This design comes from an exercise in tuning for small area and a short achievable clock period on the open sky130 flow, not from production work.
Where RTL was checked, it was by simulation tests only, not by an equivalence proof against the original.
Some runs may be left out. An edit can pass the tests and still lose a function that they never use.
No functional check of the RTL was part of runs 1, 3, 4 and 10.

--- flow/design.v: outline only ---
// module direct_FIR: 1754 lines
// module fa3: 6 lines
// module synthesis_direct_FIR: 8 lines
module synthesis_direct_FIR(out, inp, clk, rstn);
  // ...
==> flow/flow/run.sh <==
#!/bin/bash
# Own layout flow: the standard ORFS flow, with the port buffers built
# from regular buffers instead of delay buffers, and setup repair asked to
# leave a margin (SETUP_MARGIN ns) so that it also works on paths that
# already meet the design's clock period.
set -euo pipefail
cd "$(dirname "$0")/.."
export BUFFER_PORTS_ARGS="-buffer_cell sky130_fd_sc_hd__buf_4"
export SETUP_SLACK_MARGIN=${SETUP_MARGIN:-8.25}
bash standard.sh > standard_make.log 2>&1
==> flow/standard.sh <==
#!/bin/bash
# synth_recipe.tcl (not shown) runs the flow's synth.tcl, then flattens the netlist and writes it again
# the make line also repeats each setting of config.mk as NAME=value (left out here)
make -C /OpenROAD-flow-scripts/flow DESIGN_CONFIG=/design/flow/config.mk WORK_HOME=/design/flow/orfs CLKGATE_MAP_FILE= SYNTH_SCRIPT=/design/flow/synth_recipe.tcl "${@:-finish}"
==> flow/config.mk <==
export PLATFORM = sky130hd
export DESIGN_NAME = synthesis_direct_FIR
export DESIGN_NICKNAME = synthesis_direct_FIR
export VERILOG_FILES = /design/flow/design.v
export SDC_FILE = /design/flow/constraint.sdc
export NUM_CORES = 4
export LEC_CHECK = 0
export CAP_MARGIN = 20
export CORE_MARGIN = 2
export CORE_UTILIZATION = 65
export CTS_BUF_LIST = sky130_fd_sc_hd__clkbuf_16
export CTS_CLUSTER_DIAMETER = 80
export CTS_CLUSTER_SIZE = 25
export SLEW_MARGIN = 20
export SYNTH_HIERARCHICAL = 1
export SYNTH_MINIMUM_KEEP_SIZE = 0
==> flow/constraint.sdc <==
create_clock -name core_clock -period 11.5 [get_ports {clk}]
set_input_delay 2.3000 -clock core_clock [delete_from_list [all_inputs] [get_ports {clk}]]
set_output_delay 2.3000 -clock core_clock [all_outputs]
set_load 0.01 [all_outputs]
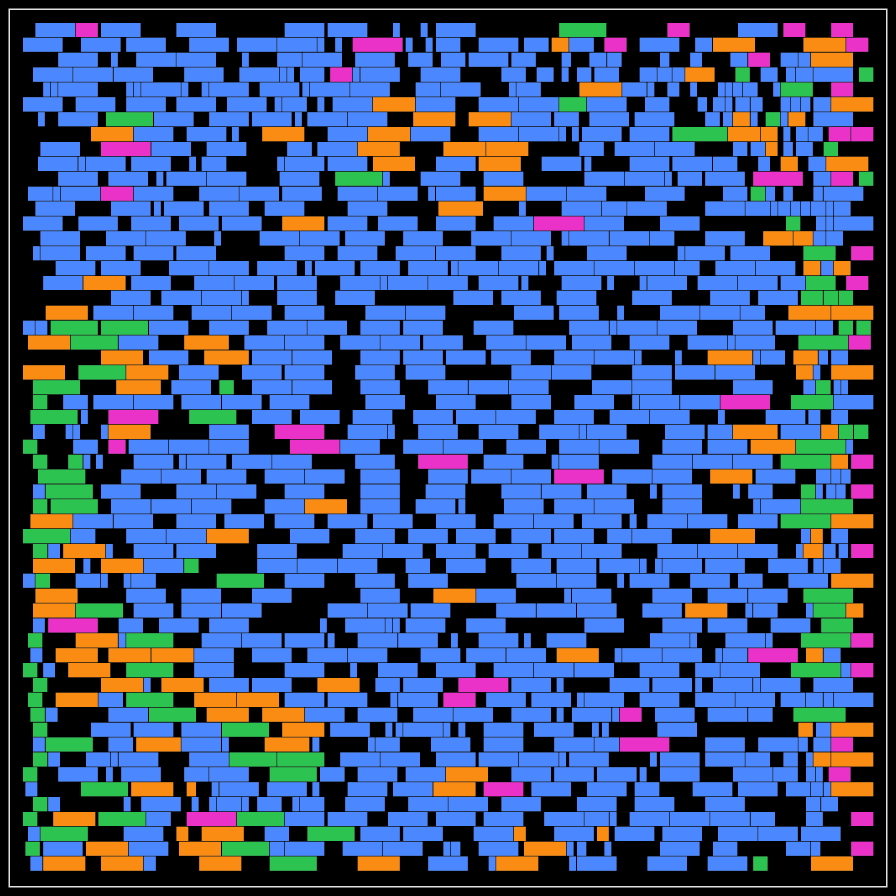
(run_1/drive_strength.png)
color	size	cells	most used
magenta	drive 6 and up	44	buf_6
orange	drive 2	110	dfxtp_2
blue	drive 1 or less	871	fa_1
green	drive 3 to 4	86	buf_4
Setup WS post-layout: 8.20 ns
post-route cell area: 17700 µm²
Non-clk bufs: 59
Area Overhead vs Synth: 11.6%

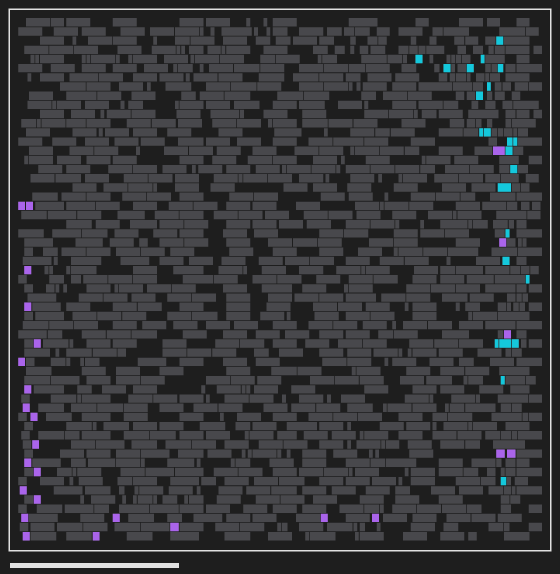
(run_1/gate_families.png)
Bar = 50 µm.
color	family	cells
cyan	NAND gates	23
purple	AND and OR gates	26
Non-Filler Instances: 1435
multi-input combinational area share: 0.642
commonest non-fill, non-tap cell in the layout: fa_1

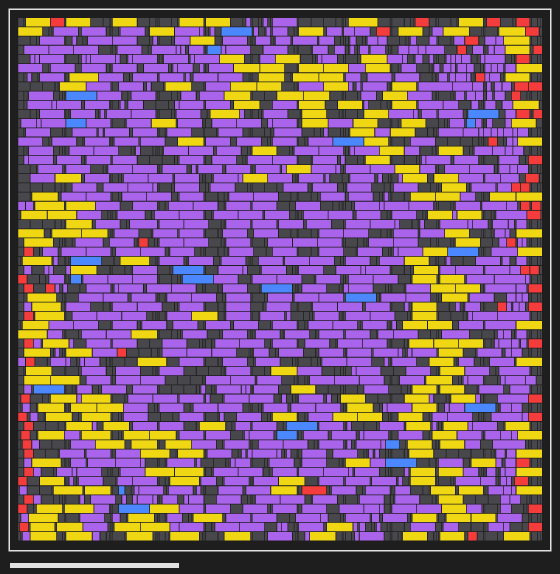
(run_1/cell_classes.png)
Bar = 50 µm. Fill, decap, tap and diode cells in gray.
color	class	cells
purple	all other logic	819
blue	clock drivers and dummy loads	22
yellow	flops	211
red	other buffers and delay cells	59
core area: 24100 µm²
Seq/total area: 0.251
num rows: 57
Core Util, Final: 0.733

==> results.txt, run 1 <==
tap cells=324; Worst-path clk slew=0.10 ns; Root Driver=clkbuf_16; signal buffers share of area=0.0307; via count=8236; Avg Cell Area, Syn=15.3 µm²; crit path cell chain=fa_2 -> fa_1 -> fa_1 -> ha_4 -> nand4_1 -> buf_4 -> o311ai_4 -> a21oi_4 -> o21ai_2 -> a31oi_1 -> xnor2_1; Critical Path RT=~12 ns; share of cells above drive strength 1=0.216; length of routed wiring on met1=approximately 16000 µm; drt drc=0; hold crit path type=register to register; WS Path Type=register to register; GRT Total Usage=0.328; Final Critical Period=around 3.3 ns; metal3 WL=about 5100 µm; pin count of the biggest net entering global routing=26; Post-synth ARST share=0; clock buffer depth=3; iteration count of the initial detailed-routing pass=6; Synth Instances=1037; first-pass GRT wire length=59400 µm; Worst-Skew Late Latency=0.50 ns; XOR/XNOR Fraction of Synth Area=0.0133; wire per inst=27.2 µm; die height=160 µm; R2R Setup Slk=8.20 ns; Synth warnings=7; hold slack=roughly 0.43 ns; DP HPWL=32700 µm; Register Area=4440 µm²; Net count, final=1654; initial DRC count=616; top cell category=multi-input gates; # fillers=about 1600; period utilization=0.287; routed vias/inst=5.74; Post-CTS Resized=119; die width=160 µm; proportion of synthesized area in mux cells=0; Setup-failing EPs final=0; CP max FO=4; Buf/Inv on CP=1; compound-gate portion of the synthesized area=0.0265; die area=25600 µm²; CP most frequent cell=fa_1; CTS tree=yes; Reg2Reg Depth=11; CP max stage cell=fa_1; worst-margin pin slew=~0.54 ns; final hold vios=0; flops & latches, synth=about 210; distinct cell type count after synthesis=38; layout sequential cell count=211; Adder-Cell Fraction of Synth Area=0.636; main combinational cell family by area after synthesis=adder cells; number of global-route vias before repair=9472; critical path's top delay family=adder cells; simple-gate share of the synthesized area=0.0243; Min-Delay Path Depth=0; CTS Sinks=roughly 210; Clock Skews=0.0161 ns; crit start category=register; comb_multi_in=approximately 700; setup tns final=0 ns; clock-cell share of area=0.0256; clock buffers=15; status=finished clean; IO Port Bufs=43; diode count=0; max incr delay on CP=0.51 ns; main flop type after synthesis=dfxtp_1; Synthesized Nets=roughly 1600; inverter count=131; total grt overflow=0; Max Slew Vio Count=0; CP endpoint kind=register; sequential share of the synthesized area=0.267; Max-Cap Viols=0; DR WL met2=16600 µm; fmax=303 MHz; Largest register FFs=26; Worst path depth=11; hold_buf cts=0; CTS Buf Count=14; Routability Congestion=0.977; I/O pins=44; multi-input logic area=approximately 11000 µm²; Top Metal Used=met5; Post-Route WL=39000 µm; unrepaired setup endpoints after global routing=true; initial antenna violation count=0; crit path DAT=about 3.7 ns; # Post-CTS Setup Buffers=8; Slew HR=0.639; H-tree depth=1; DRT antenna net count=0; number of flops mapped to enable cells by yosys=0; pre-CTS WS=7.88 ns; Initial Util=0.657; synthesized cell area=15800 µm²
## run 1: Yosys cell counts, types with 2 or more instances
| library cell | number | area (µm²) |
|---|---|---|
| buf_4 | 2 | 15.0 |
| fa_1 | 455 | 9110 |
| o31ai_1 | 2 | 15.0 |
| nand3_1 | 4 | 20.0 |
| nand4_1 | 8 | 50.1 |
| nor2_1 | 13 | 48.8 |
| nor3_1 | 5 | 25.0 |
| xnor2_1 | 15 | 131 |
| clkbuf_1 | 3 | 11.3 |
| a21oi_1 | 26 | 130 |
| o21a_1 | 3 | 22.5 |
| nand2_1 | 9 | 33.8 |
| o21ai_0 | 12 | 60.1 |
| nor2b_1 | 4 | 25.0 |
| or2_2 | 4 | 25.0 |
| a31oi_1 | 3 | 18.8 |
| inv_1 | 131 | 492 |
| dfxtp_1 | 211 | 4220 |
| a21o_1 | 8 | 60.1 |
| xor2_1 | 9 | 78.8 |
| clkbuf_2 | 2 | 10.0 |
| and2_1 | 17 | 106 |
| ha_1 | 76 | 951 |
## run 1: through the flow
stage / instance area [µm²] / instances
6_report: 17700 / 1435
5_1_grt: 17700 / 1435
4_1_cts: 17300 / 1427
3_5_place_dp: 16500 / 1397
3_3_place_gp: 16500 / 1397
2_1_floorplan: 15800 / 1037
## run 1: per-layer routing
metal,track usage,vias up
li1,-,3319
met1,0.471,4393
met2,0.468,447
met3,0.148,75
met4,0.0786,2
met5,0.0227,-
## run 1: cell usage in the layout, fill, tap and decap left out, types with 2 or more instances in the layout
cell       Yosys  final
ha_2           0      2
nor3_1         5      5
nand2_1        9      8
clkbuf_16      0     15
o21a_1         3      3
ha_1          76     67
and2_1        17     17
or2_2          4      4
buf_4          2     35
a31oi_1        3      2
o21ai_0       12      5
fa_2           0     10
xor2_1         9      9
dfxtp_4        0     32
fa_1         455    445
a21o_1         8      8
a21oi_2        1     10
inv_12         0      2
a21oi_4        0      3
buf_6          0     23
a21oi_1       26     14
dfxtp_1      211    105
o21ai_2        0      2
dfxtp_2        0     74
inv_1        131    131
nor2b_1        4      3
nor2_1        13     13
inv_8          0      2
o21ai_1        0      4
ha_4           0      7
nand3_1        4      3
xnor2_1       15     15
nand4_1        8      8
## Run 2: large edit since run 1, in outline
flow/design.v: 1768 -> 1657 lines; modules unchanged: 2
  direct_FIR: edited, 1754 -> 1643 lines
--- a/flow/flow/run.sh
+++ b/flow/flow/run.sh
@@ -6,5 +6,5 @@
 set -euo pipefail
 cd "$(dirname "$0")/.."
-export BUFFER_PORTS_ARGS="-buffer_cell sky130_fd_sc_hd__buf_4"
+export BUFFER_PORTS_ARGS="-buffer_cell sky130_fd_sc_hd__buf_2"
 export SETUP_SLACK_MARGIN=${SETUP_MARGIN:-8.25}
 bash standard.sh > standard_make.log 2>&1
==> run 2 against run 1 <==
Global-route usage increased by 1.0 points. Count of clock-buffer cells in the layout unchanged. Design area decreased by 3.4%. Flip-flop and latch count increased by 3. Synthesized cell count increased by 0.29%. Clock skew increased by 0.0061 ns. Worst hold slack got worse by 0.043 ns. Critical path depth decreased by 10. Cell count increased by 0.84%. Utilization increased by 1.6 points. Critical path type is now register to primary output. Largest cell class unchanged.
==> results.txt, run 2 <==
setup tns final=0 ns (unchanged); CP max FO=1 (-3); count leader, synth=fa_1; compound-gate portion of the synthesized area=0.0309 (+0.00445); number of flops mapped to enable cells by yosys=0 (unchanged); CP max stage cell=dfxtp_1; share of cells above drive strength 1=0.220 (+0.00444); die width=157 µm (-1.9%); routed vias/inst=5.68 (-1.1%); Max Slew Vio Count=0 (unchanged); I/O pins=44 (unchanged); Worst path depth=1 (-10); Min-Delay Path Depth=0 (unchanged); main combinational cell family by area after synthesis=adder cells; Critical Path RT=9.20 ns (-2.69 ns); distinct cell type count after synthesis=44 (+16%); H-tree depth=1 (unchanged); Adder-Cell Fraction of Synth Area=0.605 (-0.0306); Worst-Skew Late Latency=0.51 ns (about the same); IO Port Bufs=43 (unchanged); total grt overflow=0 (unchanged); top-area cell type share of the netlist area=0.538 (-0.0371); iteration count of the initial detailed-routing pass=5 (-1); Routability Congestion=1.08 (+11%); Worst-path clk slew=0.09 ns (about the same); Post-synth ARST share=0 (unchanged); diode count=0 (unchanged); Area Overhead vs Synth=12.3%; Synth Instances=1040 (+0.29%); crit path DAT=0.94 ns (-2.74 ns); Max-Cap Viols=0 (unchanged); top post-synthesis cells by area=fa_1 (54%), dfxtp_1 (28%), ha_1 (6.7%); Reg2Reg Depth=5 (-6); period utilization=0.282 (-0.00472); die height=157 µm (-1.9%); pin count of the biggest net entering global routing=26 (unchanged); simple-gate share of the synthesized area=0.0289 (+0.00453); initial antenna violation count=0 (unchanged); Core Util, Final=0.749 (+0.0165); XOR/XNOR Fraction of Synth Area=0.0127 (-0.000611); Initial Util=0.668 (+0.0111); DRT antenna net count=0 (unchanged); status=finished clean; hold crit path type=register to register; Synth warnings=7 (unchanged); main flop type after synthesis=dfxtp_1; CTS tree=yes; commonest non-fill, non-tap cell in the layout=fa_1; Setup-failing EPs final=0 (unchanged); synthesized cell area=15200 µm² (-3.9%); # fillers=1423 (-9.7%); first-pass GRT wire length=57700 µm (-2.9%); crit path cell chain=buf_2; flops & latches, synth=214 (+1.4%); drt drc=0 (unchanged); Root Driver=clkbuf_16; R2R Setup Slk=8.27 ns (+0.07 ns); Synthesized Nets=1548 (-2.4%)
-- run 2: cell types whose count changed after synthesis, moves of 4 or more --
cell	previous run	this run
inv_1	131	154
or2_2	4	0
fa_1	455	409
ha_1	76	81
nand2_1	9	20
nor2_1	13	18
nand4_1	8	4
a21o_1	8	3
o211ai_1	0	5
-- run 2: area by class of cell --
| type | instances | area (µm²) | share of cell area |
|---|---|---|---|
| inverter | 154 | 578 | 0.0339 |
| clock inverter | 8 | 126 | 0.00740 |
| multi-input combinational | 667 | 10600 | 0.623 |
| sequential | 214 | 4440 | 0.260 |
| clock buffer | 15 | 375 | 0.0220 |
| timing repair buffer | 76 | 523 | 0.0306 |
| tap | 313 | 392 | 0.0229 |
-- run 2: metal layers --
metal	share of wire	routed length [µm]	track usage
met2	0.43	16600	0.494
met3	0.12	4440	0.135
met4	0.039	1510	0.110
met5	0	0	0
met1	0.41	15700	0.472
-- run 2: logic make-up (layout without fill, tap and decap cells) --
family	count (synthesis)	count (layout)
buffers and inverters	159	253
multiplexers	2	2
flip-flops	214	214
AND/OR/NAND/NOR	84	84
XOR/XNOR	22	22
adder cells (fa/ha/maj)	490	490
AO/OA/AOI/OAI	69	69
-- run 2: through the flow --
stage               area, µm²  setup WS (ns)
CTS                     16500           8.24
floorplan               15200           8.33
global placement        15800           8.01
finish                  17100           8.26
global route            17100           8.11
detailed placement      15800           8.01
-- run 2: repair_timing --
| item | CTS | global route |
|---|---|---|
| hold buffers | 0 | 0 |
| cloned | 0 | 0 |
| gates resized for setup | 77 | 115 |
| pin swaps | 10 | 49 |
| buffers inserted | 8 | 25 |
| endpoints found under the setup margin | 40 | 60 |
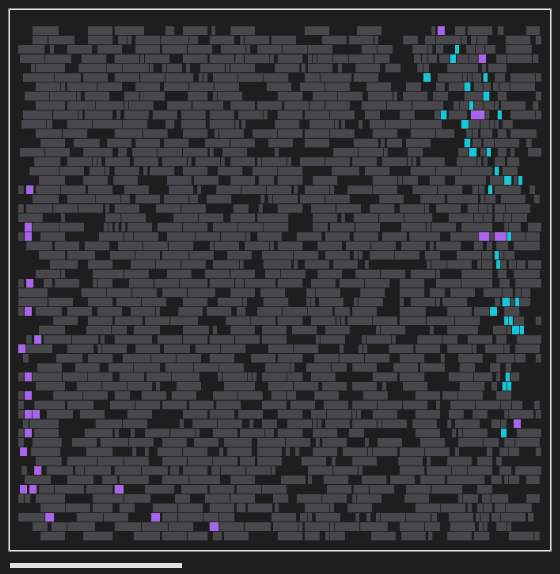
(run_2/gate_families.png)
Bar = 50 µm.
color	family	cells	most used
purple	AND and OR gates	26	and2_1
cyan	NAND gates	31	nand2_1
multi-input combinational area share: 0.623
Non-Filler Instances: 1447

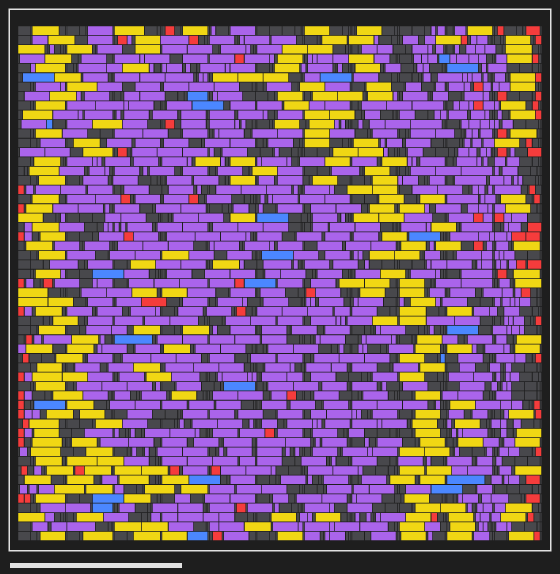
(run_2/cell_classes.png)
Bar = 50 µm. Fill, decap, tap and diode cells in gray.
color	class	cells
blue	clock drivers and dummy loads	23
yellow	flops	214
red	other buffers and delay cells	76
purple	all other logic	821
core area: 22800 µm²
Seq/total area: 0.260
num rows: 55

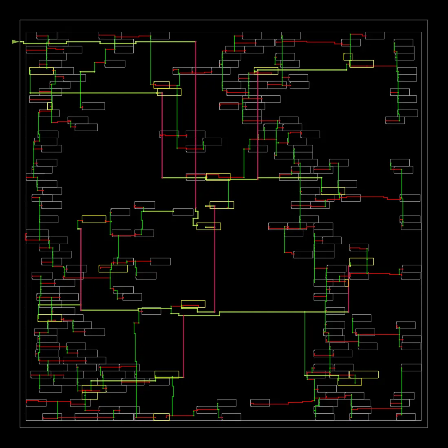
(run_2/final_clocks.png)
CTS Buf Count: 14
Clock Skews: 0.0222 ns
CTS Sinks: 214

## Run 3: large edit since run 2, in outline
flow/design.v: 1657 -> 1547 lines; modules unchanged: 2
  direct_FIR: edited, 1643 -> 1533 lines
==> run 3 against run 2 <==
Worst hold slack better by 0.0026 ns. Synthesized cell count is 1.2% lower. Flip-flop and latch count is 9 lower. Wire length up 6.8%. Die area fell by 4.0%. Register-to-register slack worse by 0.23 ns. Clock skew increased by 0.0073 ns. Critical endpoint is now DIR_FIR.q44$_DFF_P_. Largest cell class unchanged.
==> results.txt, run 3 <==
Synth Instances=1028 (-1.2%); synthesized cell area=14600 µm² (-4.1%); total grt overflow=0 (unchanged); first-pass GRT wire length=59800 µm (+3.7%); Critical Path RT=11.86 ns (+2.66 ns); Synth warnings=7 (unchanged); CTS tree=yes; distinct cell type count after synthesis=44 (unchanged); Reg2Reg Depth=6 (+1); pin count of the biggest net entering global routing=26 (unchanged); CTS Buf Count=14 (unchanged); Max-Cap Viols=0 (unchanged); Clock Skews=0.0295 ns (+0.00727 ns); critical path's top delay family=adder cells; die height=154 µm (-2.0%); diode count=0 (unchanged); crit start category=register; Worst path depth=6 (+5); IO Port Bufs=43 (unchanged); top-area cell type share of the netlist area=0.535 (-0.00331); crit path cell chain=fa_2 -> fa_1 -> fa_1 -> fa_1 -> fa_1 -> fa_1; # fillers=1322 (-7.1%); DRT antenna net count=0 (unchanged); Largest register FFs=26; Initial Util=0.664 (-0.00317); hold crit path type=register to register; DR WL met2=18000 µm (+8.4%); wire per inst=28.8 µm; GRT Total Usage=0.363; Max Slew Vio Count=0 (unchanged); initial antenna violation count=0 (unchanged); clock buffer depth=3; die area=23700 µm²; crit path DAT=3.82 ns (+2.88 ns); H-tree depth=1 (unchanged); Synthesized Nets=1507 (-2.6%); Min-Delay Path Depth=0 (unchanged); routed vias/inst=5.88 (+3.6%); number of global-route vias before repair=9299; count leader, synth=fa_1; Worst-path clk slew=0.09 ns (about the same); drt drc=0 (unchanged); most frequent cells after synthesis=fa_1 (390), dfxtp_1 (205), inv_1 (180), ha_1 (71), a21oi_1 (23); Post-synth ARST share=0 (unchanged); Setup-failing EPs final=0 (unchanged); commonest non-fill, non-tap cell in the layout=fa_1; period utilization=0.301 (+0.0188); length of routed wiring on met1=16300 µm (+3.4%); worst-margin pin slew=0.513 ns; number of flops mapped to enable cells by yosys=0 (unchanged); top post-synthesis cells by area=fa_1 (54%), dfxtp_1 (28%), ha_1 (6.1%); initial DRC count=approximately 820; status=finished clean; I/O pins=44 (unchanged); die width=154 µm (-2.0%); hold_buf cts=0 (unchanged); main flop type after synthesis=dfxtp_1; CP max FO=3 (+2); R2R Setup Slk=8.04 ns (-0.23 ns); metal3 WL=5030 µm (+13%); Root Driver=clkbuf_16; CP max stage cell=fa_2; setup tns final=0 ns (unchanged); iteration count of the initial detailed-routing pass=5 (unchanged); Routability Congestion=1.08 (-0.85%); Top Metal Used=met4; flops & latches, synth=205 (-4.2%); share of cells above drive strength 1=0.286 (+0.0653)
[run 3: logic make-up after synthesis]
group | share of synthesized area
fa+ha+maj | 0.596
flops | 0.281
buf+inv | 0.0477
simple gates | 0.0299
compound gates | 0.0305
xor+xnor | 0.0132
mux | 0.00137
[run 3: per-layer routing]
layer / vias to the layer above / global-route usage
met5: - / 0
li1: 3340 / -
met1: 4383 / 0.515
met3: 111 / 0.124
met2: 519 / 0.546
met4: 0 / 0.105
[run 3: through the flow]
step / instances / utilization / setup slack (ns) / cell area, µm² / hold WS [ns]
global route: 1421 / 0.762 / 8.02 / 16700 / 0.385
finish: 1421 / 0.762 / 8.04 / 16700 / 0.393
detailed placement: 1347 / 0.691 / 7.85 / 15200 / 0.376
floorplan: 1028 / - / 8.15 / 14600 / 0.364
global placement: 1347 / 0.691 / 7.83 / 15200 / 0.371
CTS: 1402 / 0.739 / 8.08 / 16200 / 0.383
[run 3: timing repair]
item,in CTS,in global routing
setup buffers,31,19
pin swaps,26,45
gates resized for setup,131,102
setup endpoints to repair,44,61
[run 3: worst register-to-register path: cells and delay by family, from the launching register on]
family,cells,cell delay (ns)
adders and majority gates,6,2.96
DFF,1,0.37
[run 3: layout make-up]
| type | count | area (µm²) | area share |
|---|---|---|---|
| Inverter | 180 | 676 | 0.0404 |
| Clock inverter | 9 | 144 | 0.00860 |
| Multi-Input combinational cell | 639 | 10300 | 0.614 |
| Sequential cell | 205 | 4280 | 0.256 |
| Tap cell | 280 | 350 | 0.0209 |
| Timing Repair Buffer | 93 | 621 | 0.0371 |
| Clock buffer | 15 | 375 | 0.0224 |
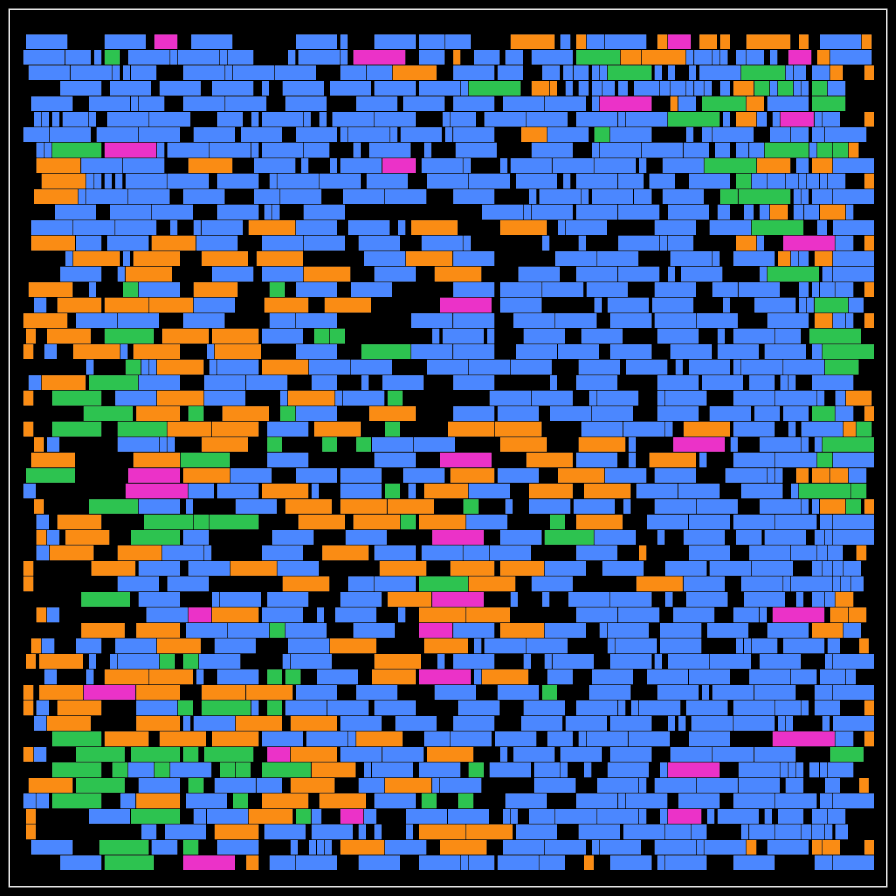
(run_3/drive_strength.png)
color	size	cells	most used
green	drive 3 to 4	99	buf_4
orange	drive 2	200	fa_2
magenta	drive 6 and up	27	clkbuf_16
blue	drive 1 or less	815	fa_1
post-route cell area: 16700 µm²
Non-clk bufs: 93
Area Overhead vs Synth: 14.7%

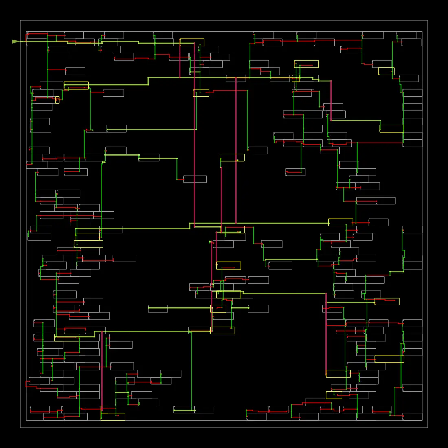
(run_3/final_clocks.png)
Worst-Skew Late Latency: 0.51 ns
CTS Sinks: 205

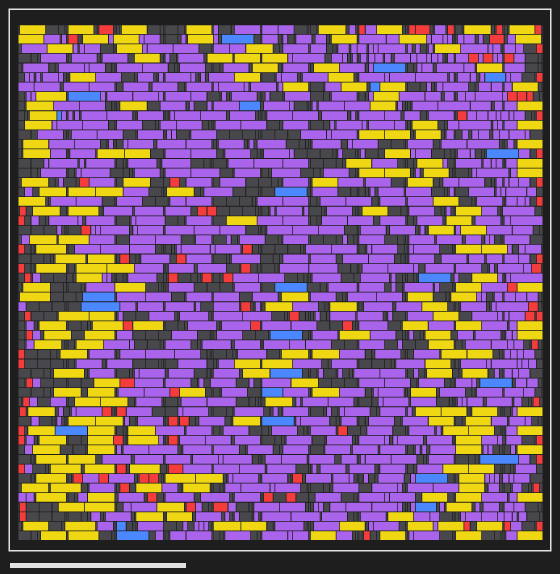
(run_3/cell_classes.png)
Bar = 50 µm. Fill, decap, tap and diode cells in gray.
color	class	cells
purple	all other logic	819
yellow	flops	205
blue	clock drivers and dummy loads	24
red	other buffers and delay cells	93
num rows: 54
Seq/total area: 0.256
Core Util, Final: 0.762
core area: 22000 µm²

--- run 4 (diff from run 3) ---
--- a/flow/flow/run.sh
+++ b/flow/flow/run.sh
@@ -6,5 +6,5 @@
 set -euo pipefail
 cd "$(dirname "$0")/.."
 export BUFFER_PORTS_ARGS="-buffer_cell sky130_fd_sc_hd__buf_2"
-export SETUP_SLACK_MARGIN=${SETUP_MARGIN:-8.25}
+export SETUP_SLACK_MARGIN=${SETUP_MARGIN:-8.1}
 bash standard.sh > standard_make.log 2>&1
==> run 4 against run 3 <==
Largest cell class unchanged. Critical path type unchanged. Sequential share of layout area rose by 0.46 points. Non-clock buffer count fell by 13. Via count decreased by 3.1%. Cell count decreased by 1.1%. Register-to-register slack worse by 0.03 ns. Highest routed layer unchanged. Clock skew is 0.021 ns higher.
==> results.txt, run 4 <==
status=finished clean; crit start category=register; setup tns final=0 ns (unchanged); CP max FO=2 (-1); initial DRC count=835 (+2.1%); max incr delay on CP=between 0.6 and 0.7 ns; core area=22000 µm² (unchanged); Avg Cell Area, Syn=about 14 µm²; Adder-Cell Fraction of Synth Area=0.596 (unchanged); first-pass GRT wire length=58000 µm (-3.0%); commonest non-fill, non-tap cell in the layout=fa_1; Net count, final=between 1500 and 2000; die height=154 µm (unchanged); Worst path depth=6 (unchanged); iteration count of the initial detailed-routing pass=7 (+2); crit path DAT=3.89 ns (+0.07 ns); worst-margin pin slew=0.504 ns (-0.00930 ns); unrepaired setup endpoints after global routing=true; distinct cell type count after synthesis=44 (unchanged); proportion of synthesized area in mux cells=0.00137 (unchanged); count leader, synth=fa_1; Routability Congestion=1.05 (-2.8%); critical path's top delay family=adder cells; CTS Buf Count=14 (unchanged); num rows=54 (unchanged); Critical Path RT=11.91 ns (+0.05 ns); final hold vios=0; die width=154 µm (unchanged); DRT antenna net count=0 (unchanged); Max Slew Vio Count=0 (unchanged); Synth Instances=1028 (unchanged); sequential share of the synthesized area=0.281; CP endpoint kind=register; DP HPWL=around 33000 µm; I/O pins=44 (unchanged); Reg2Reg Depth=6 (unchanged); number of flops mapped to enable cells by yosys=0 (unchanged); routed vias/inst=5.76 (-2.1%); Yosys top cell by area=fa_1; wire per inst=27.4 µm (-5.0%); Synth warnings=7 (unchanged); WS Path Type=register to register; top post-synthesis cells by area=fa_1 (54%), dfxtp_1 (28%), ha_1 (6.1%); Core Util, Final=0.745 (-0.0166); drt drc=0 (unchanged); synthesized cell area=14600 µm² (unchanged); Slew HR=0.664; Clock Skews=0.0509 ns (+0.0214 ns); Buf/Inv on CP=0; H-tree depth=1 (unchanged); fmax=287 MHz; main flop type after synthesis=dfxtp_1; IO Port Bufs=43 (unchanged); main combinational cell family by area after synthesis=adder cells; GRT Total Usage=0.350 (-0.0131); die area=23700 µm² (unchanged); hold slack=0.395 ns (+0.00222 ns); simple-gate share of the synthesized area=0.0299 (unchanged); Synthesized Nets=1507 (unchanged); hold crit path type=register to register; CTS Sinks=205 (unchanged); Root Driver=clkbuf_16; DP Area=15100 µm² (-0.22%); Min-Delay Path Depth=0 (unchanged); Worst-path clk slew=0.10 ns (about the same); via count=8093; clock buffer depth=3 (unchanged); number of global-route vias before repair=9165 (-1.4%); most frequent cells after synthesis=fa_1 (390), dfxtp_1 (205), inv_1 (180), ha_1 (71), a21oi_1 (23); crit path cell chain=fa_2 -> fa_1 -> fa_2 -> fa_1 -> fa_1 -> fa_2; pin count of the biggest net entering global routing=26 (unchanged); Post-Route WL=38500 µm; initial antenna violation count=2 (+2); CTS tree=yes; CP max stage cell=fa_2; top-area cell type share of the netlist area=0.535 (unchanged); flops & latches, synth=205 (unchanged); compound-gate portion of the synthesized area=0.0305 (unchanged); share of cells above drive strength 1=0.222 (-0.0635); R2R Setup Slk=8.02 ns (-0.03 ns); Largest register FFs=26 (unchanged); Post-synth ARST share=0 (unchanged); period utilization=0.303 (+0.00222); XOR/XNOR Fraction of Synth Area=0.0132 (unchanged); Max-Cap Viols=0 (unchanged); Setup-failing EPs final=0 (unchanged); Initial Util=0.664 (unchanged); total grt overflow=0 (unchanged); Final Critical Period=3.48 ns; commonest cells after routing, fill and taps aside=fa_1 (343), inv_1 (180), dfxtp_1 (136), ha_1 (59), fa_2 (47)
## run 4: cell count changes in the layout (fill, tap and decap cells not counted), moves of 3 or more
cell     change
buf_6        -6
a21oi_1      +5
fa_2        -23
dfxtp_2     -18
inv_2        -4
buf_2        +3
a21oi_2      -4
fa_1        +23
inv_1        +4
buf_4       -11
dfxtp_1     +17
## run 4: layout make-up
class,count,area [µm²]
antenna,1,2.50
clock buffer,14,350
clock inverter,7,101
fill,1362,5590
inverter,180,676
multi-input combinational,639,10100
sequential,205,4270
tap,280,350
timing repair buffer,80,505
## run 4: metrics by stage
| stage | setup WS, ns | instances |
|---|---|---|
| after floorplan | 8.12 | 1028 |
| after global placement | 7.77 | 1347 |
| after detailed placement | 7.78 | 1347 |
| after CTS | 8.02 | 1386 |
| after global routing | 7.95 | 1406 |
| final | 8.02 | 1406 |
## run 4: layer usage
metal	global-route usage	share of wire	vias up	wire, µm
li1	-	-	3302	-
met2	0.535	0.45	457	17300
met1	0.496	0.40	4246	15500
met4	0.0895	0.033	0	1290
met3	0.116	0.11	88	4380
met5	0	0	-	0
## run 4: worst register-to-register path, stage by stage (launching register included)
cell     delay [ns]
dfxtp_4        0.37
fa_2           0.62
fa_1           0.43
fa_2           0.57
fa_1           0.44
fa_1           0.52
fa_2           0.44
## run 4: what timing repair did
action,CTS,global route
pin swaps,14,29
buffers inserted,18,19
hold buffers,0,0
setup endpoints to repair,17,22
resized for setup,123,56
## run 4: cells by family (layout without fill, tap and decap cells)
family	after synthesis	in the layout
fa+ha+maj	461	461
flops	205	205
buf+inv	184	281
simple gates	86	86
compound gates	68	68
xor+xnor	22	22
mux	2	2
other cells	0	1
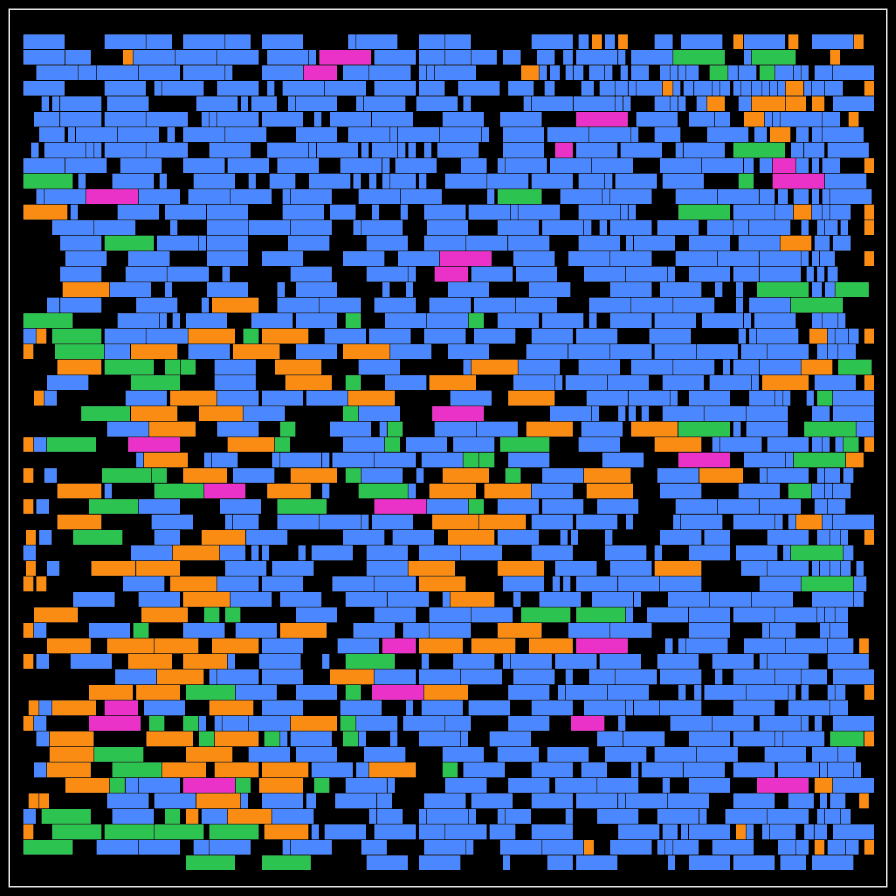
(run_4/drive_strength.png)
color	size	cells	most used
blue	drive 1 or less	875	fa_1
green	drive 3 to 4	83	buf_4
magenta	drive 6 and up	22	clkbuf_16
orange	drive 2	145	fa_2
Non-clk bufs: 80
post-route cell area: 16400 µm²
Setup WS post-layout: 8.02 ns
Area Overhead vs Synth: 12.2%

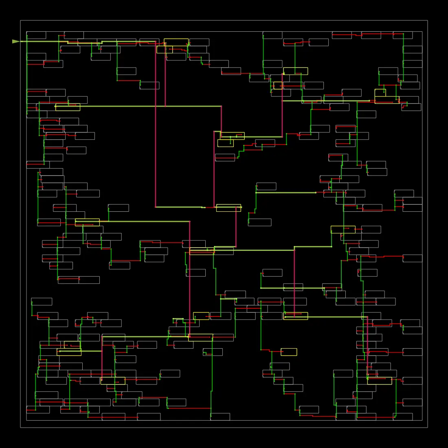
(run_4/final_clocks.png)
Worst-Skew Late Latency: 0.52 ns
layout sequential cell count: 205
clock buffers: 14

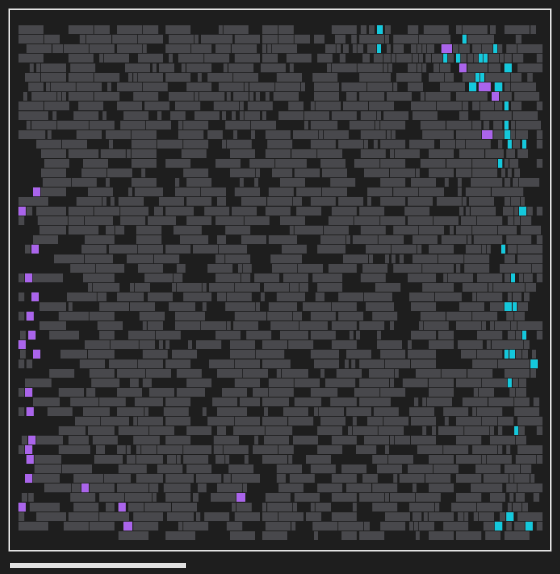
(run_4/gate_families.png)
Bar = 50 µm.
color	family	cells	most used	where
purple	AND and OR gates	25	and2_1	spread over the die
cyan	NAND gates	33	nand2_1	a vertical strip on the right
multi-input combinational area share: 0.618
Non-Filler Instances: 1406

--- run 5 (diff from run 4) ---
--- a/flow/design.v
+++ b/flow/design.v
@@ -17,7 +17,7 @@
         x4 <= x3;
         x5 <= x4;
     end
-    reg q0, q1, q2, q3, q4, q5, q6, q7, q8, q9, q10, q11, q12, q13, q14, q15, q16, q17, q18, q19, q20, q21, q22, q23, q24, q25, q26, q27, q28, q29, q30, q31, q32, q33, q34, q35, q36, q37, q38, q39, q40, q41, q42, q43, q44, q45, q46, q47, q48, q49, q50, q51, q52, q53, q54, q55, q56, q57, q58, q59, q60, q61, q62, q63, q64, q65, q66, q67, q68, q69, q70, q71, q72, q73, q74, q75, q76, q77, q78, q79, q80, q81, q82;
+    reg q0, q1, q2, q3, q4, q5, q6, q7, q8, q9, q10, q11, q12, q13, q14, q15, q16, q17, q18, q19, q20, q21, q22, q23, q24, q25, q26, q27, q28, q29, q30, q31, q32, q33, q34, q35, q36, q37, q38, q39, q40, q41, q42, q43, q44, q45, q46, q47, q48, q49, q50, q51, q52, q53, q54, q55, q56, q57, q58, q59, q60, q61, q62, q63, q64, q65, q66, q67, q68, q69, q70, q71, q72, q73, q74, q75, q76, q77, q78, q79, q80, q81, q82, q83, q84, q85, q86, q87, q88, q89, q90;
     wire s1;
     wire c2;
     wire s3;
@@ -924,6 +924,8 @@
     wire c904;
     wire s905;
     wire c906;
+    wire s907;
+    wire c908;
     assign s1 = x0[2] ^ ~1'b0;
     assign c2 = x0[2] & ~1'b0;
     assign s3 = x1[1] ^ x1[0];
@@ -1320,129 +1322,131 @@
     fa3 us705 (.a(~s701), .b(s577), .c(c698), .s(s705), .co(c706));
     fa3 us707 (.a(~c574), .b(c576), .c(s579), .s(s707), .co(c708));
     fa3 us709 (.a(c578), .b(s583), .c(s707), .s(s709), .co(c710));
-    fa3 us711 (.a(s581), .b(c702), .c(~c704), .s(s711), .co(c712));
-    fa3 us713 (.a(c580), .b(s585), .c(s587), .s(s713), .co(c714));
-    fa3 us715 (.a(c582), .b(~c584), .c(s589), .s(s715), .co(c716));
-    fa3 us717 (.a(c586), .b(s591), .c(c588), .s(s717), .co(c718));
-    fa3 us719 (.a(s593), .b(c590), .c(s595), .s(s719), .co(c720));
-    fa3 us721 (.a(~c592), .b(c594), .c(s597), .s(s721), .co(c722));
-    fa3 us723 (.a(~s599), .b(c718), .c(s601), .s(s723), .co(c724));
-    fa3 us725 (.a(c598), .b(c600), .c(s603), .s(s725), .co(c726));
-    fa3 us727 (.a(c602), .b(s605), .c(s607), .s(s727), .co(c728));
-    fa3 us729 (.a(~c604), .b(c606), .c(s609), .s(s729), .co(c730));
-    fa3 us731 (.a(s611), .b(~c608), .c(c726), .s(s731), .co(c732));
-    fa3 us733 (.a(c610), .b(~c612), .c(s615), .s(s733), .co(c734));
-    fa3 us735 (.a(~s617), .b(c614), .c(c730), .s(s735), .co(c736));
-    fa3 us737 (.a(c616), .b(s621), .c(s623), .s(s737), .co(c738));
-    fa3 us739 (.a(c618), .b(c620), .c(s625), .s(s739), .co(c740));
-    fa3 us741 (.a(c622), .b(s627), .c(c624), .s(s741), .co(c742));
-    fa3 us743 (.a(~s629), .b(s631), .c(c626), .s(s743), .co(c744));
-    fa3 us745 (.a(c628), .b(s635), .c(c630), .s(s745), .co(c746));
-    fa3 us747 (.a(s633), .b(c632), .c(s637), .s(s747), .co(c748));
-    fa3 us749 (.a(s639), .b(c634), .c(~c636), .s(s749), .co(c750));
-    fa3 us751 (.a(~s641), .b(s643), .c(c638), .s(s751), .co(c752));
-    fa3 us753 (.a(c640), .b(s645), .c(~c642), .s(s753), .co(c754));
-    fa3 us755 (.a(~s647), .b(s649), .c(c644), .s(s755), .co(c756));
-    fa3 us757 (.a(~s651), .b(c646), .c(s653), .s(s757), .co(c758));
-    fa3 us759 (.a(c648), .b(~c650), .c(s655), .s(s759), .co(c760));
-    fa3 us761 (.a(c652), .b(s657), .c(~s659), .s(s761), .co(c762));
-    fa3 us763 (.a(~c654), .b(s661), .c(c656), .s(s763), .co(c764));
-    fa3 us765 (.a(s663), .b(c658), .c(s665), .s(s765), .co(c766));
-    fa3 us767 (.a(c660), .b(~c662), .c(s667), .s(s767), .co(c768));
-    fa3 us769 (.a(s669), .b(c664), .c(s671), .s(s769), .co(c770));
-    fa3 us771 (.a(c666), .b(~s673), .c(s769), .s(s771), .co(c772));
-    fa3 us773 (.a(~c668), .b(c766), .c(s771), .s(s773), .co(c774));
-    fa3 us775 (.a(s675), .b(~c670), .c(s677), .s(s775), .co(c776));
-    fa3 us777 (.a(c672), .b(s679), .c(c770), .s(s777), .co(c778));
-    fa3 us779 (.a(c674), .b(s775), .c(~s777), .s(s779), .co(c780));
-    fa3 us781 (.a(c676), .b(~c162), .c(s87), .s(s781), .co(c782));
-    fa3 us783 (.a(c678), .b(s681), .c(s781), .s(s783), .co(c784));
-    fa3 us785 (.a(~c680), .b(c776), .c(s783), .s(s785), .co(c786));
-    assign s787 = x3[14] ^ x5[15] ^ ~1'b0;
-    assign c788 = (x3[14] & x5[15]) | (x3[14] & ~1'b0) | (x5[15] & ~1'b0);
-    fa3 us789 (.a(s683), .b(c88), .c(s787), .s(s789), .co(c790));
-    fa3 us791 (.a(c682), .b(s789), .c(c782), .s(s791), .co(c792));
-    fa3 us793 (.a(c784), .b(s791), .c(c786), .s(s793), .co(c794));
-    fa3 us795 (.a(~x3[15]), .b(c684), .c(c788), .s(s795), .co(c796));
-    fa3 us797 (.a(c790), .b(s795), .c(c792), .s(s797), .co(c798));
-    assign s799 = ~q13 ^ ~q14;
-    assign c800 = ~q13 & ~q14;
-    assign s801 = ~q18 ^ ~q19;
-    assign c802 = ~q18 & ~q19;
-    assign s803 = q22 ^ q23;
-    assign c804 = q22 & q23;
-    assign s805 = q26 ^ q27;
-    assign c806 = q26 & q27;
-    assign s807 = ~q30 ^ ~q31;
-    assign c808 = ~q30 & ~q31;
-    assign s809 = q34 ^ ~q35;
-    assign c810 = q34 & ~q35;
-    assign s811 = ~q38 ^ ~q39;
-    assign c812 = ~q38 & ~q39;
-    assign s813 = ~q42 ^ ~q43;
-    assign c814 = ~q42 & ~q43;
-    assign s815 = ~q46 ^ ~q47;
-    assign c816 = ~q46 & ~q47;
-    assign s817 = q50 ^ ~q51;
-    assign c818 = q50 & ~q51;
-    assign s819 = q54 ^ q55;
-    assign c820 = q54 & q55;
-    assign s821 = q58 ^ q59;
-    assign c822 = q58 & q59;
-    assign s823 = ~q62 ^ q63;
-    assign c824 = ~q62 & q63;
-    assign s825 = ~q66 ^ ~q67;
-    assign c826 = ~q66 & ~q67;
-    assign s827 = ~q15 ^ q16;
-    assign c828 = ~q15 & q16;
-    fa3 us829 (.a(q20), .b(q21), .c(c800), .s(s829), .co(c830));
-    fa3 us831 (.a(q24), .b(c802), .c(s803), .s(s831), .co(c832));
-    fa3 us833 (.a(q28), .b(q29), .c(~c804), .s(s833), .co(c834));
-    fa3 us835 (.a(q33), .b(c806), .c(s807), .s(s835), .co(c836));
-    fa3 us837 (.a(q36), .b(c808), .c(s809), .s(s837), .co(c838));
-    fa3 us839 (.a(q40), .b(c810), .c(s811), .s(s839), .co(c840));
-    fa3 us841 (.a(q44), .b(q45), .c(c812), .s(s841), .co(c842));
-    fa3 us843 (.a(q48), .b(q49), .c(c814), .s(s843), .co(c844));
-    fa3 us845 (.a(q52), .b(q53), .c(c816), .s(s845), .co(c846));
-    fa3 us847 (.a(q56), .b(q57), .c(c818), .s(s847), .co(c848));
-    fa3 us849 (.a(q61), .b(c820), .c(s821), .s(s849), .co(c850));
-    fa3 us851 (.a(q64), .b(q65), .c(~c822), .s(s851), .co(c852));
-    fa3 us853 (.a(q68), .b(c824), .c(s825), .s(s853), .co(c854));
-    assign s855 = q70 ^ ~q71;
-    assign c856 = q70 & ~q71;
-    assign s857 = ~q72 ^ q73;
-    assign c858 = ~q72 & q73;
-    assign s859 = ~q75 ^ q76;
-    assign c860 = ~q75 & q76;
-    assign s861 = ~q4 ^ q5;
-    assign c862 = ~q4 & q5;
-    fa3 us863 (.a(q7), .b(~q8), .c(q9), .s(s863), .co(c864));
-    fa3 us865 (.a(q10), .b(q11), .c(~q12), .s(s865), .co(c866));
-    fa3 us867 (.a(q17), .b(s827), .c(s799), .s(s867), .co(c868));
-    fa3 us869 (.a(c828), .b(s801), .c(s829), .s(s869), .co(c870));
-    fa3 us871 (.a(~q25), .b(c830), .c(s831), .s(s871), .co(c872));
-    fa3 us873 (.a(s805), .b(c832), .c(~s833), .s(s873), .co(c874));
-    fa3 us875 (.a(q32), .b(c834), .c(~s835), .s(s875), .co(c876));
-    fa3 us877 (.a(~q37), .b(c836), .c(s837), .s(s877), .co(c878));
-    fa3 us879 (.a(~q41), .b(c838), .c(s839), .s(s879), .co(c880));
-    fa3 us881 (.a(s813), .b(c840), .c(s841), .s(s881), .co(c882));
-    fa3 us883 (.a(s815), .b(c842), .c(s843), .s(s883), .co(c884));
-    fa3 us885 (.a(s817), .b(c844), .c(s845), .s(s885), .co(c886));
-    fa3 us887 (.a(s819), .b(c846), .c(s847), .s(s887), .co(c888));
-    fa3 us889 (.a(~q60), .b(c848), .c(s849), .s(s889), .co(c890));
-    fa3 us891 (.a(s823), .b(c850), .c(~s851), .s(s891), .co(c892));
-    fa3 us893 (.a(q69), .b(c852), .c(~s853), .s(s893), .co(c894));
-    fa3 us895 (.a(c826), .b(s855), .c(c854), .s(s895), .co(c896));
-    fa3 us897 (.a(~q74), .b(c856), .c(s857), .s(s897), .co(c898));
-    fa3 us899 (.a(q77), .b(c858), .c(s859), .s(s899), .co(c900));
-    assign s901 = q78 ^ c860;
-    assign c902 = q78 & c860;
-    assign s903 = q79 ^ q80;
-    assign c904 = q79 & q80;
-    assign s905 = q81 ^ q82;
-    assign c906 = q81 & q82;
-    wire [25:0] ra = {c906, c904, c902, c900, c898, c896, ~c894, c892, c890, c888, c886, c884, c882, c880, c878, ~c876, c874, c872, c870, c868, ~c866, ~c864, c862, s861, ~q2, q0};
-    wire [25:0] rb = {~1'b0, s905, s903, s901, s899, s897, s895, ~s893, s891, s889, s887, s885, s883, s881, s879, s877, ~s875, s873, s871, s869, s867, ~s865, ~s863, q6, q3, ~q1};
+    fa3 us711 (.a(c580), .b(s585), .c(s587), .s(s711), .co(c712));
+    fa3 us713 (.a(c582), .b(~c584), .c(s589), .s(s713), .co(c714));
+    fa3 us715 (.a(c586), .b(s591), .c(c588), .s(s715), .co(c716));
+    fa3 us717 (.a(s593), .b(c590), .c(s595), .s(s717), .co(c718));
+    fa3 us719 (.a(~c592), .b(c594), .c(s597), .s(s719), .co(c720));
+    fa3 us721 (.a(~s599), .b(c716), .c(s601), .s(s721), .co(c722));
+    fa3 us723 (.a(c598), .b(c600), .c(s603), .s(s723), .co(c724));
+    fa3 us725 (.a(~c604), .b(c606), .c(s609), .s(s725), .co(c726));
+    fa3 us727 (.a(c610), .b(~c612), .c(s615), .s(s727), .co(c728));
+    fa3 us729 (.a(c616), .b(s621), .c(s623), .s(s729), .co(c730));
+    fa3 us731 (.a(c622), .b(s627), .c(c624), .s(s731), .co(c732));
+    fa3 us733 (.a(c628), .b(s635), .c(c630), .s(s733), .co(c734));
+    fa3 us735 (.a(s639), .b(c634), .c(~c636), .s(s735), .co(c736));
+    fa3 us737 (.a(c640), .b(s645), .c(~c642), .s(s737), .co(c738));
+    fa3 us739 (.a(~s647), .b(s649), .c(c644), .s(s739), .co(c740));
+    fa3 us741 (.a(~s651), .b(c646), .c(s653), .s(s741), .co(c742));
+    fa3 us743 (.a(c648), .b(~c650), .c(s655), .s(s743), .co(c744));
+    fa3 us745 (.a(c652), .b(s657), .c(~s659), .s(s745), .co(c746));
+    fa3 us747 (.a(~c654), .b(s661), .c(c656), .s(s747), .co(c748));
+    fa3 us749 (.a(s663), .b(c658), .c(s665), .s(s749), .co(c750));
+    fa3 us751 (.a(c660), .b(~c662), .c(s667), .s(s751), .co(c752));
+    fa3 us753 (.a(s669), .b(c664), .c(s671), .s(s753), .co(c754));
+    fa3 us755 (.a(c666), .b(~s673), .c(s753), .s(s755), .co(c756));
+    fa3 us757 (.a(~c668), .b(c750), .c(s755), .s(s757), .co(c758));
+    fa3 us759 (.a(s675), .b(~c670), .c(s677), .s(s759), .co(c760));
+    fa3 us761 (.a(c672), .b(s679), .c(c754), .s(s761), .co(c762));
+    fa3 us763 (.a(c674), .b(s759), .c(~s761), .s(s763), .co(c764));
+    fa3 us765 (.a(c676), .b(~c162), .c(s87), .s(s765), .co(c766));
+    fa3 us767 (.a(c678), .b(s681), .c(s765), .s(s767), .co(c768));
+    fa3 us769 (.a(~c680), .b(c760), .c(s767), .s(s769), .co(c770));
+    assign s771 = x3[14] ^ x5[15] ^ ~1'b0;
+    assign c772 = (x3[14] & x5[15]) | (x3[14] & ~1'b0) | (x5[15] & ~1'b0);
+    fa3 us773 (.a(s683), .b(c88), .c(s771), .s(s773), .co(c774));
+    fa3 us775 (.a(c682), .b(s773), .c(c766), .s(s775), .co(c776));
+    fa3 us777 (.a(c768), .b(s775), .c(c770), .s(s777), .co(c778));
+    fa3 us779 (.a(~x3[15]), .b(c684), .c(c772), .s(s779), .co(c780));
+    fa3 us781 (.a(c774), .b(s779), .c(c776), .s(s781), .co(c782));
+    assign s783 = q10 ^ q11;
+    assign c784 = q10 & q11;
+    assign s785 = ~q15 ^ ~q16;
+    assign c786 = ~q15 & ~q16;
+    assign s787 = ~q19 ^ ~q20;
+    assign c788 = ~q19 & ~q20;
+    assign s789 = q23 ^ q24;
+    assign c790 = q23 & q24;
+    fa3 us791 (.a(q27), .b(q28), .c(q29), .s(s791), .co(c792));
+    assign s793 = q30 ^ q31;
+    assign c794 = q30 & q31;
+    fa3 us795 (.a(q34), .b(q36), .c(q37), .s(s795), .co(c796));
+    assign s797 = q33 ^ q35;
+    assign c798 = q33 & q35;
+    fa3 us799 (.a(q39), .b(q40), .c(q42), .s(s799), .co(c800));
+    assign s801 = q38 ^ q41;
+    assign c802 = q38 & q41;
+    fa3 us803 (.a(q43), .b(q44), .c(q45), .s(s803), .co(c804));
+    assign s805 = ~q46 ^ ~q47;
+    assign c806 = ~q46 & ~q47;
+    fa3 us807 (.a(q48), .b(q51), .c(q52), .s(s807), .co(c808));
+    assign s809 = q49 ^ q50;
+    assign c810 = q49 & q50;
+    fa3 us811 (.a(q53), .b(q54), .c(q55), .s(s811), .co(c812));
+    assign s813 = ~q56 ^ ~q57;
+    assign c814 = ~q56 & ~q57;
+    fa3 us815 (.a(q59), .b(q60), .c(q61), .s(s815), .co(c816));
+    assign s817 = ~q58 ^ ~q62;
+    assign c818 = ~q58 & ~q62;
+    assign s819 = q63 ^ q64;
+    assign c820 = q63 & q64;
+    assign s821 = q66 ^ q67;
+    assign c822 = q66 & q67;
+    assign s823 = ~q70 ^ q71;
+    assign c824 = ~q70 & q71;
+    assign s825 = ~q74 ^ ~q75;
+    assign c826 = ~q74 & ~q75;
+    assign s827 = ~q12 ^ ~q13;
+    assign c828 = ~q12 & ~q13;
+    fa3 us829 (.a(q18), .b(c784), .c(s785), .s(s829), .co(c830));
+    fa3 us831 (.a(q21), .b(q22), .c(c786), .s(s831), .co(c832));
+    fa3 us833 (.a(q25), .b(c788), .c(s789), .s(s833), .co(c834));
+    fa3 us835 (.a(~q32), .b(c790), .c(s793), .s(s835), .co(c836));
+    fa3 us837 (.a(c794), .b(s797), .c(~c792), .s(s837), .co(c838));
+    fa3 us839 (.a(c798), .b(s801), .c(~c796), .s(s839), .co(c840));
+    fa3 us841 (.a(c802), .b(s805), .c(s803), .s(s841), .co(c842));
+    fa3 us843 (.a(c806), .b(s809), .c(c804), .s(s843), .co(c844));
+    fa3 us845 (.a(c810), .b(s813), .c(s811), .s(s845), .co(c846));
+    fa3 us847 (.a(c814), .b(s817), .c(c812), .s(s847), .co(c848));
+    fa3 us849 (.a(q65), .b(c818), .c(s819), .s(s849), .co(c850));
+    fa3 us851 (.a(q69), .b(c820), .c(s821), .s(s851), .co(c852));
+    fa3 us853 (.a(q72), .b(q73), .c(~c822), .s(s853), .co(c854));
+    fa3 us855 (.a(q76), .b(c824), .c(s825), .s(s855), .co(c856));
+    assign s857 = q78 ^ ~q79;
+    assign c858 = q78 & ~q79;
+    assign s859 = ~q80 ^ q81;
+    assign c860 = ~q80 & q81;
+    assign s861 = ~q83 ^ q84;
+    assign c862 = ~q83 & q84;
+    assign s863 = ~q4 ^ q5;
+    assign c864 = ~q4 & q5;
+    fa3 us865 (.a(q7), .b(~q8), .c(q9), .s(s865), .co(c866));
+    fa3 us867 (.a(~q14), .b(s827), .c(s783), .s(s867), .co(c868));
+    fa3 us869 (.a(~q17), .b(c828), .c(s829), .s(s869), .co(c870));
+    fa3 us871 (.a(s787), .b(c830), .c(s831), .s(s871), .co(c872));
+    fa3 us873 (.a(~q26), .b(c832), .c(s833), .s(s873), .co(c874));
+    fa3 us875 (.a(~s791), .b(c834), .c(s835), .s(s875), .co(c876));
+    fa3 us877 (.a(~s795), .b(c836), .c(s837), .s(s877), .co(c878));
+    fa3 us879 (.a(~s799), .b(c838), .c(s839), .s(s879), .co(c880));
+    fa3 us881 (.a(~c800), .b(c840), .c(s841), .s(s881), .co(c882));
+    fa3 us883 (.a(~s807), .b(c842), .c(s843), .s(s883), .co(c884));
+    fa3 us885 (.a(~c808), .b(c844), .c(s845), .s(s885), .co(c886));
+    fa3 us887 (.a(s815), .b(c846), .c(s847), .s(s887), .co(c888));
+    fa3 us889 (.a(c816), .b(s849), .c(c848), .s(s889), .co(c890));
+    fa3 us891 (.a(~q68), .b(c850), .c(s851), .s(s891), .co(c892));
+    fa3 us893 (.a(s823), .b(c852), .c(~s853), .s(s893), .co(c894));
+    fa3 us895 (.a(q77), .b(c854), .c(~s855), .s(s895), .co(c896));
+    fa3 us897 (.a(c826), .b(s857), .c(c856), .s(s897), .co(c898));
+    fa3 us899 (.a(~q82), .b(c858), .c(s859), .s(s899), .co(c900));
+    fa3 us901 (.a(q85), .b(c860), .c(s861), .s(s901), .co(c902));
+    assign s903 = q86 ^ c862;
+    assign c904 = q86 & c862;
+    assign s905 = q87 ^ q88;
+    assign c906 = q87 & q88;
+    assign s907 = q89 ^ q90;
+    assign c908 = q89 & q90;
+    wire [25:0] ra = {c908, c906, c904, c902, c900, c898, ~c896, c894, c892, c890, c888, c886, c884, c882, c880, c878, c876, c874, c872, c870, c868, ~c866, c864, s863, ~q2, q0};
+    wire [25:0] rb = {~1'b0, s907, s905, s903, s901, s899, s897, ~s895, s893, s891, s889, s887, s885, s883, s881, s879, s877, s875, s873, s871, s869, s867, ~s865, q6, q3, ~q1};
     always @(posedge clk) begin
         q0 <= s685;
         q1 <= s687;
@@ -1454,79 +1458,87 @@
         q7 <= s703;
         q8 <= c700;
         q9 <= s705;
-        q10 <= s709;
-        q11 <= c706;
-        q12 <= s711;
-        q13 <= c708;
-        q14 <= s713;
-        q15 <= c710;
-        q16 <= s715;
-        q17 <= c712;
-        q18 <= c714;
-        q19 <= s717;
-        q20 <= c716;
-        q21 <= s719;
-        q22 <= c596;
-        q23 <= s721;
-        q24 <= c720;
-        q25 <= s723;
-        q26 <= c722;
-        q27 <= s725;
-        q28 <= c724;
-        q29 <= s727;
-        q30 <= s613;
-        q31 <= s729;
-        q32 <= c728;
-        q33 <= s731;
-        q34 <= s619;
-        q35 <= s733;
-        q36 <= c732;
-        q37 <= s735;
-        q38 <= c734;
-        q39 <= s737;
-        q40 <= s739;
-        q41 <= c736;
-        q42 <= c738;
-        q43 <= s741;
-        q44 <= c740;
-        q45 <= s743;
-        q46 <= c742;
-        q47 <= s745;
-        q48 <= s747;
-        q49 <= c744;
-        q50 <= s749;
-        q51 <= c746;
-        q52 <= c748;
-        q53 <= s751;
-        q54 <= c750;
-        q55 <= s753;
-        q56 <= s755;
-        q57 <= c752;
-        q58 <= c754;
-        q59 <= s757;
-        q60 <= s759;
-        q61 <= c756;
-        q62 <= s761;
-        q63 <= c758;
-        q64 <= c760;
-        q65 <= s763;
-        q66 <= s765;
-        q67 <= c762;
-        q68 <= s767;
-        q69 <= c764;
-        q70 <= c768;
-        q71 <= s773;
-        q72 <= c772;
-        q73 <= s779;
-        q74 <= c774;
-        q75 <= c778;
-        q76 <= s785;
-        q77 <= c780;
-        q78 <= s793;
-        q79 <= c794;
-        q80 <= s797;
-        q81 <= c796;
-        q82 <= c798;
+        q10 <= s581;
+        q11 <= c702;
+        q12 <= c704;
+        q13 <= s709;
+        q14 <= c706;
+        q15 <= c708;
+        q16 <= s711;
+        q17 <= c710;
+        q18 <= s713;
+        q19 <= c712;
+        q20 <= s715;
+        q21 <= c714;
+        q22 <= s717;
+        q23 <= c596;
+        q24 <= s719;
+        q25 <= c718;
+        q26 <= s721;
+        q27 <= c602;
+        q28 <= s605;
+        q29 <= s607;
+        q30 <= c720;
+        q31 <= s723;
+        q32 <= c722;
+        q33 <= s611;
+        q34 <= c608;
+        q35 <= c724;
+        q36 <= s613;
+        q37 <= s725;
+        q38 <= s617;
+        q39 <= c614;
+        q40 <= c726;
+        q41 <= s619;
+        q42 <= s727;
+        q43 <= c618;
+        q44 <= c620;
+        q45 <= s625;
+        q46 <= c728;
+        q47 <= s729;
+        q48 <= s629;
+        q49 <= s631;
+        q50 <= c626;
+        q51 <= c730;
+        q52 <= s731;
+        q53 <= s633;
+        q54 <= c632;
+        q55 <= s637;
+        q56 <= c732;
+        q57 <= s733;
+        q58 <= s641;
+        q59 <= s643;
+        q60 <= c638;
+        q61 <= s735;
+        q62 <= c734;
+        q63 <= c736;
+        q64 <= s737;
+        q65 <= s739;
+        q66 <= c738;
+        q67 <= s741;
+        q68 <= s743;
+        q69 <= c740;
+        q70 <= s745;
+        q71 <= c742;
+        q72 <= c744;
+        q73 <= s747;
+        q74 <= s749;
+        q75 <= c746;
+        q76 <= s751;
+        q77 <= c748;
+        q78 <= c752;
+        q79 <= s757;
+        q80 <= c756;
+        q81 <= s763;
+        q82 <= c758;
+        q83 <= c762;
+        q84 <= s769;
+        q85 <= c764;
+        q86 <= s777;
+        q87 <= c778;
+        q88 <= s781;
+        q89 <= c780;
+        q90 <= c782;
     end
     wire [25:0] sum = ra + rb;
     always @(posedge clk) out <= sum;
--- a/flow/flow/run.sh
+++ b/flow/flow/run.sh
@@ -6,5 +6,5 @@
 set -euo pipefail
 cd "$(dirname "$0")/.."
 export BUFFER_PORTS_ARGS="-buffer_cell sky130_fd_sc_hd__buf_2"
-export SETUP_SLACK_MARGIN=${SETUP_MARGIN:-8.1}
+export SETUP_SLACK_MARGIN=${SETUP_MARGIN:-8.25}
 bash standard.sh > standard_make.log 2>&1
==> run 5 against run 4 <==
Clock skew decreased by 0.035 ns. Critical path type unchanged. Worst hold slack got worse by 0.00079 ns. Highest routed layer unchanged. Flip-flop and latch count increased by 8. First-iteration DRC count decreased by 26%. Critical endpoint is now DIR_FIR.out[24]$_DFF_P_.
==> results.txt, run 5 <==
DRT antenna net count=0 (unchanged); DP HPWL=33400 µm (+0.24%); setup tns final=0 ns (unchanged); drt drc=0 (unchanged); Reg2Reg Depth=12 (+6); Setup-failing EPs final=0 (unchanged); die width=155 µm (+0.58%); diode count=0 (-1); share of cells above drive strength 1=0.197 (-0.0249); Final Critical Period=3.35 ns (-0.134 ns); synthesized cell area=14800 µm² (+1.2%); distinct cell type count after synthesis=45 (+2.3%); # fillers=1502 (+10%); Worst-path clk slew=0.09 ns (about the same); fmax=299 MHz (+4.0%); Synthesized Nets=1510 (+0.20%); Max-Cap Viols=0 (unchanged); total grt overflow=0 (unchanged); CP endpoint kind=register; initial DRC count=616 (-26%); hold crit path type=register to register; CTS Buf Count=14 (unchanged); pre-CTS WS=7.87 ns (+0.0869 ns); crit start category=register; GRT Total Usage=0.347 (-0.00296); commonest cells after routing, fill and taps aside=fa_1 (363), inv_1 (169), dfxtp_1 (142), dfxtp_2 (68), ha_1 (60); Synth warnings=7 (unchanged); hold_buf cts=0 (unchanged); CTS tree=yes; CP max FO=4 (+2); Synth Instances=1030 (+0.19%); main flop type after synthesis=dfxtp_1; top post-synthesis cells by area=fa_1 (53%), dfxtp_1 (29%), ha_1 (6.1%); flops & latches, synth=213 (+3.9%); Initial Util=0.658 (-0.00639); Post-synth ARST share=0 (unchanged); period utilization=0.291 (-0.0117); commonest non-fill, non-tap cell in the layout=fa_1; worst-margin pin slew=0.436 ns (-0.0681 ns); Root Driver=clkbuf_16; clock buffer depth=3 (unchanged); sequential share of the synthesized area=0.289 (+0.00756); Slew HR=0.709 (+0.0455); Critical Path RT=11.93 ns (+0.02 ns); crit path DAT=3.77 ns (-0.12 ns); H-tree depth=1 (unchanged); num rows=55 (+1.9%); WS Path Type=register to register; Net count, final=1574 (-1.6%); Max Slew Vio Count=0 (unchanged); number of global-route vias before repair=9251 (+0.94%); R2R Setup Slk=8.15 ns (+0.13 ns); Setup WS post-layout=8.15 ns (+0.134 ns); crit path cell chain=inv_2 -> ha_4 -> fa_2 -> fa_1 -> ha_4 -> o211a_1 -> o31a_1 -> buf_4 -> o31a_1 -> or2_4 -> a211oi_2 -> xnor2_1; routed vias/inst=5.78 (+0.45%); unrepaired setup endpoints after global routing=true; Largest register FFs=26 (unchanged); IO Port Bufs=43 (unchanged); wire per inst=27.8 µm (+1.6%); Routability Congestion=1.08 (+3.1%); final hold vios=0 (unchanged); Yosys top cell by area=fa_1; pin count of the biggest net entering global routing=26 (unchanged); Buf/Inv on CP=2 (+2); max incr delay on CP=0.60 ns (-0.02 ns); iteration count of the initial detailed-routing pass=7 (unchanged); status=finished clean; I/O pins=44 (unchanged); initial antenna violation count=0 (-2); die height=155 µm (+0.58%); Clock Skews=0.0156 ns (-0.0354 ns); hold slack=0.394 ns (-0.000794 ns); CP max stage cell=fa_1; core area=22400 µm² (+2.2%); most frequent cells after synthesis=fa_1 (390), dfxtp_1 (213), inv_1 (171), ha_1 (72), a21oi_1 (22); Min-Delay Path Depth=0 (unchanged); first-pass GRT wire length=57800 µm (-0.32%); critical path's top delay family=adder cells; Avg Cell Area, Syn=14.3 µm² (+0.99%); Worst path depth=12 (+6); count leader, synth=fa_1; number of flops mapped to enable cells by yosys=0 (unchanged); top-area cell type share of the netlist area=0.529 (-0.00626); die area=23900 µm² (+1.2%)
==> run 5: cell count changes after synthesis, sizes merged, moves of 3 or more <==
cell,change
a21boi,+3
a21o,-4
a21oi,-6
dfxtp,+8
inv,-9
nand2,-3
nand3,+3
o211ai,+3
==> run 5: repair_timing <==
| item | CTS | global route |
|---|---|---|
| setup buffers | 0 | 10 |
| endpoints found under the hold margin | 0 | 0 |
| pin swaps | 5 | 20 |
| resized for setup | 74 | 81 |
| setup endpoints to repair | 35 | 56 |
==> run 5: metal layers <==
metal | share of wire | GRT usage | up-vias
met5 | 0 | 0 | -
met2 | 0.45 | 0.537 | 457
li1 | - | - | 3277
met3 | 0.12 | 0.124 | 84
met1 | 0.40 | 0.477 | 4190
met4 | 0.032 | 0.0895 | 0
==> run 5: cell type report <==
type,instances,area (µm²),share of cell area
clock inverter,7,78.8,0.00485
multi-input combinational,641,10100,0.624
timing repair buffer,53,303,0.0186
clock buffer,15,375,0.0231
tap,285,357,0.0219
sequential,213,4360,0.268
inverter,171,642,0.0395
==> run 5: metrics by stage <==
stage / util / cells / cell area, µm²
floorplan: - / 1030 / 14800
global route: 0.725 / 1385 / 16300
detailed placement: 0.683 / 1353 / 15300
global placement: 0.683 / 1353 / 15300
CTS: 0.712 / 1375 / 16000
finish: 0.725 / 1385 / 16300
==> run 5: logic make-up (layout without fill, tap and decap cells) <==
logic type	after synthesis	in the layout	synth area share
AO/OA/AOI/OAI	68	68	0.0314
XOR/XNOR	22	22	0.0131
AND/OR/NAND/NOR	87	87	0.0306
flip-flops	213	213	0.289
buffers and inverters	176	246	0.0448
multiplexers	2	2	0.00136
adder cells (fa/ha/maj)	462	462	0.590
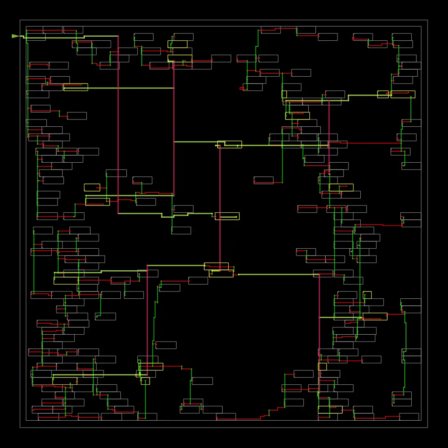
(run_5/final_clocks.png)
layout sequential cell count: 213
Worst-Skew Late Latency: 0.50 ns
CTS Sinks: 213

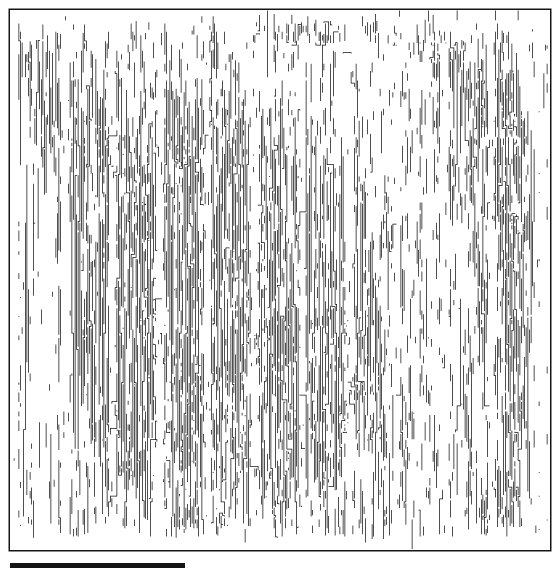
(run_5/met2.png)
Bar = 50 µm.
share of all routed wire	45%
nets with wire on the layer	1363
Post-Route WL: 38500 µm
met2 Use GR: 0.537
via count: 8008

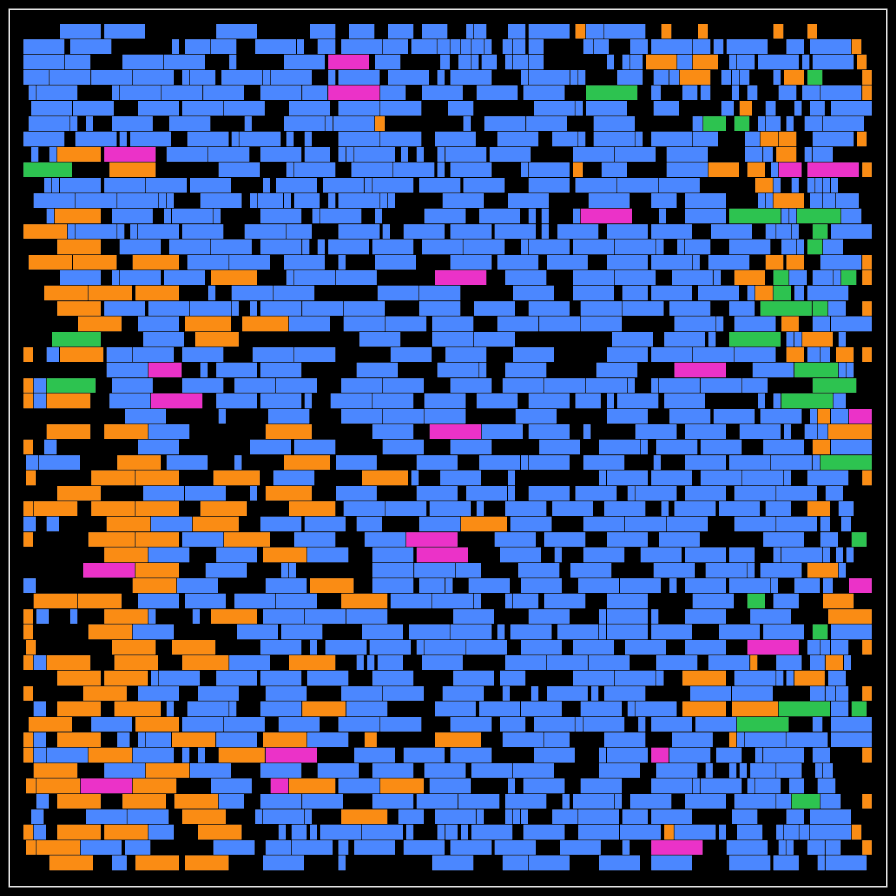
(run_5/drive_strength.png)
color	size	cells	most used
green	drive 3 to 4	28	buf_4
orange	drive 2	167	dfxtp_2
magenta	drive 6 and up	22	clkbuf_16
blue	drive 1 or less	883	fa_1
post-route cell area: 16300 µm²
Area Overhead vs Synth: 10.1%

--- run 6 (diff from run 5) ---
--- a/flow/flow/run.sh
+++ b/flow/flow/run.sh
@@ -6,5 +6,5 @@
 set -euo pipefail
 cd "$(dirname "$0")/.."
 export BUFFER_PORTS_ARGS="-buffer_cell sky130_fd_sc_hd__buf_2"
-export SETUP_SLACK_MARGIN=${SETUP_MARGIN:-8.25}
+export SETUP_SLACK_MARGIN=${SETUP_MARGIN:-7.95}
 bash standard.sh > standard_make.log 2>&1
==> run 6 against run 5 <==
Cell count down 0.72%. Count of clock-buffer cells in the layout unchanged. Synthesized area unchanged. Critical path type unchanged. Design area down 2.6%.
==> results.txt, run 6 <==
status=finished clean; pin count of the biggest net entering global routing=26 (unchanged); CTS tree=yes; Initial Util=0.658 (unchanged); max incr delay on CP=0.52 ns (-0.08 ns); sequential share of the synthesized area=0.289 (unchanged); # Post-CTS Setup Buffers=0 (unchanged); top-area cell type share of the netlist area=0.529 (unchanged); fmax=291 MHz (-2.4%); Worst path depth=10 (-2); Reg2Reg Depth=10 (-2); Largest register FFs=26 (unchanged); main flop type after synthesis=dfxtp_1; Routability Congestion=1.08 (unchanged); IO Port Bufs=43 (unchanged); hold crit path type=register to register; Buf/Inv on CP=0 (-2); Critical Path RT=11.92 ns (about the same); Root Driver=clkbuf_16; unrepaired setup endpoints after global routing=true; setup tns final=0 ns (unchanged); Setup-failing EPs final=0 (unchanged); CP most frequent cell=fa_1; WS Path Type=register to register; clock buffer depth=3 (unchanged); Yosys top cell by area=fa_1; num rows=55 (unchanged); wire per inst=27.7 µm (-0.23%); Clock Skews=0.0162 ns (+0.000685 ns); core area=22400 µm² (unchanged); number of flops mapped to enable cells by yosys=0 (unchanged); most frequent cells after synthesis=fa_1 (390), dfxtp_1 (213), inv_1 (171), ha_1 (72), a21oi_1 (22); routed vias/inst=5.83 (+0.82%); Post-Route WL=38100 µm (-0.95%); total grt overflow=0 (unchanged); Synth Instances=1030 (unchanged); I/O pins=44 (unchanged); number of global-route vias before repair=9210 (-0.44%); hold_buf cts=0 (unchanged); CTS Sinks=213 (unchanged); iteration count of the initial detailed-routing pass=7 (unchanged); R2R Setup Slk=8.07 ns (-0.08 ns); Slew HR=0.628 (-0.0815); Synthesized Nets=1510 (unchanged); final hold vios=0 (unchanged); period utilization=0.298 (+0.00717); Final Critical Period=3.43 ns (+0.0825 ns); GRT Total Usage=0.346 (-0.000604); H-tree depth=1 (unchanged); Max Slew Vio Count=0 (unchanged); first-pass GRT wire length=58000 µm (+0.37%); flops & latches, synth=213 (unchanged); commonest cells after routing, fill and taps aside=fa_1 (390), dfxtp_1 (213), inv_1 (171), ha_1 (69), buf_2 (43); Core Util, Final=0.706 (-0.0191); via count=8015 (+0.087%); diode count=0 (unchanged); crit start category=register; CP max stage cell=fa_1; distinct cell type count after synthesis=45 (unchanged); critical path's top delay family=adder cells; initial DRC count=688 (+12%); Worst-path clk slew=0.09 ns (about the same); die area=23900 µm² (unchanged); Avg Cell Area, Syn=14.3 µm² (unchanged); Min-Delay Path Depth=0 (unchanged); CP endpoint kind=register; drt drc=0 (unchanged); commonest non-fill, non-tap cell in the layout=fa_1; worst-margin pin slew=0.558 ns (+0.122 ns); CP max FO=6 (+2); Post-synth ARST share=0 (unchanged); die height=155 µm (unchanged); CTS Buf Count=14 (unchanged); Max-Cap Viols=0 (unchanged); share of cells above drive strength 1=0.0771 (-0.120); top post-synthesis cells by area=fa_1 (53%), dfxtp_1 (29%), ha_1 (6.1%); crit path cell chain=fa_1 -> fa_1 -> fa_1 -> ha_1 -> a21oi_1 -> o221ai_1 -> a31oi_4 -> o211ai_1 -> nand2_1 -> xor2_1; Net count, final=1564 (-0.64%); DP HPWL=33400 µm (unchanged); initial antenna violation count=0 (unchanged); count leader, synth=fa_1; Worst-Skew Late Latency=0.50 ns (about the same); synthesized cell area=14800 µm² (unchanged); crit path DAT=3.85 ns (+0.08 ns); Synth warnings=7 (unchanged); DRT antenna net count=0 (unchanged); die width=155 µm (unchanged)
## run 6: cell count changes in the layout (fill, tap and decap cells not counted), sizes merged
cell	previous run	this run
buf	53	43
## run 6: layer usage
layer	up-vias	track usage	wire length, µm
li1	3257	-	-
met4	0	0.0974	1400
met3	101	0.103	4370
met5	-	0	0
met1	4186	0.495	15500
met2	471	0.528	16900
## run 6: cells by family after synthesis
| kind of cell | share of synthesized area |
|---|---|
| DFF | 0.289 |
| AOI/OAI and AO/OA | 0.0314 |
| muxes | 0.00136 |
| and+or+nand+nor | 0.0306 |
| adders and majority gates | 0.590 |
| buffers and inverters | 0.0448 |
| xor gates and xnor gates | 0.0131 |
## run 6: per-stage QoR
step | setup slack [ns] | instance area (µm²) | hold WS, ns | std cells
after global placement | 7.92 | 15300 | 0.381 | 1353
after floorplan | 8.28 | 14800 | 0.372 | 1030
final | 8.07 | 15800 | 0.397 | 1375
after global routing | 7.93 | 15800 | 0.414 | 1375
after detailed placement | 7.87 | 15300 | 0.388 | 1353
after CTS | 7.95 | 15800 | 0.401 | 1375
## run 6: final cells by class
type | count | area, µm²
clock inverters | 7 | 78.8
inverters | 171 | 642
fillers | 1574 | 6610
flip-flops and latches | 213 | 4260
well taps | 285 | 357
repair buffers | 43 | 215
clock buffers | 15 | 375
multi-input cells | 641 | 9900
## run 6: worst register-to-register path, stage by stage, from the launching register on
cell	delay, ns
dfxtp_1	0.34
fa_1	0.46
fa_1	0.52
fa_1	0.42
ha_1	0.39
a21oi_1	0.24
o221ai_1	0.21
a31oi_4	0.33
o211ai_1	0.16
nand2_1	0.13
xor2_1	0.16
## run 6: timing repair
| item | in CTS | in global routing |
|---|---|---|
| pin swaps | 0 | 2 |
| setup endpoints to repair | 4 | 10 |
| hold endpoints to repair | 0 | 0 |
| gates resized for setup | 1 | 14 |
| gates cloned | 0 | 0 |
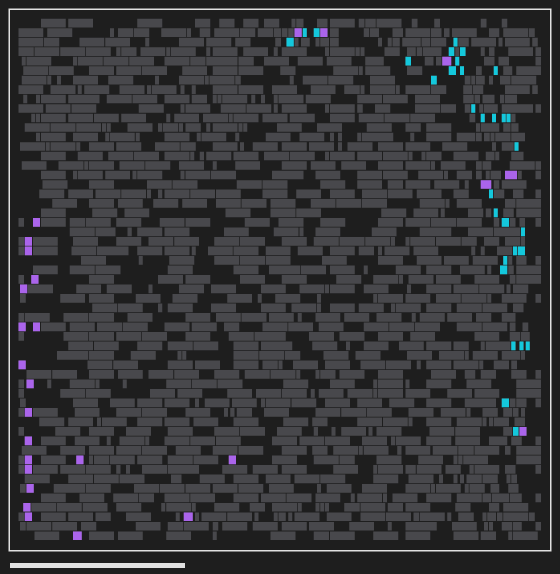
(run_6/gate_families.png)
Bar = 50 µm.
color	family	cells	most used
cyan	NAND gates	31	nand2_1
purple	AND and OR gates	26	and2_1
multi-input combinational area share: 0.625
Non-Filler Instances: 1375

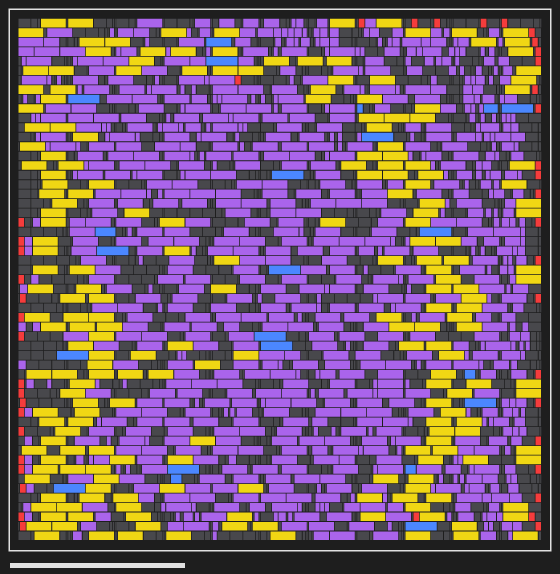
(run_6/cell_classes.png)
Bar = 50 µm. Fill, decap, tap and diode cells in gray.
color	class	cells
red	other buffers and delay cells	43
yellow	flops	213
blue	clock drivers and dummy loads	22
purple	all other logic	812
post-route cell area: 15800 µm²
Seq/total area: 0.269

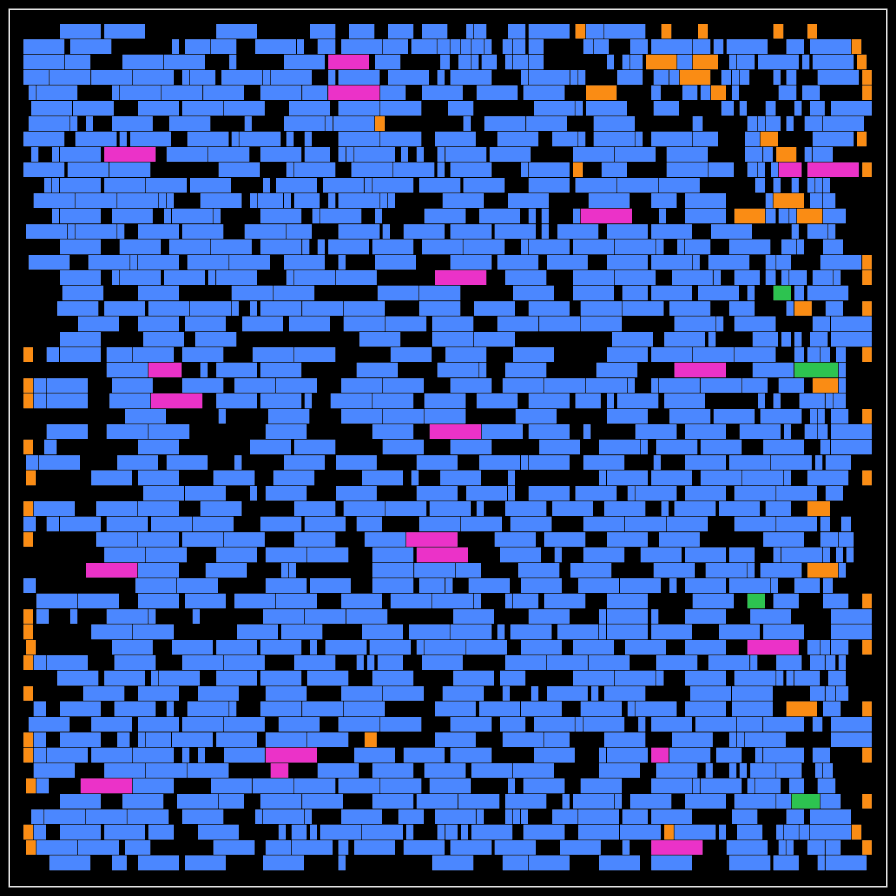
(run_6/drive_strength.png)
color	size	cells
orange	drive 2	60
magenta	drive 6 and up	20
blue	drive 1 or less	1006
green	drive 3 to 4	4
Setup WS post-layout: 8.07 ns
Area Overhead vs Synth: 7.22%

--- run 7 (diff from run 6) ---
--- a/flow/flow/run.sh
+++ b/flow/flow/run.sh
@@ -6,5 +6,5 @@
 set -euo pipefail
 cd "$(dirname "$0")/.."
 export BUFFER_PORTS_ARGS="-buffer_cell sky130_fd_sc_hd__buf_2"
-export SETUP_SLACK_MARGIN=${SETUP_MARGIN:-7.95}
+export SETUP_SLACK_MARGIN=${SETUP_MARGIN:-8.1}
 bash standard.sh > standard_make.log 2>&1
--- a/flow/config.mk
+++ b/flow/config.mk
@@ -14,3 +14,4 @@
 export SLEW_MARGIN = 20
 export SYNTH_HIERARCHICAL = 1
 export SYNTH_MINIMUM_KEEP_SIZE = 0
+export TNS_END_PERCENT = 5
==> run 7 against run 6 <==
Flip-flop and latch count is the same. Via count is essentially flat. Sequential share of layout area shrank 0.11 points. Synthesized area is the same. Fmax grew 1.3%. Global-route usage shrank 0.050 points. Critical endpoint is now DIR_FIR.q47$_DFF_P_.
==> results.txt, run 7 <==
Synthesized Nets=1510 (unchanged); Min-Delay Path Depth=0 (unchanged); commonest cells after routing, fill and taps aside=fa_1 (390), dfxtp_1 (212), inv_1 (171), ha_1 (66), buf_2 (43); Critical Path RT=11.87 ns (-0.05 ns); status=finished clean; Post-synth ARST share=0 (unchanged); most frequent cells after synthesis=fa_1 (390), dfxtp_1 (213), inv_1 (171), ha_1 (72), a21oi_1 (22); Final Critical Period=3.39 ns (-0.0450 ns); worst-margin pin slew=0.573 ns (+0.0152 ns); top-area cell type share of the netlist area=0.529 (unchanged); hold crit path type=register to register; number of global-route vias before repair=9184 (-0.28%); Top Metal Used=met4; DP HPWL=33400 µm (unchanged); Largest register FFs=26 (unchanged); CTS Buf Count=14 (unchanged); Avg Cell Area, Syn=14.3 µm² (unchanged); DRT antenna net count=0 (unchanged); total grt overflow=0 (unchanged); crit start category=register; die width=155 µm (unchanged); commonest non-fill, non-tap cell in the layout=fa_1; I/O pins=44 (unchanged); num rows=55 (unchanged); fmax=295 MHz (+1.3%); setup tns final=0 ns (unchanged); Synth warnings=7 (unchanged); Synth Instances=1030 (unchanged); Buf/Inv on CP=1 (+1); Worst-Skew Late Latency=0.50 ns (about the same); max incr delay on CP=0.60 ns (+0.08 ns); period utilization=0.294 (-0.00391); Yosys top cell by area=fa_1; core area=22400 µm² (unchanged); final hold vios=0 (unchanged); GRT Total Usage=0.346 (-0.000500); via count=8011 (-0.050%); share of cells above drive strength 1=0.0888 (+0.0118); count leader, synth=fa_1; DR WL met2=17200 µm (+1.7%); Reg2Reg Depth=6 (-4); CP endpoint kind=register; main flop type after synthesis=dfxtp_1; Worst path depth=6 (-4); wire per inst=27.8 µm (+0.20%); synthesized cell area=14800 µm² (unchanged); IO Port Bufs=43 (unchanged); Max-Cap Viols=0 (unchanged); initial antenna violation count=0 (unchanged); drt drc=0 (unchanged); CP max stage cell=fa_1; Slew HR=0.618 (-0.0101); distinct cell type count after synthesis=45 (unchanged); top post-synthesis cells by area=fa_1 (53%), dfxtp_1 (29%), ha_1 (6.1%); CP most frequent cell=fa_1; sequential share of the synthesized area=0.289 (unchanged); post-route cell area=15900 µm² (+0.45%); H-tree depth=1 (unchanged); unrepaired setup endpoints after global routing=true; crit path DAT=3.76 ns (-0.09 ns); Routability Congestion=1.08 (unchanged); first-pass GRT wire length=57700 µm (-0.55%); die area=23900 µm² (unchanged); number of flops mapped to enable cells by yosys=0 (unchanged); R2R Setup Slk=8.11 ns (+0.04 ns); CTS Sinks=213 (unchanged); Post-Route WL=38300 µm (+0.35%); clock buffer depth=3 (unchanged); metal3 WL=4370 µm (-0.14%); Root Driver=clkbuf_16; CTS tree=yes; flops & latches, synth=213 (unchanged); diode count=0 (unchanged); routed vias/inst=5.82 (-0.20%); Worst-path clk slew=0.09 ns (about the same); DP Area=15300 µm² (unchanged); Initial Util=0.658 (unchanged); CP max FO=5 (-1); iteration count of the initial detailed-routing pass=5 (-2); Max Slew Vio Count=0 (unchanged); WS Path Type=register to register; critical path's top delay family=adder cells; pin count of the biggest net entering global routing=26 (unchanged); Setup-failing EPs final=0 (unchanged); crit path cell chain=inv_1 -> fa_1 -> fa_1 -> fa_1 -> fa_1 -> fa_1; Net count, final=1566 (+0.13%); initial DRC count=682 (-0.87%); die height=155 µm (unchanged); Core Util, Final=0.709 (+0.00318); length of routed wiring on met1=15500 µm (+0.43%)
## run 7: cell counts after synthesis
No cell type changed its count.
## run 7: logic make-up (layout without fill, tap and decap cells)
family                     Yosys count  count (layout)  share of synthesized area
muxes                                2               2                    0.00136
DFF                                213             213                      0.289
buffers and inverters              176             238                     0.0448
adders and majority gates          462             462                      0.590
AOI/OAI and AO/OA                   68              68                     0.0314
and+or+nand+nor                     87              87                     0.0306
xor gates and xnor gates            22              22                     0.0131
## run 7: metal layers
| layer | up-vias | GRT usage |
|---|---|---|
| met1 | 4193 | 0.478 |
| met5 | - | 0 |
| met4 | 0 | 0.0873 |
| li1 | 3263 | - |
| met2 | 469 | 0.533 |
| met3 | 86 | 0.126 |
## run 7: final cells by class
type / instances / area [µm²]
Clock buffer: 15 / 375
Tap cell: 285 / 357
Timing Repair Buffer: 45 / 230
Multi-Input combinational cell: 641 / 9950
Inverter: 171 / 642
Fill cell: 1566 / 6530
Sequential cell: 213 / 4270
Clock inverter: 7 / 78.8
## run 7: repair_timing
action,in CTS,in global routing
setup buffers,0,2
hold buffers,0,0
resized for setup,6,23
setup endpoints to repair,9,19
cloned,0,0
endpoints found under the hold margin,0,0
pin swaps,0,4
## run 7: stage by stage
stage / instances / worst slack [ns] / hold WS, ns
finish: 1377 / 8.11 / 0.396
global route: 1377 / 8.00 / 0.414
CTS: 1375 / 8.04 / 0.401
detailed placement: 1353 / 7.87 / 0.388
global placement: 1353 / 7.92 / 0.381
floorplan: 1030 / 8.28 / 0.372
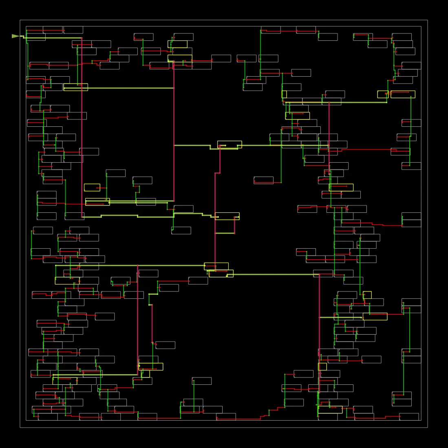
(run_7/final_clocks.png)
clock buffers: 15
Clock Skews: 0.0184 ns

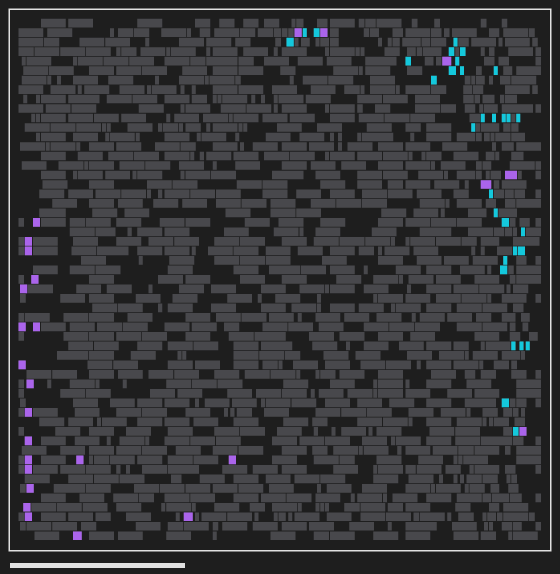
(run_7/gate_families.png)
Bar = 50 µm.
color	family	cells	most used
cyan	NAND gates	31	nand2_1
purple	AND and OR gates	26	and2_1
Non-Filler Instances: 1377
multi-input combinational area share: 0.626

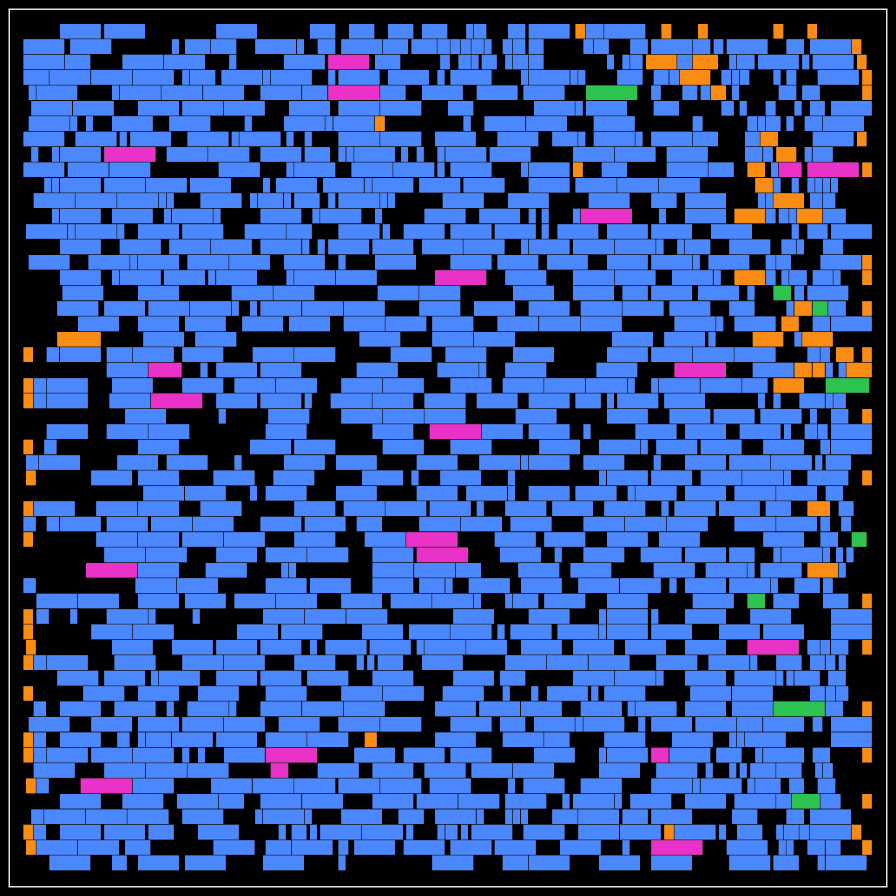
(run_7/drive_strength.png)
color	size	cells
magenta	drive 6 and up	20
orange	drive 2	69
blue	drive 1 or less	995
green	drive 3 to 4	8
Area Overhead vs Synth: 7.70%
Non-clk bufs: 45

--- run 8 (diff from run 7) ---
--- a/flow/config.mk
+++ b/flow/config.mk
@@ -14,4 +14,3 @@
 export SLEW_MARGIN = 20
 export SYNTH_HIERARCHICAL = 1
 export SYNTH_MINIMUM_KEEP_SIZE = 0
-export TNS_END_PERCENT = 5
==> run 8 against run 7 <==
Still clean on timing, DRC and antenna. Critical path depth fell by 1. Die area did not move. Highest routed layer unchanged. Synthesized cell count did not move. Synthesized area did not move. First-iteration DRC count rose by 19%.
==> results.txt, run 8 <==
placed instance count=1353 (unchanged); initial antenna violation count=0 (unchanged); Min-Delay Path Depth=0 (unchanged); DP HPWL=33400 µm (unchanged); die area=23900 µm² (unchanged); Initial Util=0.658 (unchanged); Net count, final=1569 (+0.19%); hold_buf cts=0 (unchanged); Max Slew Vio Count=0 (unchanged); die height=155 µm (unchanged); length of routed wiring on met1=15400 µm (-0.97%); CP most frequent cell=fa_1; WS Path Type=register to register; CTS tree=yes; Worst path depth=5 (-1); Slew HR=0.604 (-0.0136); setup tns final=0 ns (unchanged); max incr delay on CP=0.60 ns (about the same); commonest cells after routing, fill and taps aside=fa_1 (389), dfxtp_1 (200), inv_1 (169), ha_1 (61), buf_2 (43); iteration count of the initial detailed-routing pass=5 (unchanged); Top Metal Used=met4; Synthesized Nets=1510 (unchanged); share of cells above drive strength 1=0.113 (+0.0244); top post-synthesis cells by area=fa_1 (53%), dfxtp_1 (29%), ha_1 (6.1%); DR WL met2=17300 µm (+0.54%); num rows=55 (unchanged); crit path cell chain=fa_1 -> fa_1 -> fa_1 -> fa_1 -> fa_1; Critical Path RT=11.87 ns (about the same); final hold vios=0 (unchanged); synthesized cell area=14800 µm² (unchanged); CTS Sinks=213 (unchanged); I/O pins=44 (unchanged); Root Driver=clkbuf_16; initial DRC count=813 (+19%); unrepaired setup endpoints after global routing=true; worst-margin pin slew=0.591 ns (+0.0186 ns); number of flops mapped to enable cells by yosys=0 (unchanged); CTS Buf Count=14 (unchanged); fmax=298 MHz (+0.90%); core area=22400 µm² (unchanged); DRT antenna net count=0 (unchanged); Synth warnings=7 (unchanged); Setup-failing EPs final=0 (unchanged); Area Overhead vs Synth=8.42%; drt drc=0 (unchanged); Buf/Inv on CP=0 (-1); metal3 WL=4610 µm (+5.6%); sequential share of the synthesized area=0.289 (unchanged); IO Port Bufs=43 (unchanged); first-pass GRT wire length=57800 µm (+0.11%); main flop type after synthesis=dfxtp_1; Worst-path clk slew=0.10 ns (about the same); CP max FO=3 (-2); Reg2Reg Depth=5 (-1); Post-synth ARST share=0 (unchanged); routed vias/inst=5.81 (-0.20%); count leader, synth=fa_1; Core Util, Final=0.713 (+0.00474); status=finished clean; wire per inst=27.9 µm (+0.22%); top-area cell type share of the netlist area=0.529 (unchanged); clock buffer depth=3 (unchanged); flops & latches, synth=213 (unchanged); Yosys top cell by area=fa_1; hold crit path type=register to register
## run 8: cell counts after synthesis
No cell type changed its count.
## run 8: kinds of logic after synthesis
group	after synthesis	synth area share
buffers and inverters	176	0.0448
DFF	213	0.289
xor gates and xnor gates	22	0.0131
and+or+nand+nor	87	0.0306
AOI/OAI and AO/OA	68	0.0314
muxes	2	0.00136
adders and majority gates	462	0.590
## run 8: stage by stage
stage                     setup WS [ns]  hold slack (ns)  area (µm²)
after floorplan                    8.28            0.372       14800
after global placement             7.92            0.381       15300
after detailed placement           7.87            0.388       15300
after CTS                          8.07            0.401       15800
after global routing               8.07            0.414       16000
final                              8.14            0.397       16000
## run 8: layout make-up
class,instances,area [µm²]
clock inverter,7,78.8
fill,1547,6430
multi-input combinational,641,10000
tap,285,357
timing repair buffer,48,253
sequential,213,4280
inverter,171,642
clock buffer,15,375
## run 8: timing repair
action	4_1_cts	5_1_grt
resized for setup	10	46
setup buffers	0	5
pin swaps	1	12
endpoints found under the setup margin	9	19
## run 8: metal layers
layer	vias to the layer above	global-route usage
met3	81	0.126
met4	0	0.0873
li1	3262	-
met5	-	0
met2	482	0.534
met1	4187	0.478
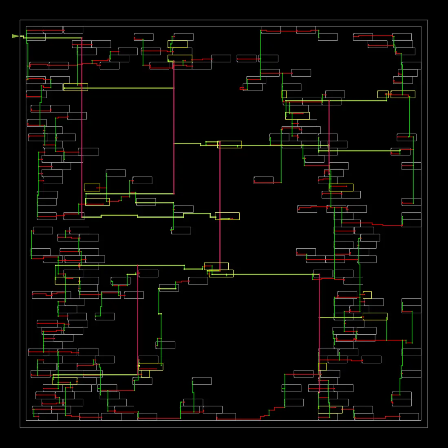
(run_8/final_clocks.png)
Clock Skews: 0.0192 ns

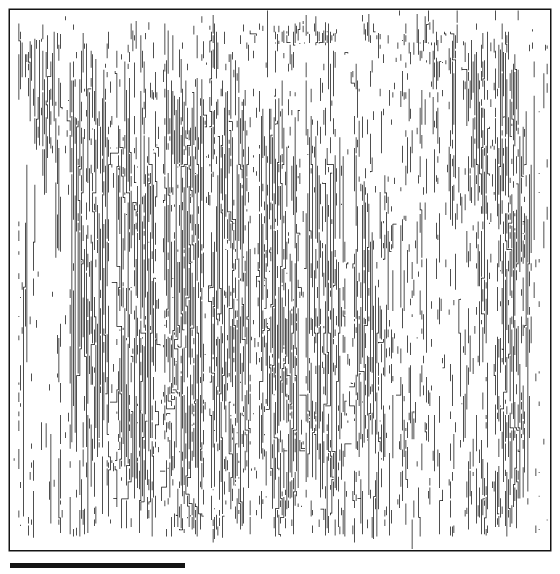
(run_8/met2.png)
Bar = 50 µm.
share of all routed wire	45%
longest straight run	76.7 µm
Post-Route WL: 38400 µm
met2 Use GR: 0.534
via count: 8012

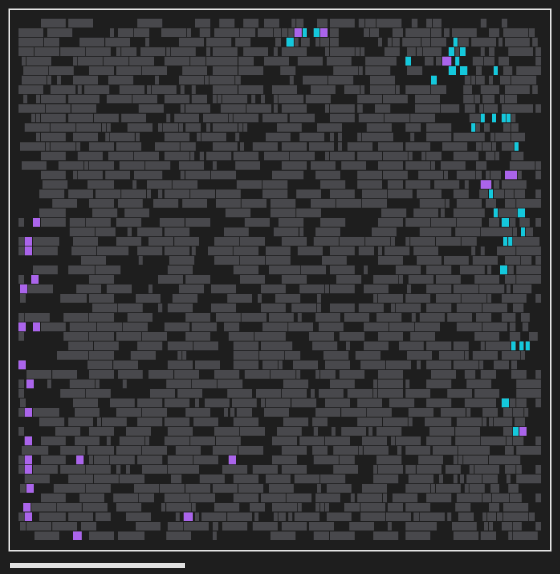
(run_8/gate_families.png)
Bar = 50 µm.
color	family	cells	most used
cyan	NAND gates	31	nand2_1
purple	AND and OR gates	26	and2_1
Non-Filler Instances: 1380
multi-input combinational area share: 0.626

--- run 9 (diff from run 8) ---
--- a/flow/config.mk
+++ b/flow/config.mk
@@ -9,8 +9,8 @@
 export CORE_MARGIN = 2
 export CORE_UTILIZATION = 65
 export CTS_BUF_LIST = sky130_fd_sc_hd__clkbuf_16
-export CTS_CLUSTER_DIAMETER = 80
-export CTS_CLUSTER_SIZE = 25
+export CTS_CLUSTER_DIAMETER = 90
+export CTS_CLUSTER_SIZE = 30
 export SLEW_MARGIN = 20
 export SYNTH_HIERARCHICAL = 1
 export SYNTH_MINIMUM_KEEP_SIZE = 0
==> run 9 against run 8 <==
Utilization decreased by 0.49 points. Count of clock-buffer cells in the layout decreased by 2. Wire length shrank 1.7%. Critical path depth unchanged. Sequential share of layout area up 0.19 points. Die area did not move. Via count is 1.2% lower. Fmax about the same. Critical path type unchanged. Global-route usage shrank 0.29 points.
==> results.txt, run 9 <==
status=finished clean; flops & latches, synth=213 (unchanged); Worst-path clk slew=0.11 ns (about the same); Synth Instances=1030; crit start category=register; pin count of the biggest net entering global routing=31; Net count, final=1564 (-0.32%); Initial Util=0.658 (unchanged); crit path cell chain=fa_1 -> fa_1 -> fa_1 -> fa_1 -> fa_1; final hold vios=0 (unchanged); R2R Setup Slk=8.14 ns; CP max stage cell=dfxtp_1; Max Slew Vio Count=0 (unchanged); period utilization=0.292; diode count=0; setup tns final=0 ns (unchanged); number of flops mapped to enable cells by yosys=0 (unchanged); crit path DAT=between 3 and 4 ns; Yosys top cell by area=fa_1; Avg Cell Area, Syn=14.3 µm²; Slew HR=0.624 (+0.0200); first-pass GRT wire length=57300 µm (-0.79%); total grt overflow=0; CP endpoint kind=register; fmax=298 MHz (about the same); drt drc=0 (unchanged); I/O pins=44 (unchanged); worst-margin pin slew=0.562 ns (-0.0298 ns); Final Critical Period=roughly 3.4 ns; DRT antenna net count=0 (unchanged); Area Overhead vs Synth=7.69%; Clock Skews=0.0180 ns (-0.00120 ns); sequential share of the synthesized area=0.289 (unchanged); DP HPWL=33400 µm (unchanged); commonest non-fill, non-tap cell in the layout=fa_1; die height=155 µm (unchanged); IO Port Bufs=43 (unchanged); Max-Cap Viols=0; wire per inst=27.5 µm (-1.3%); synthesized cell area=14800 µm² (unchanged); GRT Total Usage=0.343; CP most frequent cell=fa_1; main flop type after synthesis=dfxtp_1; WS Path Type=register to register; top-area cell type share of the netlist area=0.529 (unchanged); unrepaired setup endpoints after global routing=true; number of global-route vias before repair=9132; share of cells above drive strength 1=0.103 (-0.0105); Largest register FFs=26; initial antenna violation count=0 (unchanged); iteration count of the initial detailed-routing pass=5 (unchanged); Routability Congestion=1.08; max incr delay on CP=0.60 ns (about the same); hold_buf cts=0 (unchanged); hold crit path type=register to register; routed vias/inst=5.76 (-0.81%); most frequent cells after synthesis=fa_1 (390), dfxtp_1 (213), inv_1 (171), ha_1 (72), a21oi_1 (22); die area=23900 µm² (unchanged); Min-Delay Path Depth=0 (unchanged); Reg2Reg Depth=5 (unchanged); Synth warnings=7 (unchanged); placed instance count=1353 (unchanged); initial DRC count=647 (-20%); Setup-failing EPs final=0 (unchanged); Root Driver=clkbuf_16; CTS tree=yes; Post-synth ARST share=0 (unchanged); CTS Sinks=213 (unchanged); CP max FO=3 (unchanged); distinct cell type count after synthesis=45; Critical Path RT=11.87 ns (about the same); count leader, synth=fa_1; H-tree depth=1; die width=155 µm; top post-synthesis cells by area=fa_1 (53%), dfxtp_1 (29%), ha_1 (6.1%); clock buffer depth=3 (unchanged); commonest cells after routing, fill and taps aside=fa_1 (390), dfxtp_1 (199), inv_1 (171), ha_1 (64), buf_2 (43); Synthesized Nets=1510 (unchanged); Non-Filler Instances=1375 (-0.36%)
==> run 9: cell counts after synthesis <==
No cell type changed its count.
==> run 9: metal layers <==
| layer | vias to the layer above | track usage | wire length, µm |
|---|---|---|---|
| met4 | 2 | 0.0948 | 1210 |
| met3 | 74 | 0.117 | 4680 |
| met2 | 484 | 0.525 | 16800 |
| li1 | 3246 | - | - |
| met1 | 4112 | 0.479 | 15100 |
| met5 | - | 0.0166 | 46 |
==> run 9: repair_timing <==
action | CTS | global route
gates resized for setup | 9 | 41
pin swaps | 1 | 6
setup endpoints to repair | 8 | 18
buffers inserted | 0 | 2
==> run 9: kinds of logic (layout without fill, tap and decap cells) <==
group                      after synthesis  count (layout)  share of synthesized area
buffers and inverters                  176             236                     0.0448
muxes                                    2               2                    0.00136
AOI/OAI and AO/OA                       68              68                     0.0314
DFF                                    213             213                      0.289
and+or+nand+nor                         87              87                     0.0306
xor gates and xnor gates                22              22                     0.0131
adders and majority gates              462             462                      0.590
==> run 9: cell type report <==
class                   instances  area, µm²
clock inverters                 7       70.1
clock buffers                  13        325
inverters                     171        642
repair buffers                 45        230
multi-input cells             641       9990
fillers                      1554       6540
well taps                     285        357
flip-flops and latches        213       4280
==> run 9: through the flow <==
stage / hold WS, ns / setup WS, ns / cell area, µm² / util
after floorplan: 0.372 / 8.28 / 14800 / -
after global placement: 0.381 / 7.92 / 15300 / 0.683
after detailed placement: 0.388 / 7.87 / 15300 / 0.683
after CTS: 0.404 / 8.07 / 15700 / 0.702
after global routing: 0.416 / 8.07 / 15900 / 0.709
final: 0.402 / 8.14 / 15900 / 0.709
==> run 9: worst max-delay path: cells and delay by family, from the launching register on <==
kind       cells  cell delay, ns
fa+ha+maj      5            2.64
flops          1            0.60
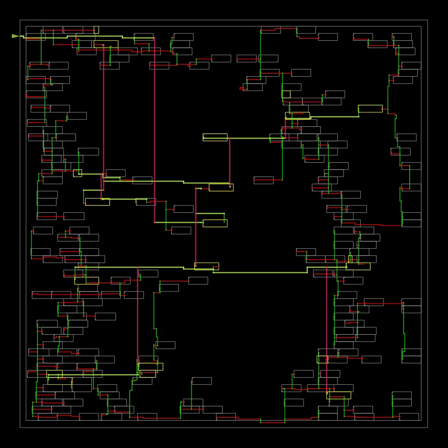
(run_9/final_clocks.png)
CTS Buf Count: 12
Worst-Skew Late Latency: 0.49 ns

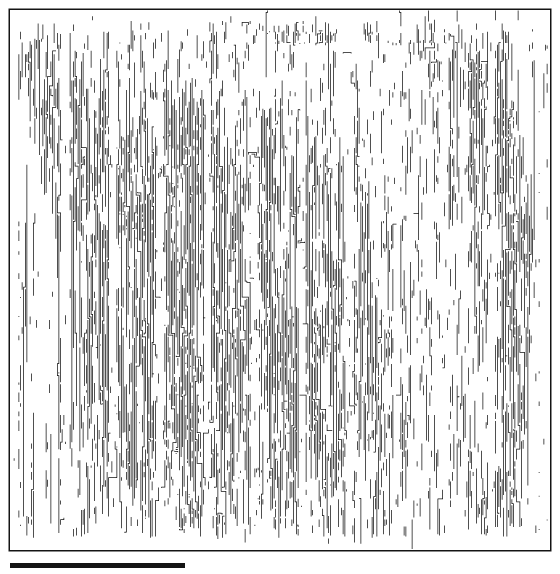
(run_9/met2.png)
Bar = 50 µm.
share of all routed wire	44%
nets with wire on the layer	1340
via count: 7918
met2 Use GR: 0.525
Post-Route WL: 37800 µm

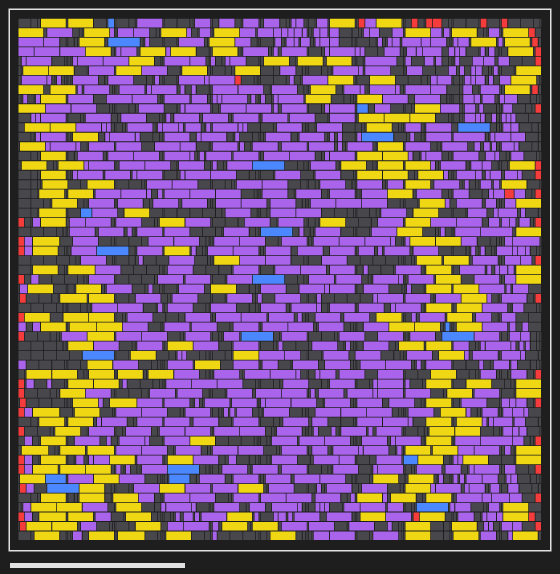
(run_9/cell_classes.png)
Bar = 50 µm. Fill, decap, tap and diode cells in gray.
color	class	cells
blue	clock drivers and dummy loads	20
yellow	flops	213
red	other buffers and delay cells	45
purple	all other logic	812
core area: 22400 µm²
num rows: 55

--- run 10 (diff from run 9) ---
--- a/flow/design.v
+++ b/flow/design.v
@@ -1540,9 +1540,15 @@
         q89 <= c780;
         q90 <= c782;
     end
-    wire [25:0] sum = ra + rb;
+    wire [25:0] sum;
+    cpa_add u_cpa (.a(ra), .b(rb), .s(sum));
     always @(posedge clk) out <= sum;
 endmodule
+module cpa_add (a, b, s);
+    input [25:0] a, b;
+    output [25:0] s;
+    assign s = a + b;
+endmodule
 module fa3 (a, b, c, s, co);
     input a, b, c;
     output s, co;
==> run 10 against run 9 <==
Still clean. Global-route usage fell by 0.82 points. Register-to-register slack got worse by 0.04 ns. Non-clock buffer count grew 1.
==> results.txt, run 10 <==
I/O pins=44 (unchanged); Root Driver=clkbuf_16; # fillers=1566 (+0.77%); CTS Sinks=213 (unchanged); Yosys top cell by area=fa_1; setup tns final=0 ns (unchanged); Min-Delay Path Depth=0 (unchanged); crit start category=register; iteration count of the initial detailed-routing pass=5 (unchanged); hold slack=0.411 ns (+0.00828 ns); commonest non-fill, non-tap cell in the layout=fa_1; metal3 WL=4040 µm (-14%); flops & latches, synth=213 (unchanged); Max-Cap Viols=0 (unchanged); WS Path Type=register to register; number of flops mapped to enable cells by yosys=0 (unchanged); unrepaired setup endpoints after global routing=true; Initial Util=0.660 (+0.00229); CTS tree=yes; Synthesized Nets=1538 (+1.9%); Avg Cell Area, Syn=14.1 µm² (-1.4%); via count=8106 (+2.4%); top post-synthesis cells by area=fa_1 (52%), dfxtp_1 (29%), ha_1 (6.0%); first-pass GRT wire length=56500 µm (-1.4%); CP max FO=5 (+2); pin count of the biggest net entering global routing=29 (-6.5%); GRT Total Usage=0.335 (-0.00819); wire per inst=26.8 µm (-2.6%); Worst-path clk slew=0.11 ns (about the same); DP Area=15500 µm² (+1.0%); IO Port Bufs=43 (unchanged); R2R Setup Slk=8.10 ns (-0.04 ns); Post-synth ARST share=0 (unchanged); Synth Instances=1058 (+2.7%); Synth warnings=7 (unchanged); die area=24200 µm² (+1.2%); die height=156 µm (+0.62%); initial DRC count=810 (+25%); share of cells above drive strength 1=0.104 (+0.00128); DP HPWL=32800 µm (-1.8%); routed vias/inst=5.79 (+0.55%); sequential share of the synthesized area=0.285 (-0.00363); synthesized cell area=15000 µm² (+1.3%); distinct cell type count after synthesis=49 (+8.9%); drt drc=0 (unchanged); die width=156 µm (+0.62%); diode count=0 (unchanged); length of routed wiring on met1=15300 µm (+1.8%); hold_buf cts=0 (unchanged); Area Overhead vs Synth=7.28%; Routability Congestion=1.09 (+1.4%); commonest cells after routing, fill and taps aside=fa_1 (387), dfxtp_1 (196), inv_1 (173), ha_1 (63), buf_2 (43); fmax=294 MHz (-1.1%); main flop type after synthesis=dfxtp_1; CTS Buf Count=12 (unchanged); DR WL met2=16900 µm (+0.61%); final hold vios=0 (unchanged); Largest register FFs=26 (unchanged); number of global-route vias before repair=9332 (+2.2%); Net count, final=1589 (+1.6%); DRT antenna net count=0 (unchanged); most frequent cells after synthesis=fa_1 (390), dfxtp_1 (213), inv_1 (170), ha_1 (72), a21oi_1 (29); num rows=55 (unchanged); Reg2Reg Depth=5 (unchanged); initial antenna violation count=0 (unchanged); CP endpoint kind=register; top-area cell type share of the netlist area=0.522 (-0.00664); count leader, synth=fa_1; status=finished clean; Top Metal Used=met4; hold crit path type=register to register; period utilization=0.295 (+0.00340); total grt overflow=0 (unchanged); Max Slew Vio Count=0 (unchanged); crit path DAT=3.74 ns (about the same); Critical Path RT=11.84 ns (-0.03 ns); Setup-failing EPs final=0 (unchanged); H-tree depth=1 (unchanged); clock buffer depth=3 (unchanged); Final Critical Period=3.40 ns (+0.0391 ns); Post-Route WL=37500 µm (-0.79%)
-- run 10: kinds of logic after synthesis --
kind of cell,count (synthesis),synth area share
simple gates,95,0.0349
fa+ha+maj,462,0.582
flops,213,0.285
compound gates,87,0.0383
buf+inv,179,0.0464
other cells,1,0.000251
xor+xnor,19,0.0111
mux,2,0.00134
-- run 10: area by class of cell --
| cell class | count | area [µm²] | area share |
|---|---|---|---|
| clock inverter | 7 | 46.3 | 0.00289 |
| multi-input combinational | 666 | 10100 | 0.633 |
| clock buffer | 13 | 325 | 0.0203 |
| inverter | 170 | 638 | 0.0398 |
| sequential | 213 | 4290 | 0.267 |
| timing repair buffer | 46 | 238 | 0.0148 |
| tap | 285 | 357 | 0.0222 |
-- run 10: critical path: stages (launching register included) --
cell and delay [ns]:
dfxtp_1 0.62, fa_1 0.59, fa_1 0.54, fa_1 0.44, fa_1 0.47, fa_1 0.56
-- run 10: metrics by stage --
stage | worst slack (ns) | cells
6_report | 8.10 | 1400
5_1_grt | 8.03 | 1400
4_1_cts | 8.10 | 1397
3_5_place_dp | 7.95 | 1377
3_3_place_gp | 8.05 | 1377
2_1_floorplan | 8.23 | 1058
-- run 10: repair_timing --
item,4_1_cts,5_1_grt
gates resized for setup,18,36
buffers inserted,0,3
setup endpoints to repair,9,15
pin swaps,2,12
-- run 10: per-layer routing --
| metal | track usage | up-vias |
|---|---|---|
| met4 | 0.0935 | 0 |
| met2 | 0.515 | 412 |
| met1 | 0.464 | 4261 |
| met5 | 0 | - |
| met3 | 0.116 | 75 |
| li1 | - | 3358 |
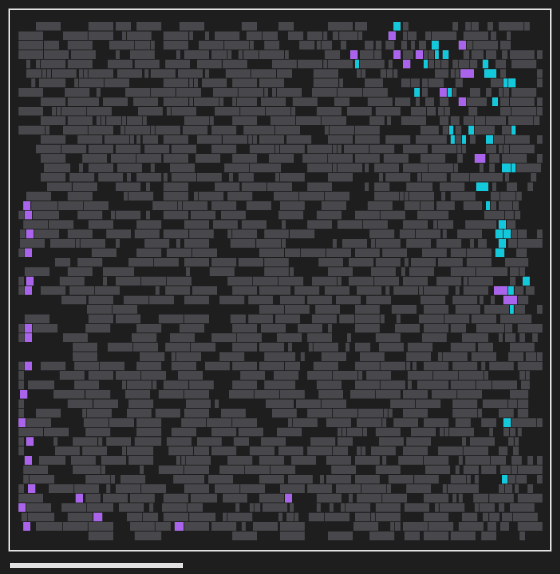
(run_10/gate_families.png)
Bar = 50 µm.
color	family	cells	most used
purple	AND and OR gates	32	and2_1
cyan	NAND gates	33	nand2_1
multi-input combinational area share: 0.633
Non-Filler Instances: 1400

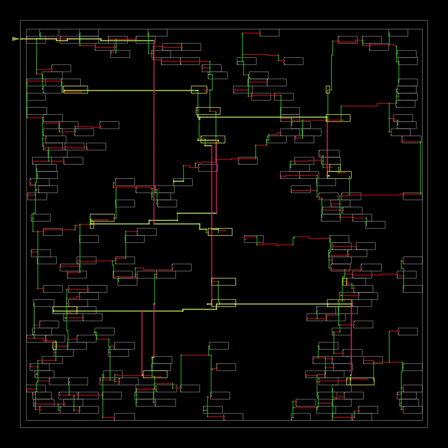
(run_10/final_clocks.png)
Worst-Skew Late Latency: 0.50 ns
clock buffers: 13
Clock Skews: 0.0321 ns

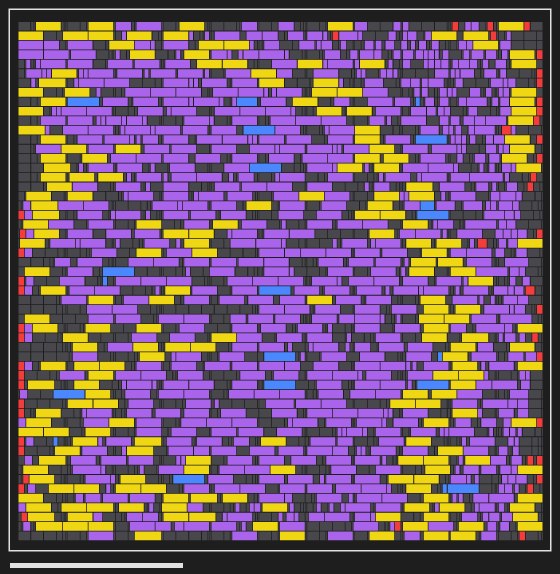
(run_10/cell_classes.png)
Bar = 50 µm. Fill, decap, tap and diode cells in gray.
color	class	cells
red	other buffers and delay cells	46
purple	all other logic	836
yellow	flops	213
blue	clock drivers and dummy loads	20
core area: 22600 µm²
Core Util, Final: 0.708
post-route cell area: 16000 µm²

static timing again, ports no longer ideal:
In the flow no input, the clock included, has a driving cell. The finished layouts below were timed again as built, in two steps. Step 1 assumes that a clkbuf_16 drives the clock port and a buf_2 every other input. Step 2 moves the port delays by t, midway between the first and last clock arrival at a register: inputs arrive t later, outputs are due t later. That takes back most of the time a late clock gives input paths. a / b / c = ideal / step 1 / step 2; a / b = the first two.
run | t (ns) | slack for setup (ns) | worst setup path at the end | clock arrival spread, ns | worst register clock-pin slew, ns
run 1 | 0.544 | 8.205 / 8.165 / 8.205 | register to register | 0.016 / 0.017 | 0.10 / 0.10
run 2 | 0.547 | 8.259 / 8.211 / 8.272 | register to register | 0.023 / 0.024 | 0.10 / 0.10
run 3 | 0.545 | 8.043 / 8.043 / 8.043 | register to register | 0.029 / 0.030 | 0.10 / 0.10
run 4 | 0.546 | 8.017 / 8.017 / 8.017 | register to register | 0.051 / 0.051 | 0.10 / 0.10
run 5 | 0.541 | 8.152 / 8.152 / 8.152 | register to register | 0.018 / 0.018 | 0.10 / 0.09
run 6 | 0.544 | 8.069 / 8.069 / 8.069 | register to register | 0.016 / 0.016 | 0.09 / 0.09
run 7 | 0.544 | 8.114 / 8.114 / 8.114 | register to register | 0.019 / 0.019 | 0.09 / 0.09
run 8 | 0.542 | 8.144 / 8.144 / 8.144 | register to register | 0.020 / 0.019 | 0.10 / 0.10
run 9 | 0.536 | 8.142 / 8.142 / 8.142 | register to register | 0.018 / 0.019 | 0.11 / 0.11
run 10 | 0.532 | 8.103 / 8.103 / 8.103 | register to register | 0.032 / 0.032 | 0.11 / 0.11
After both steps every run listed still meets setup and hold.
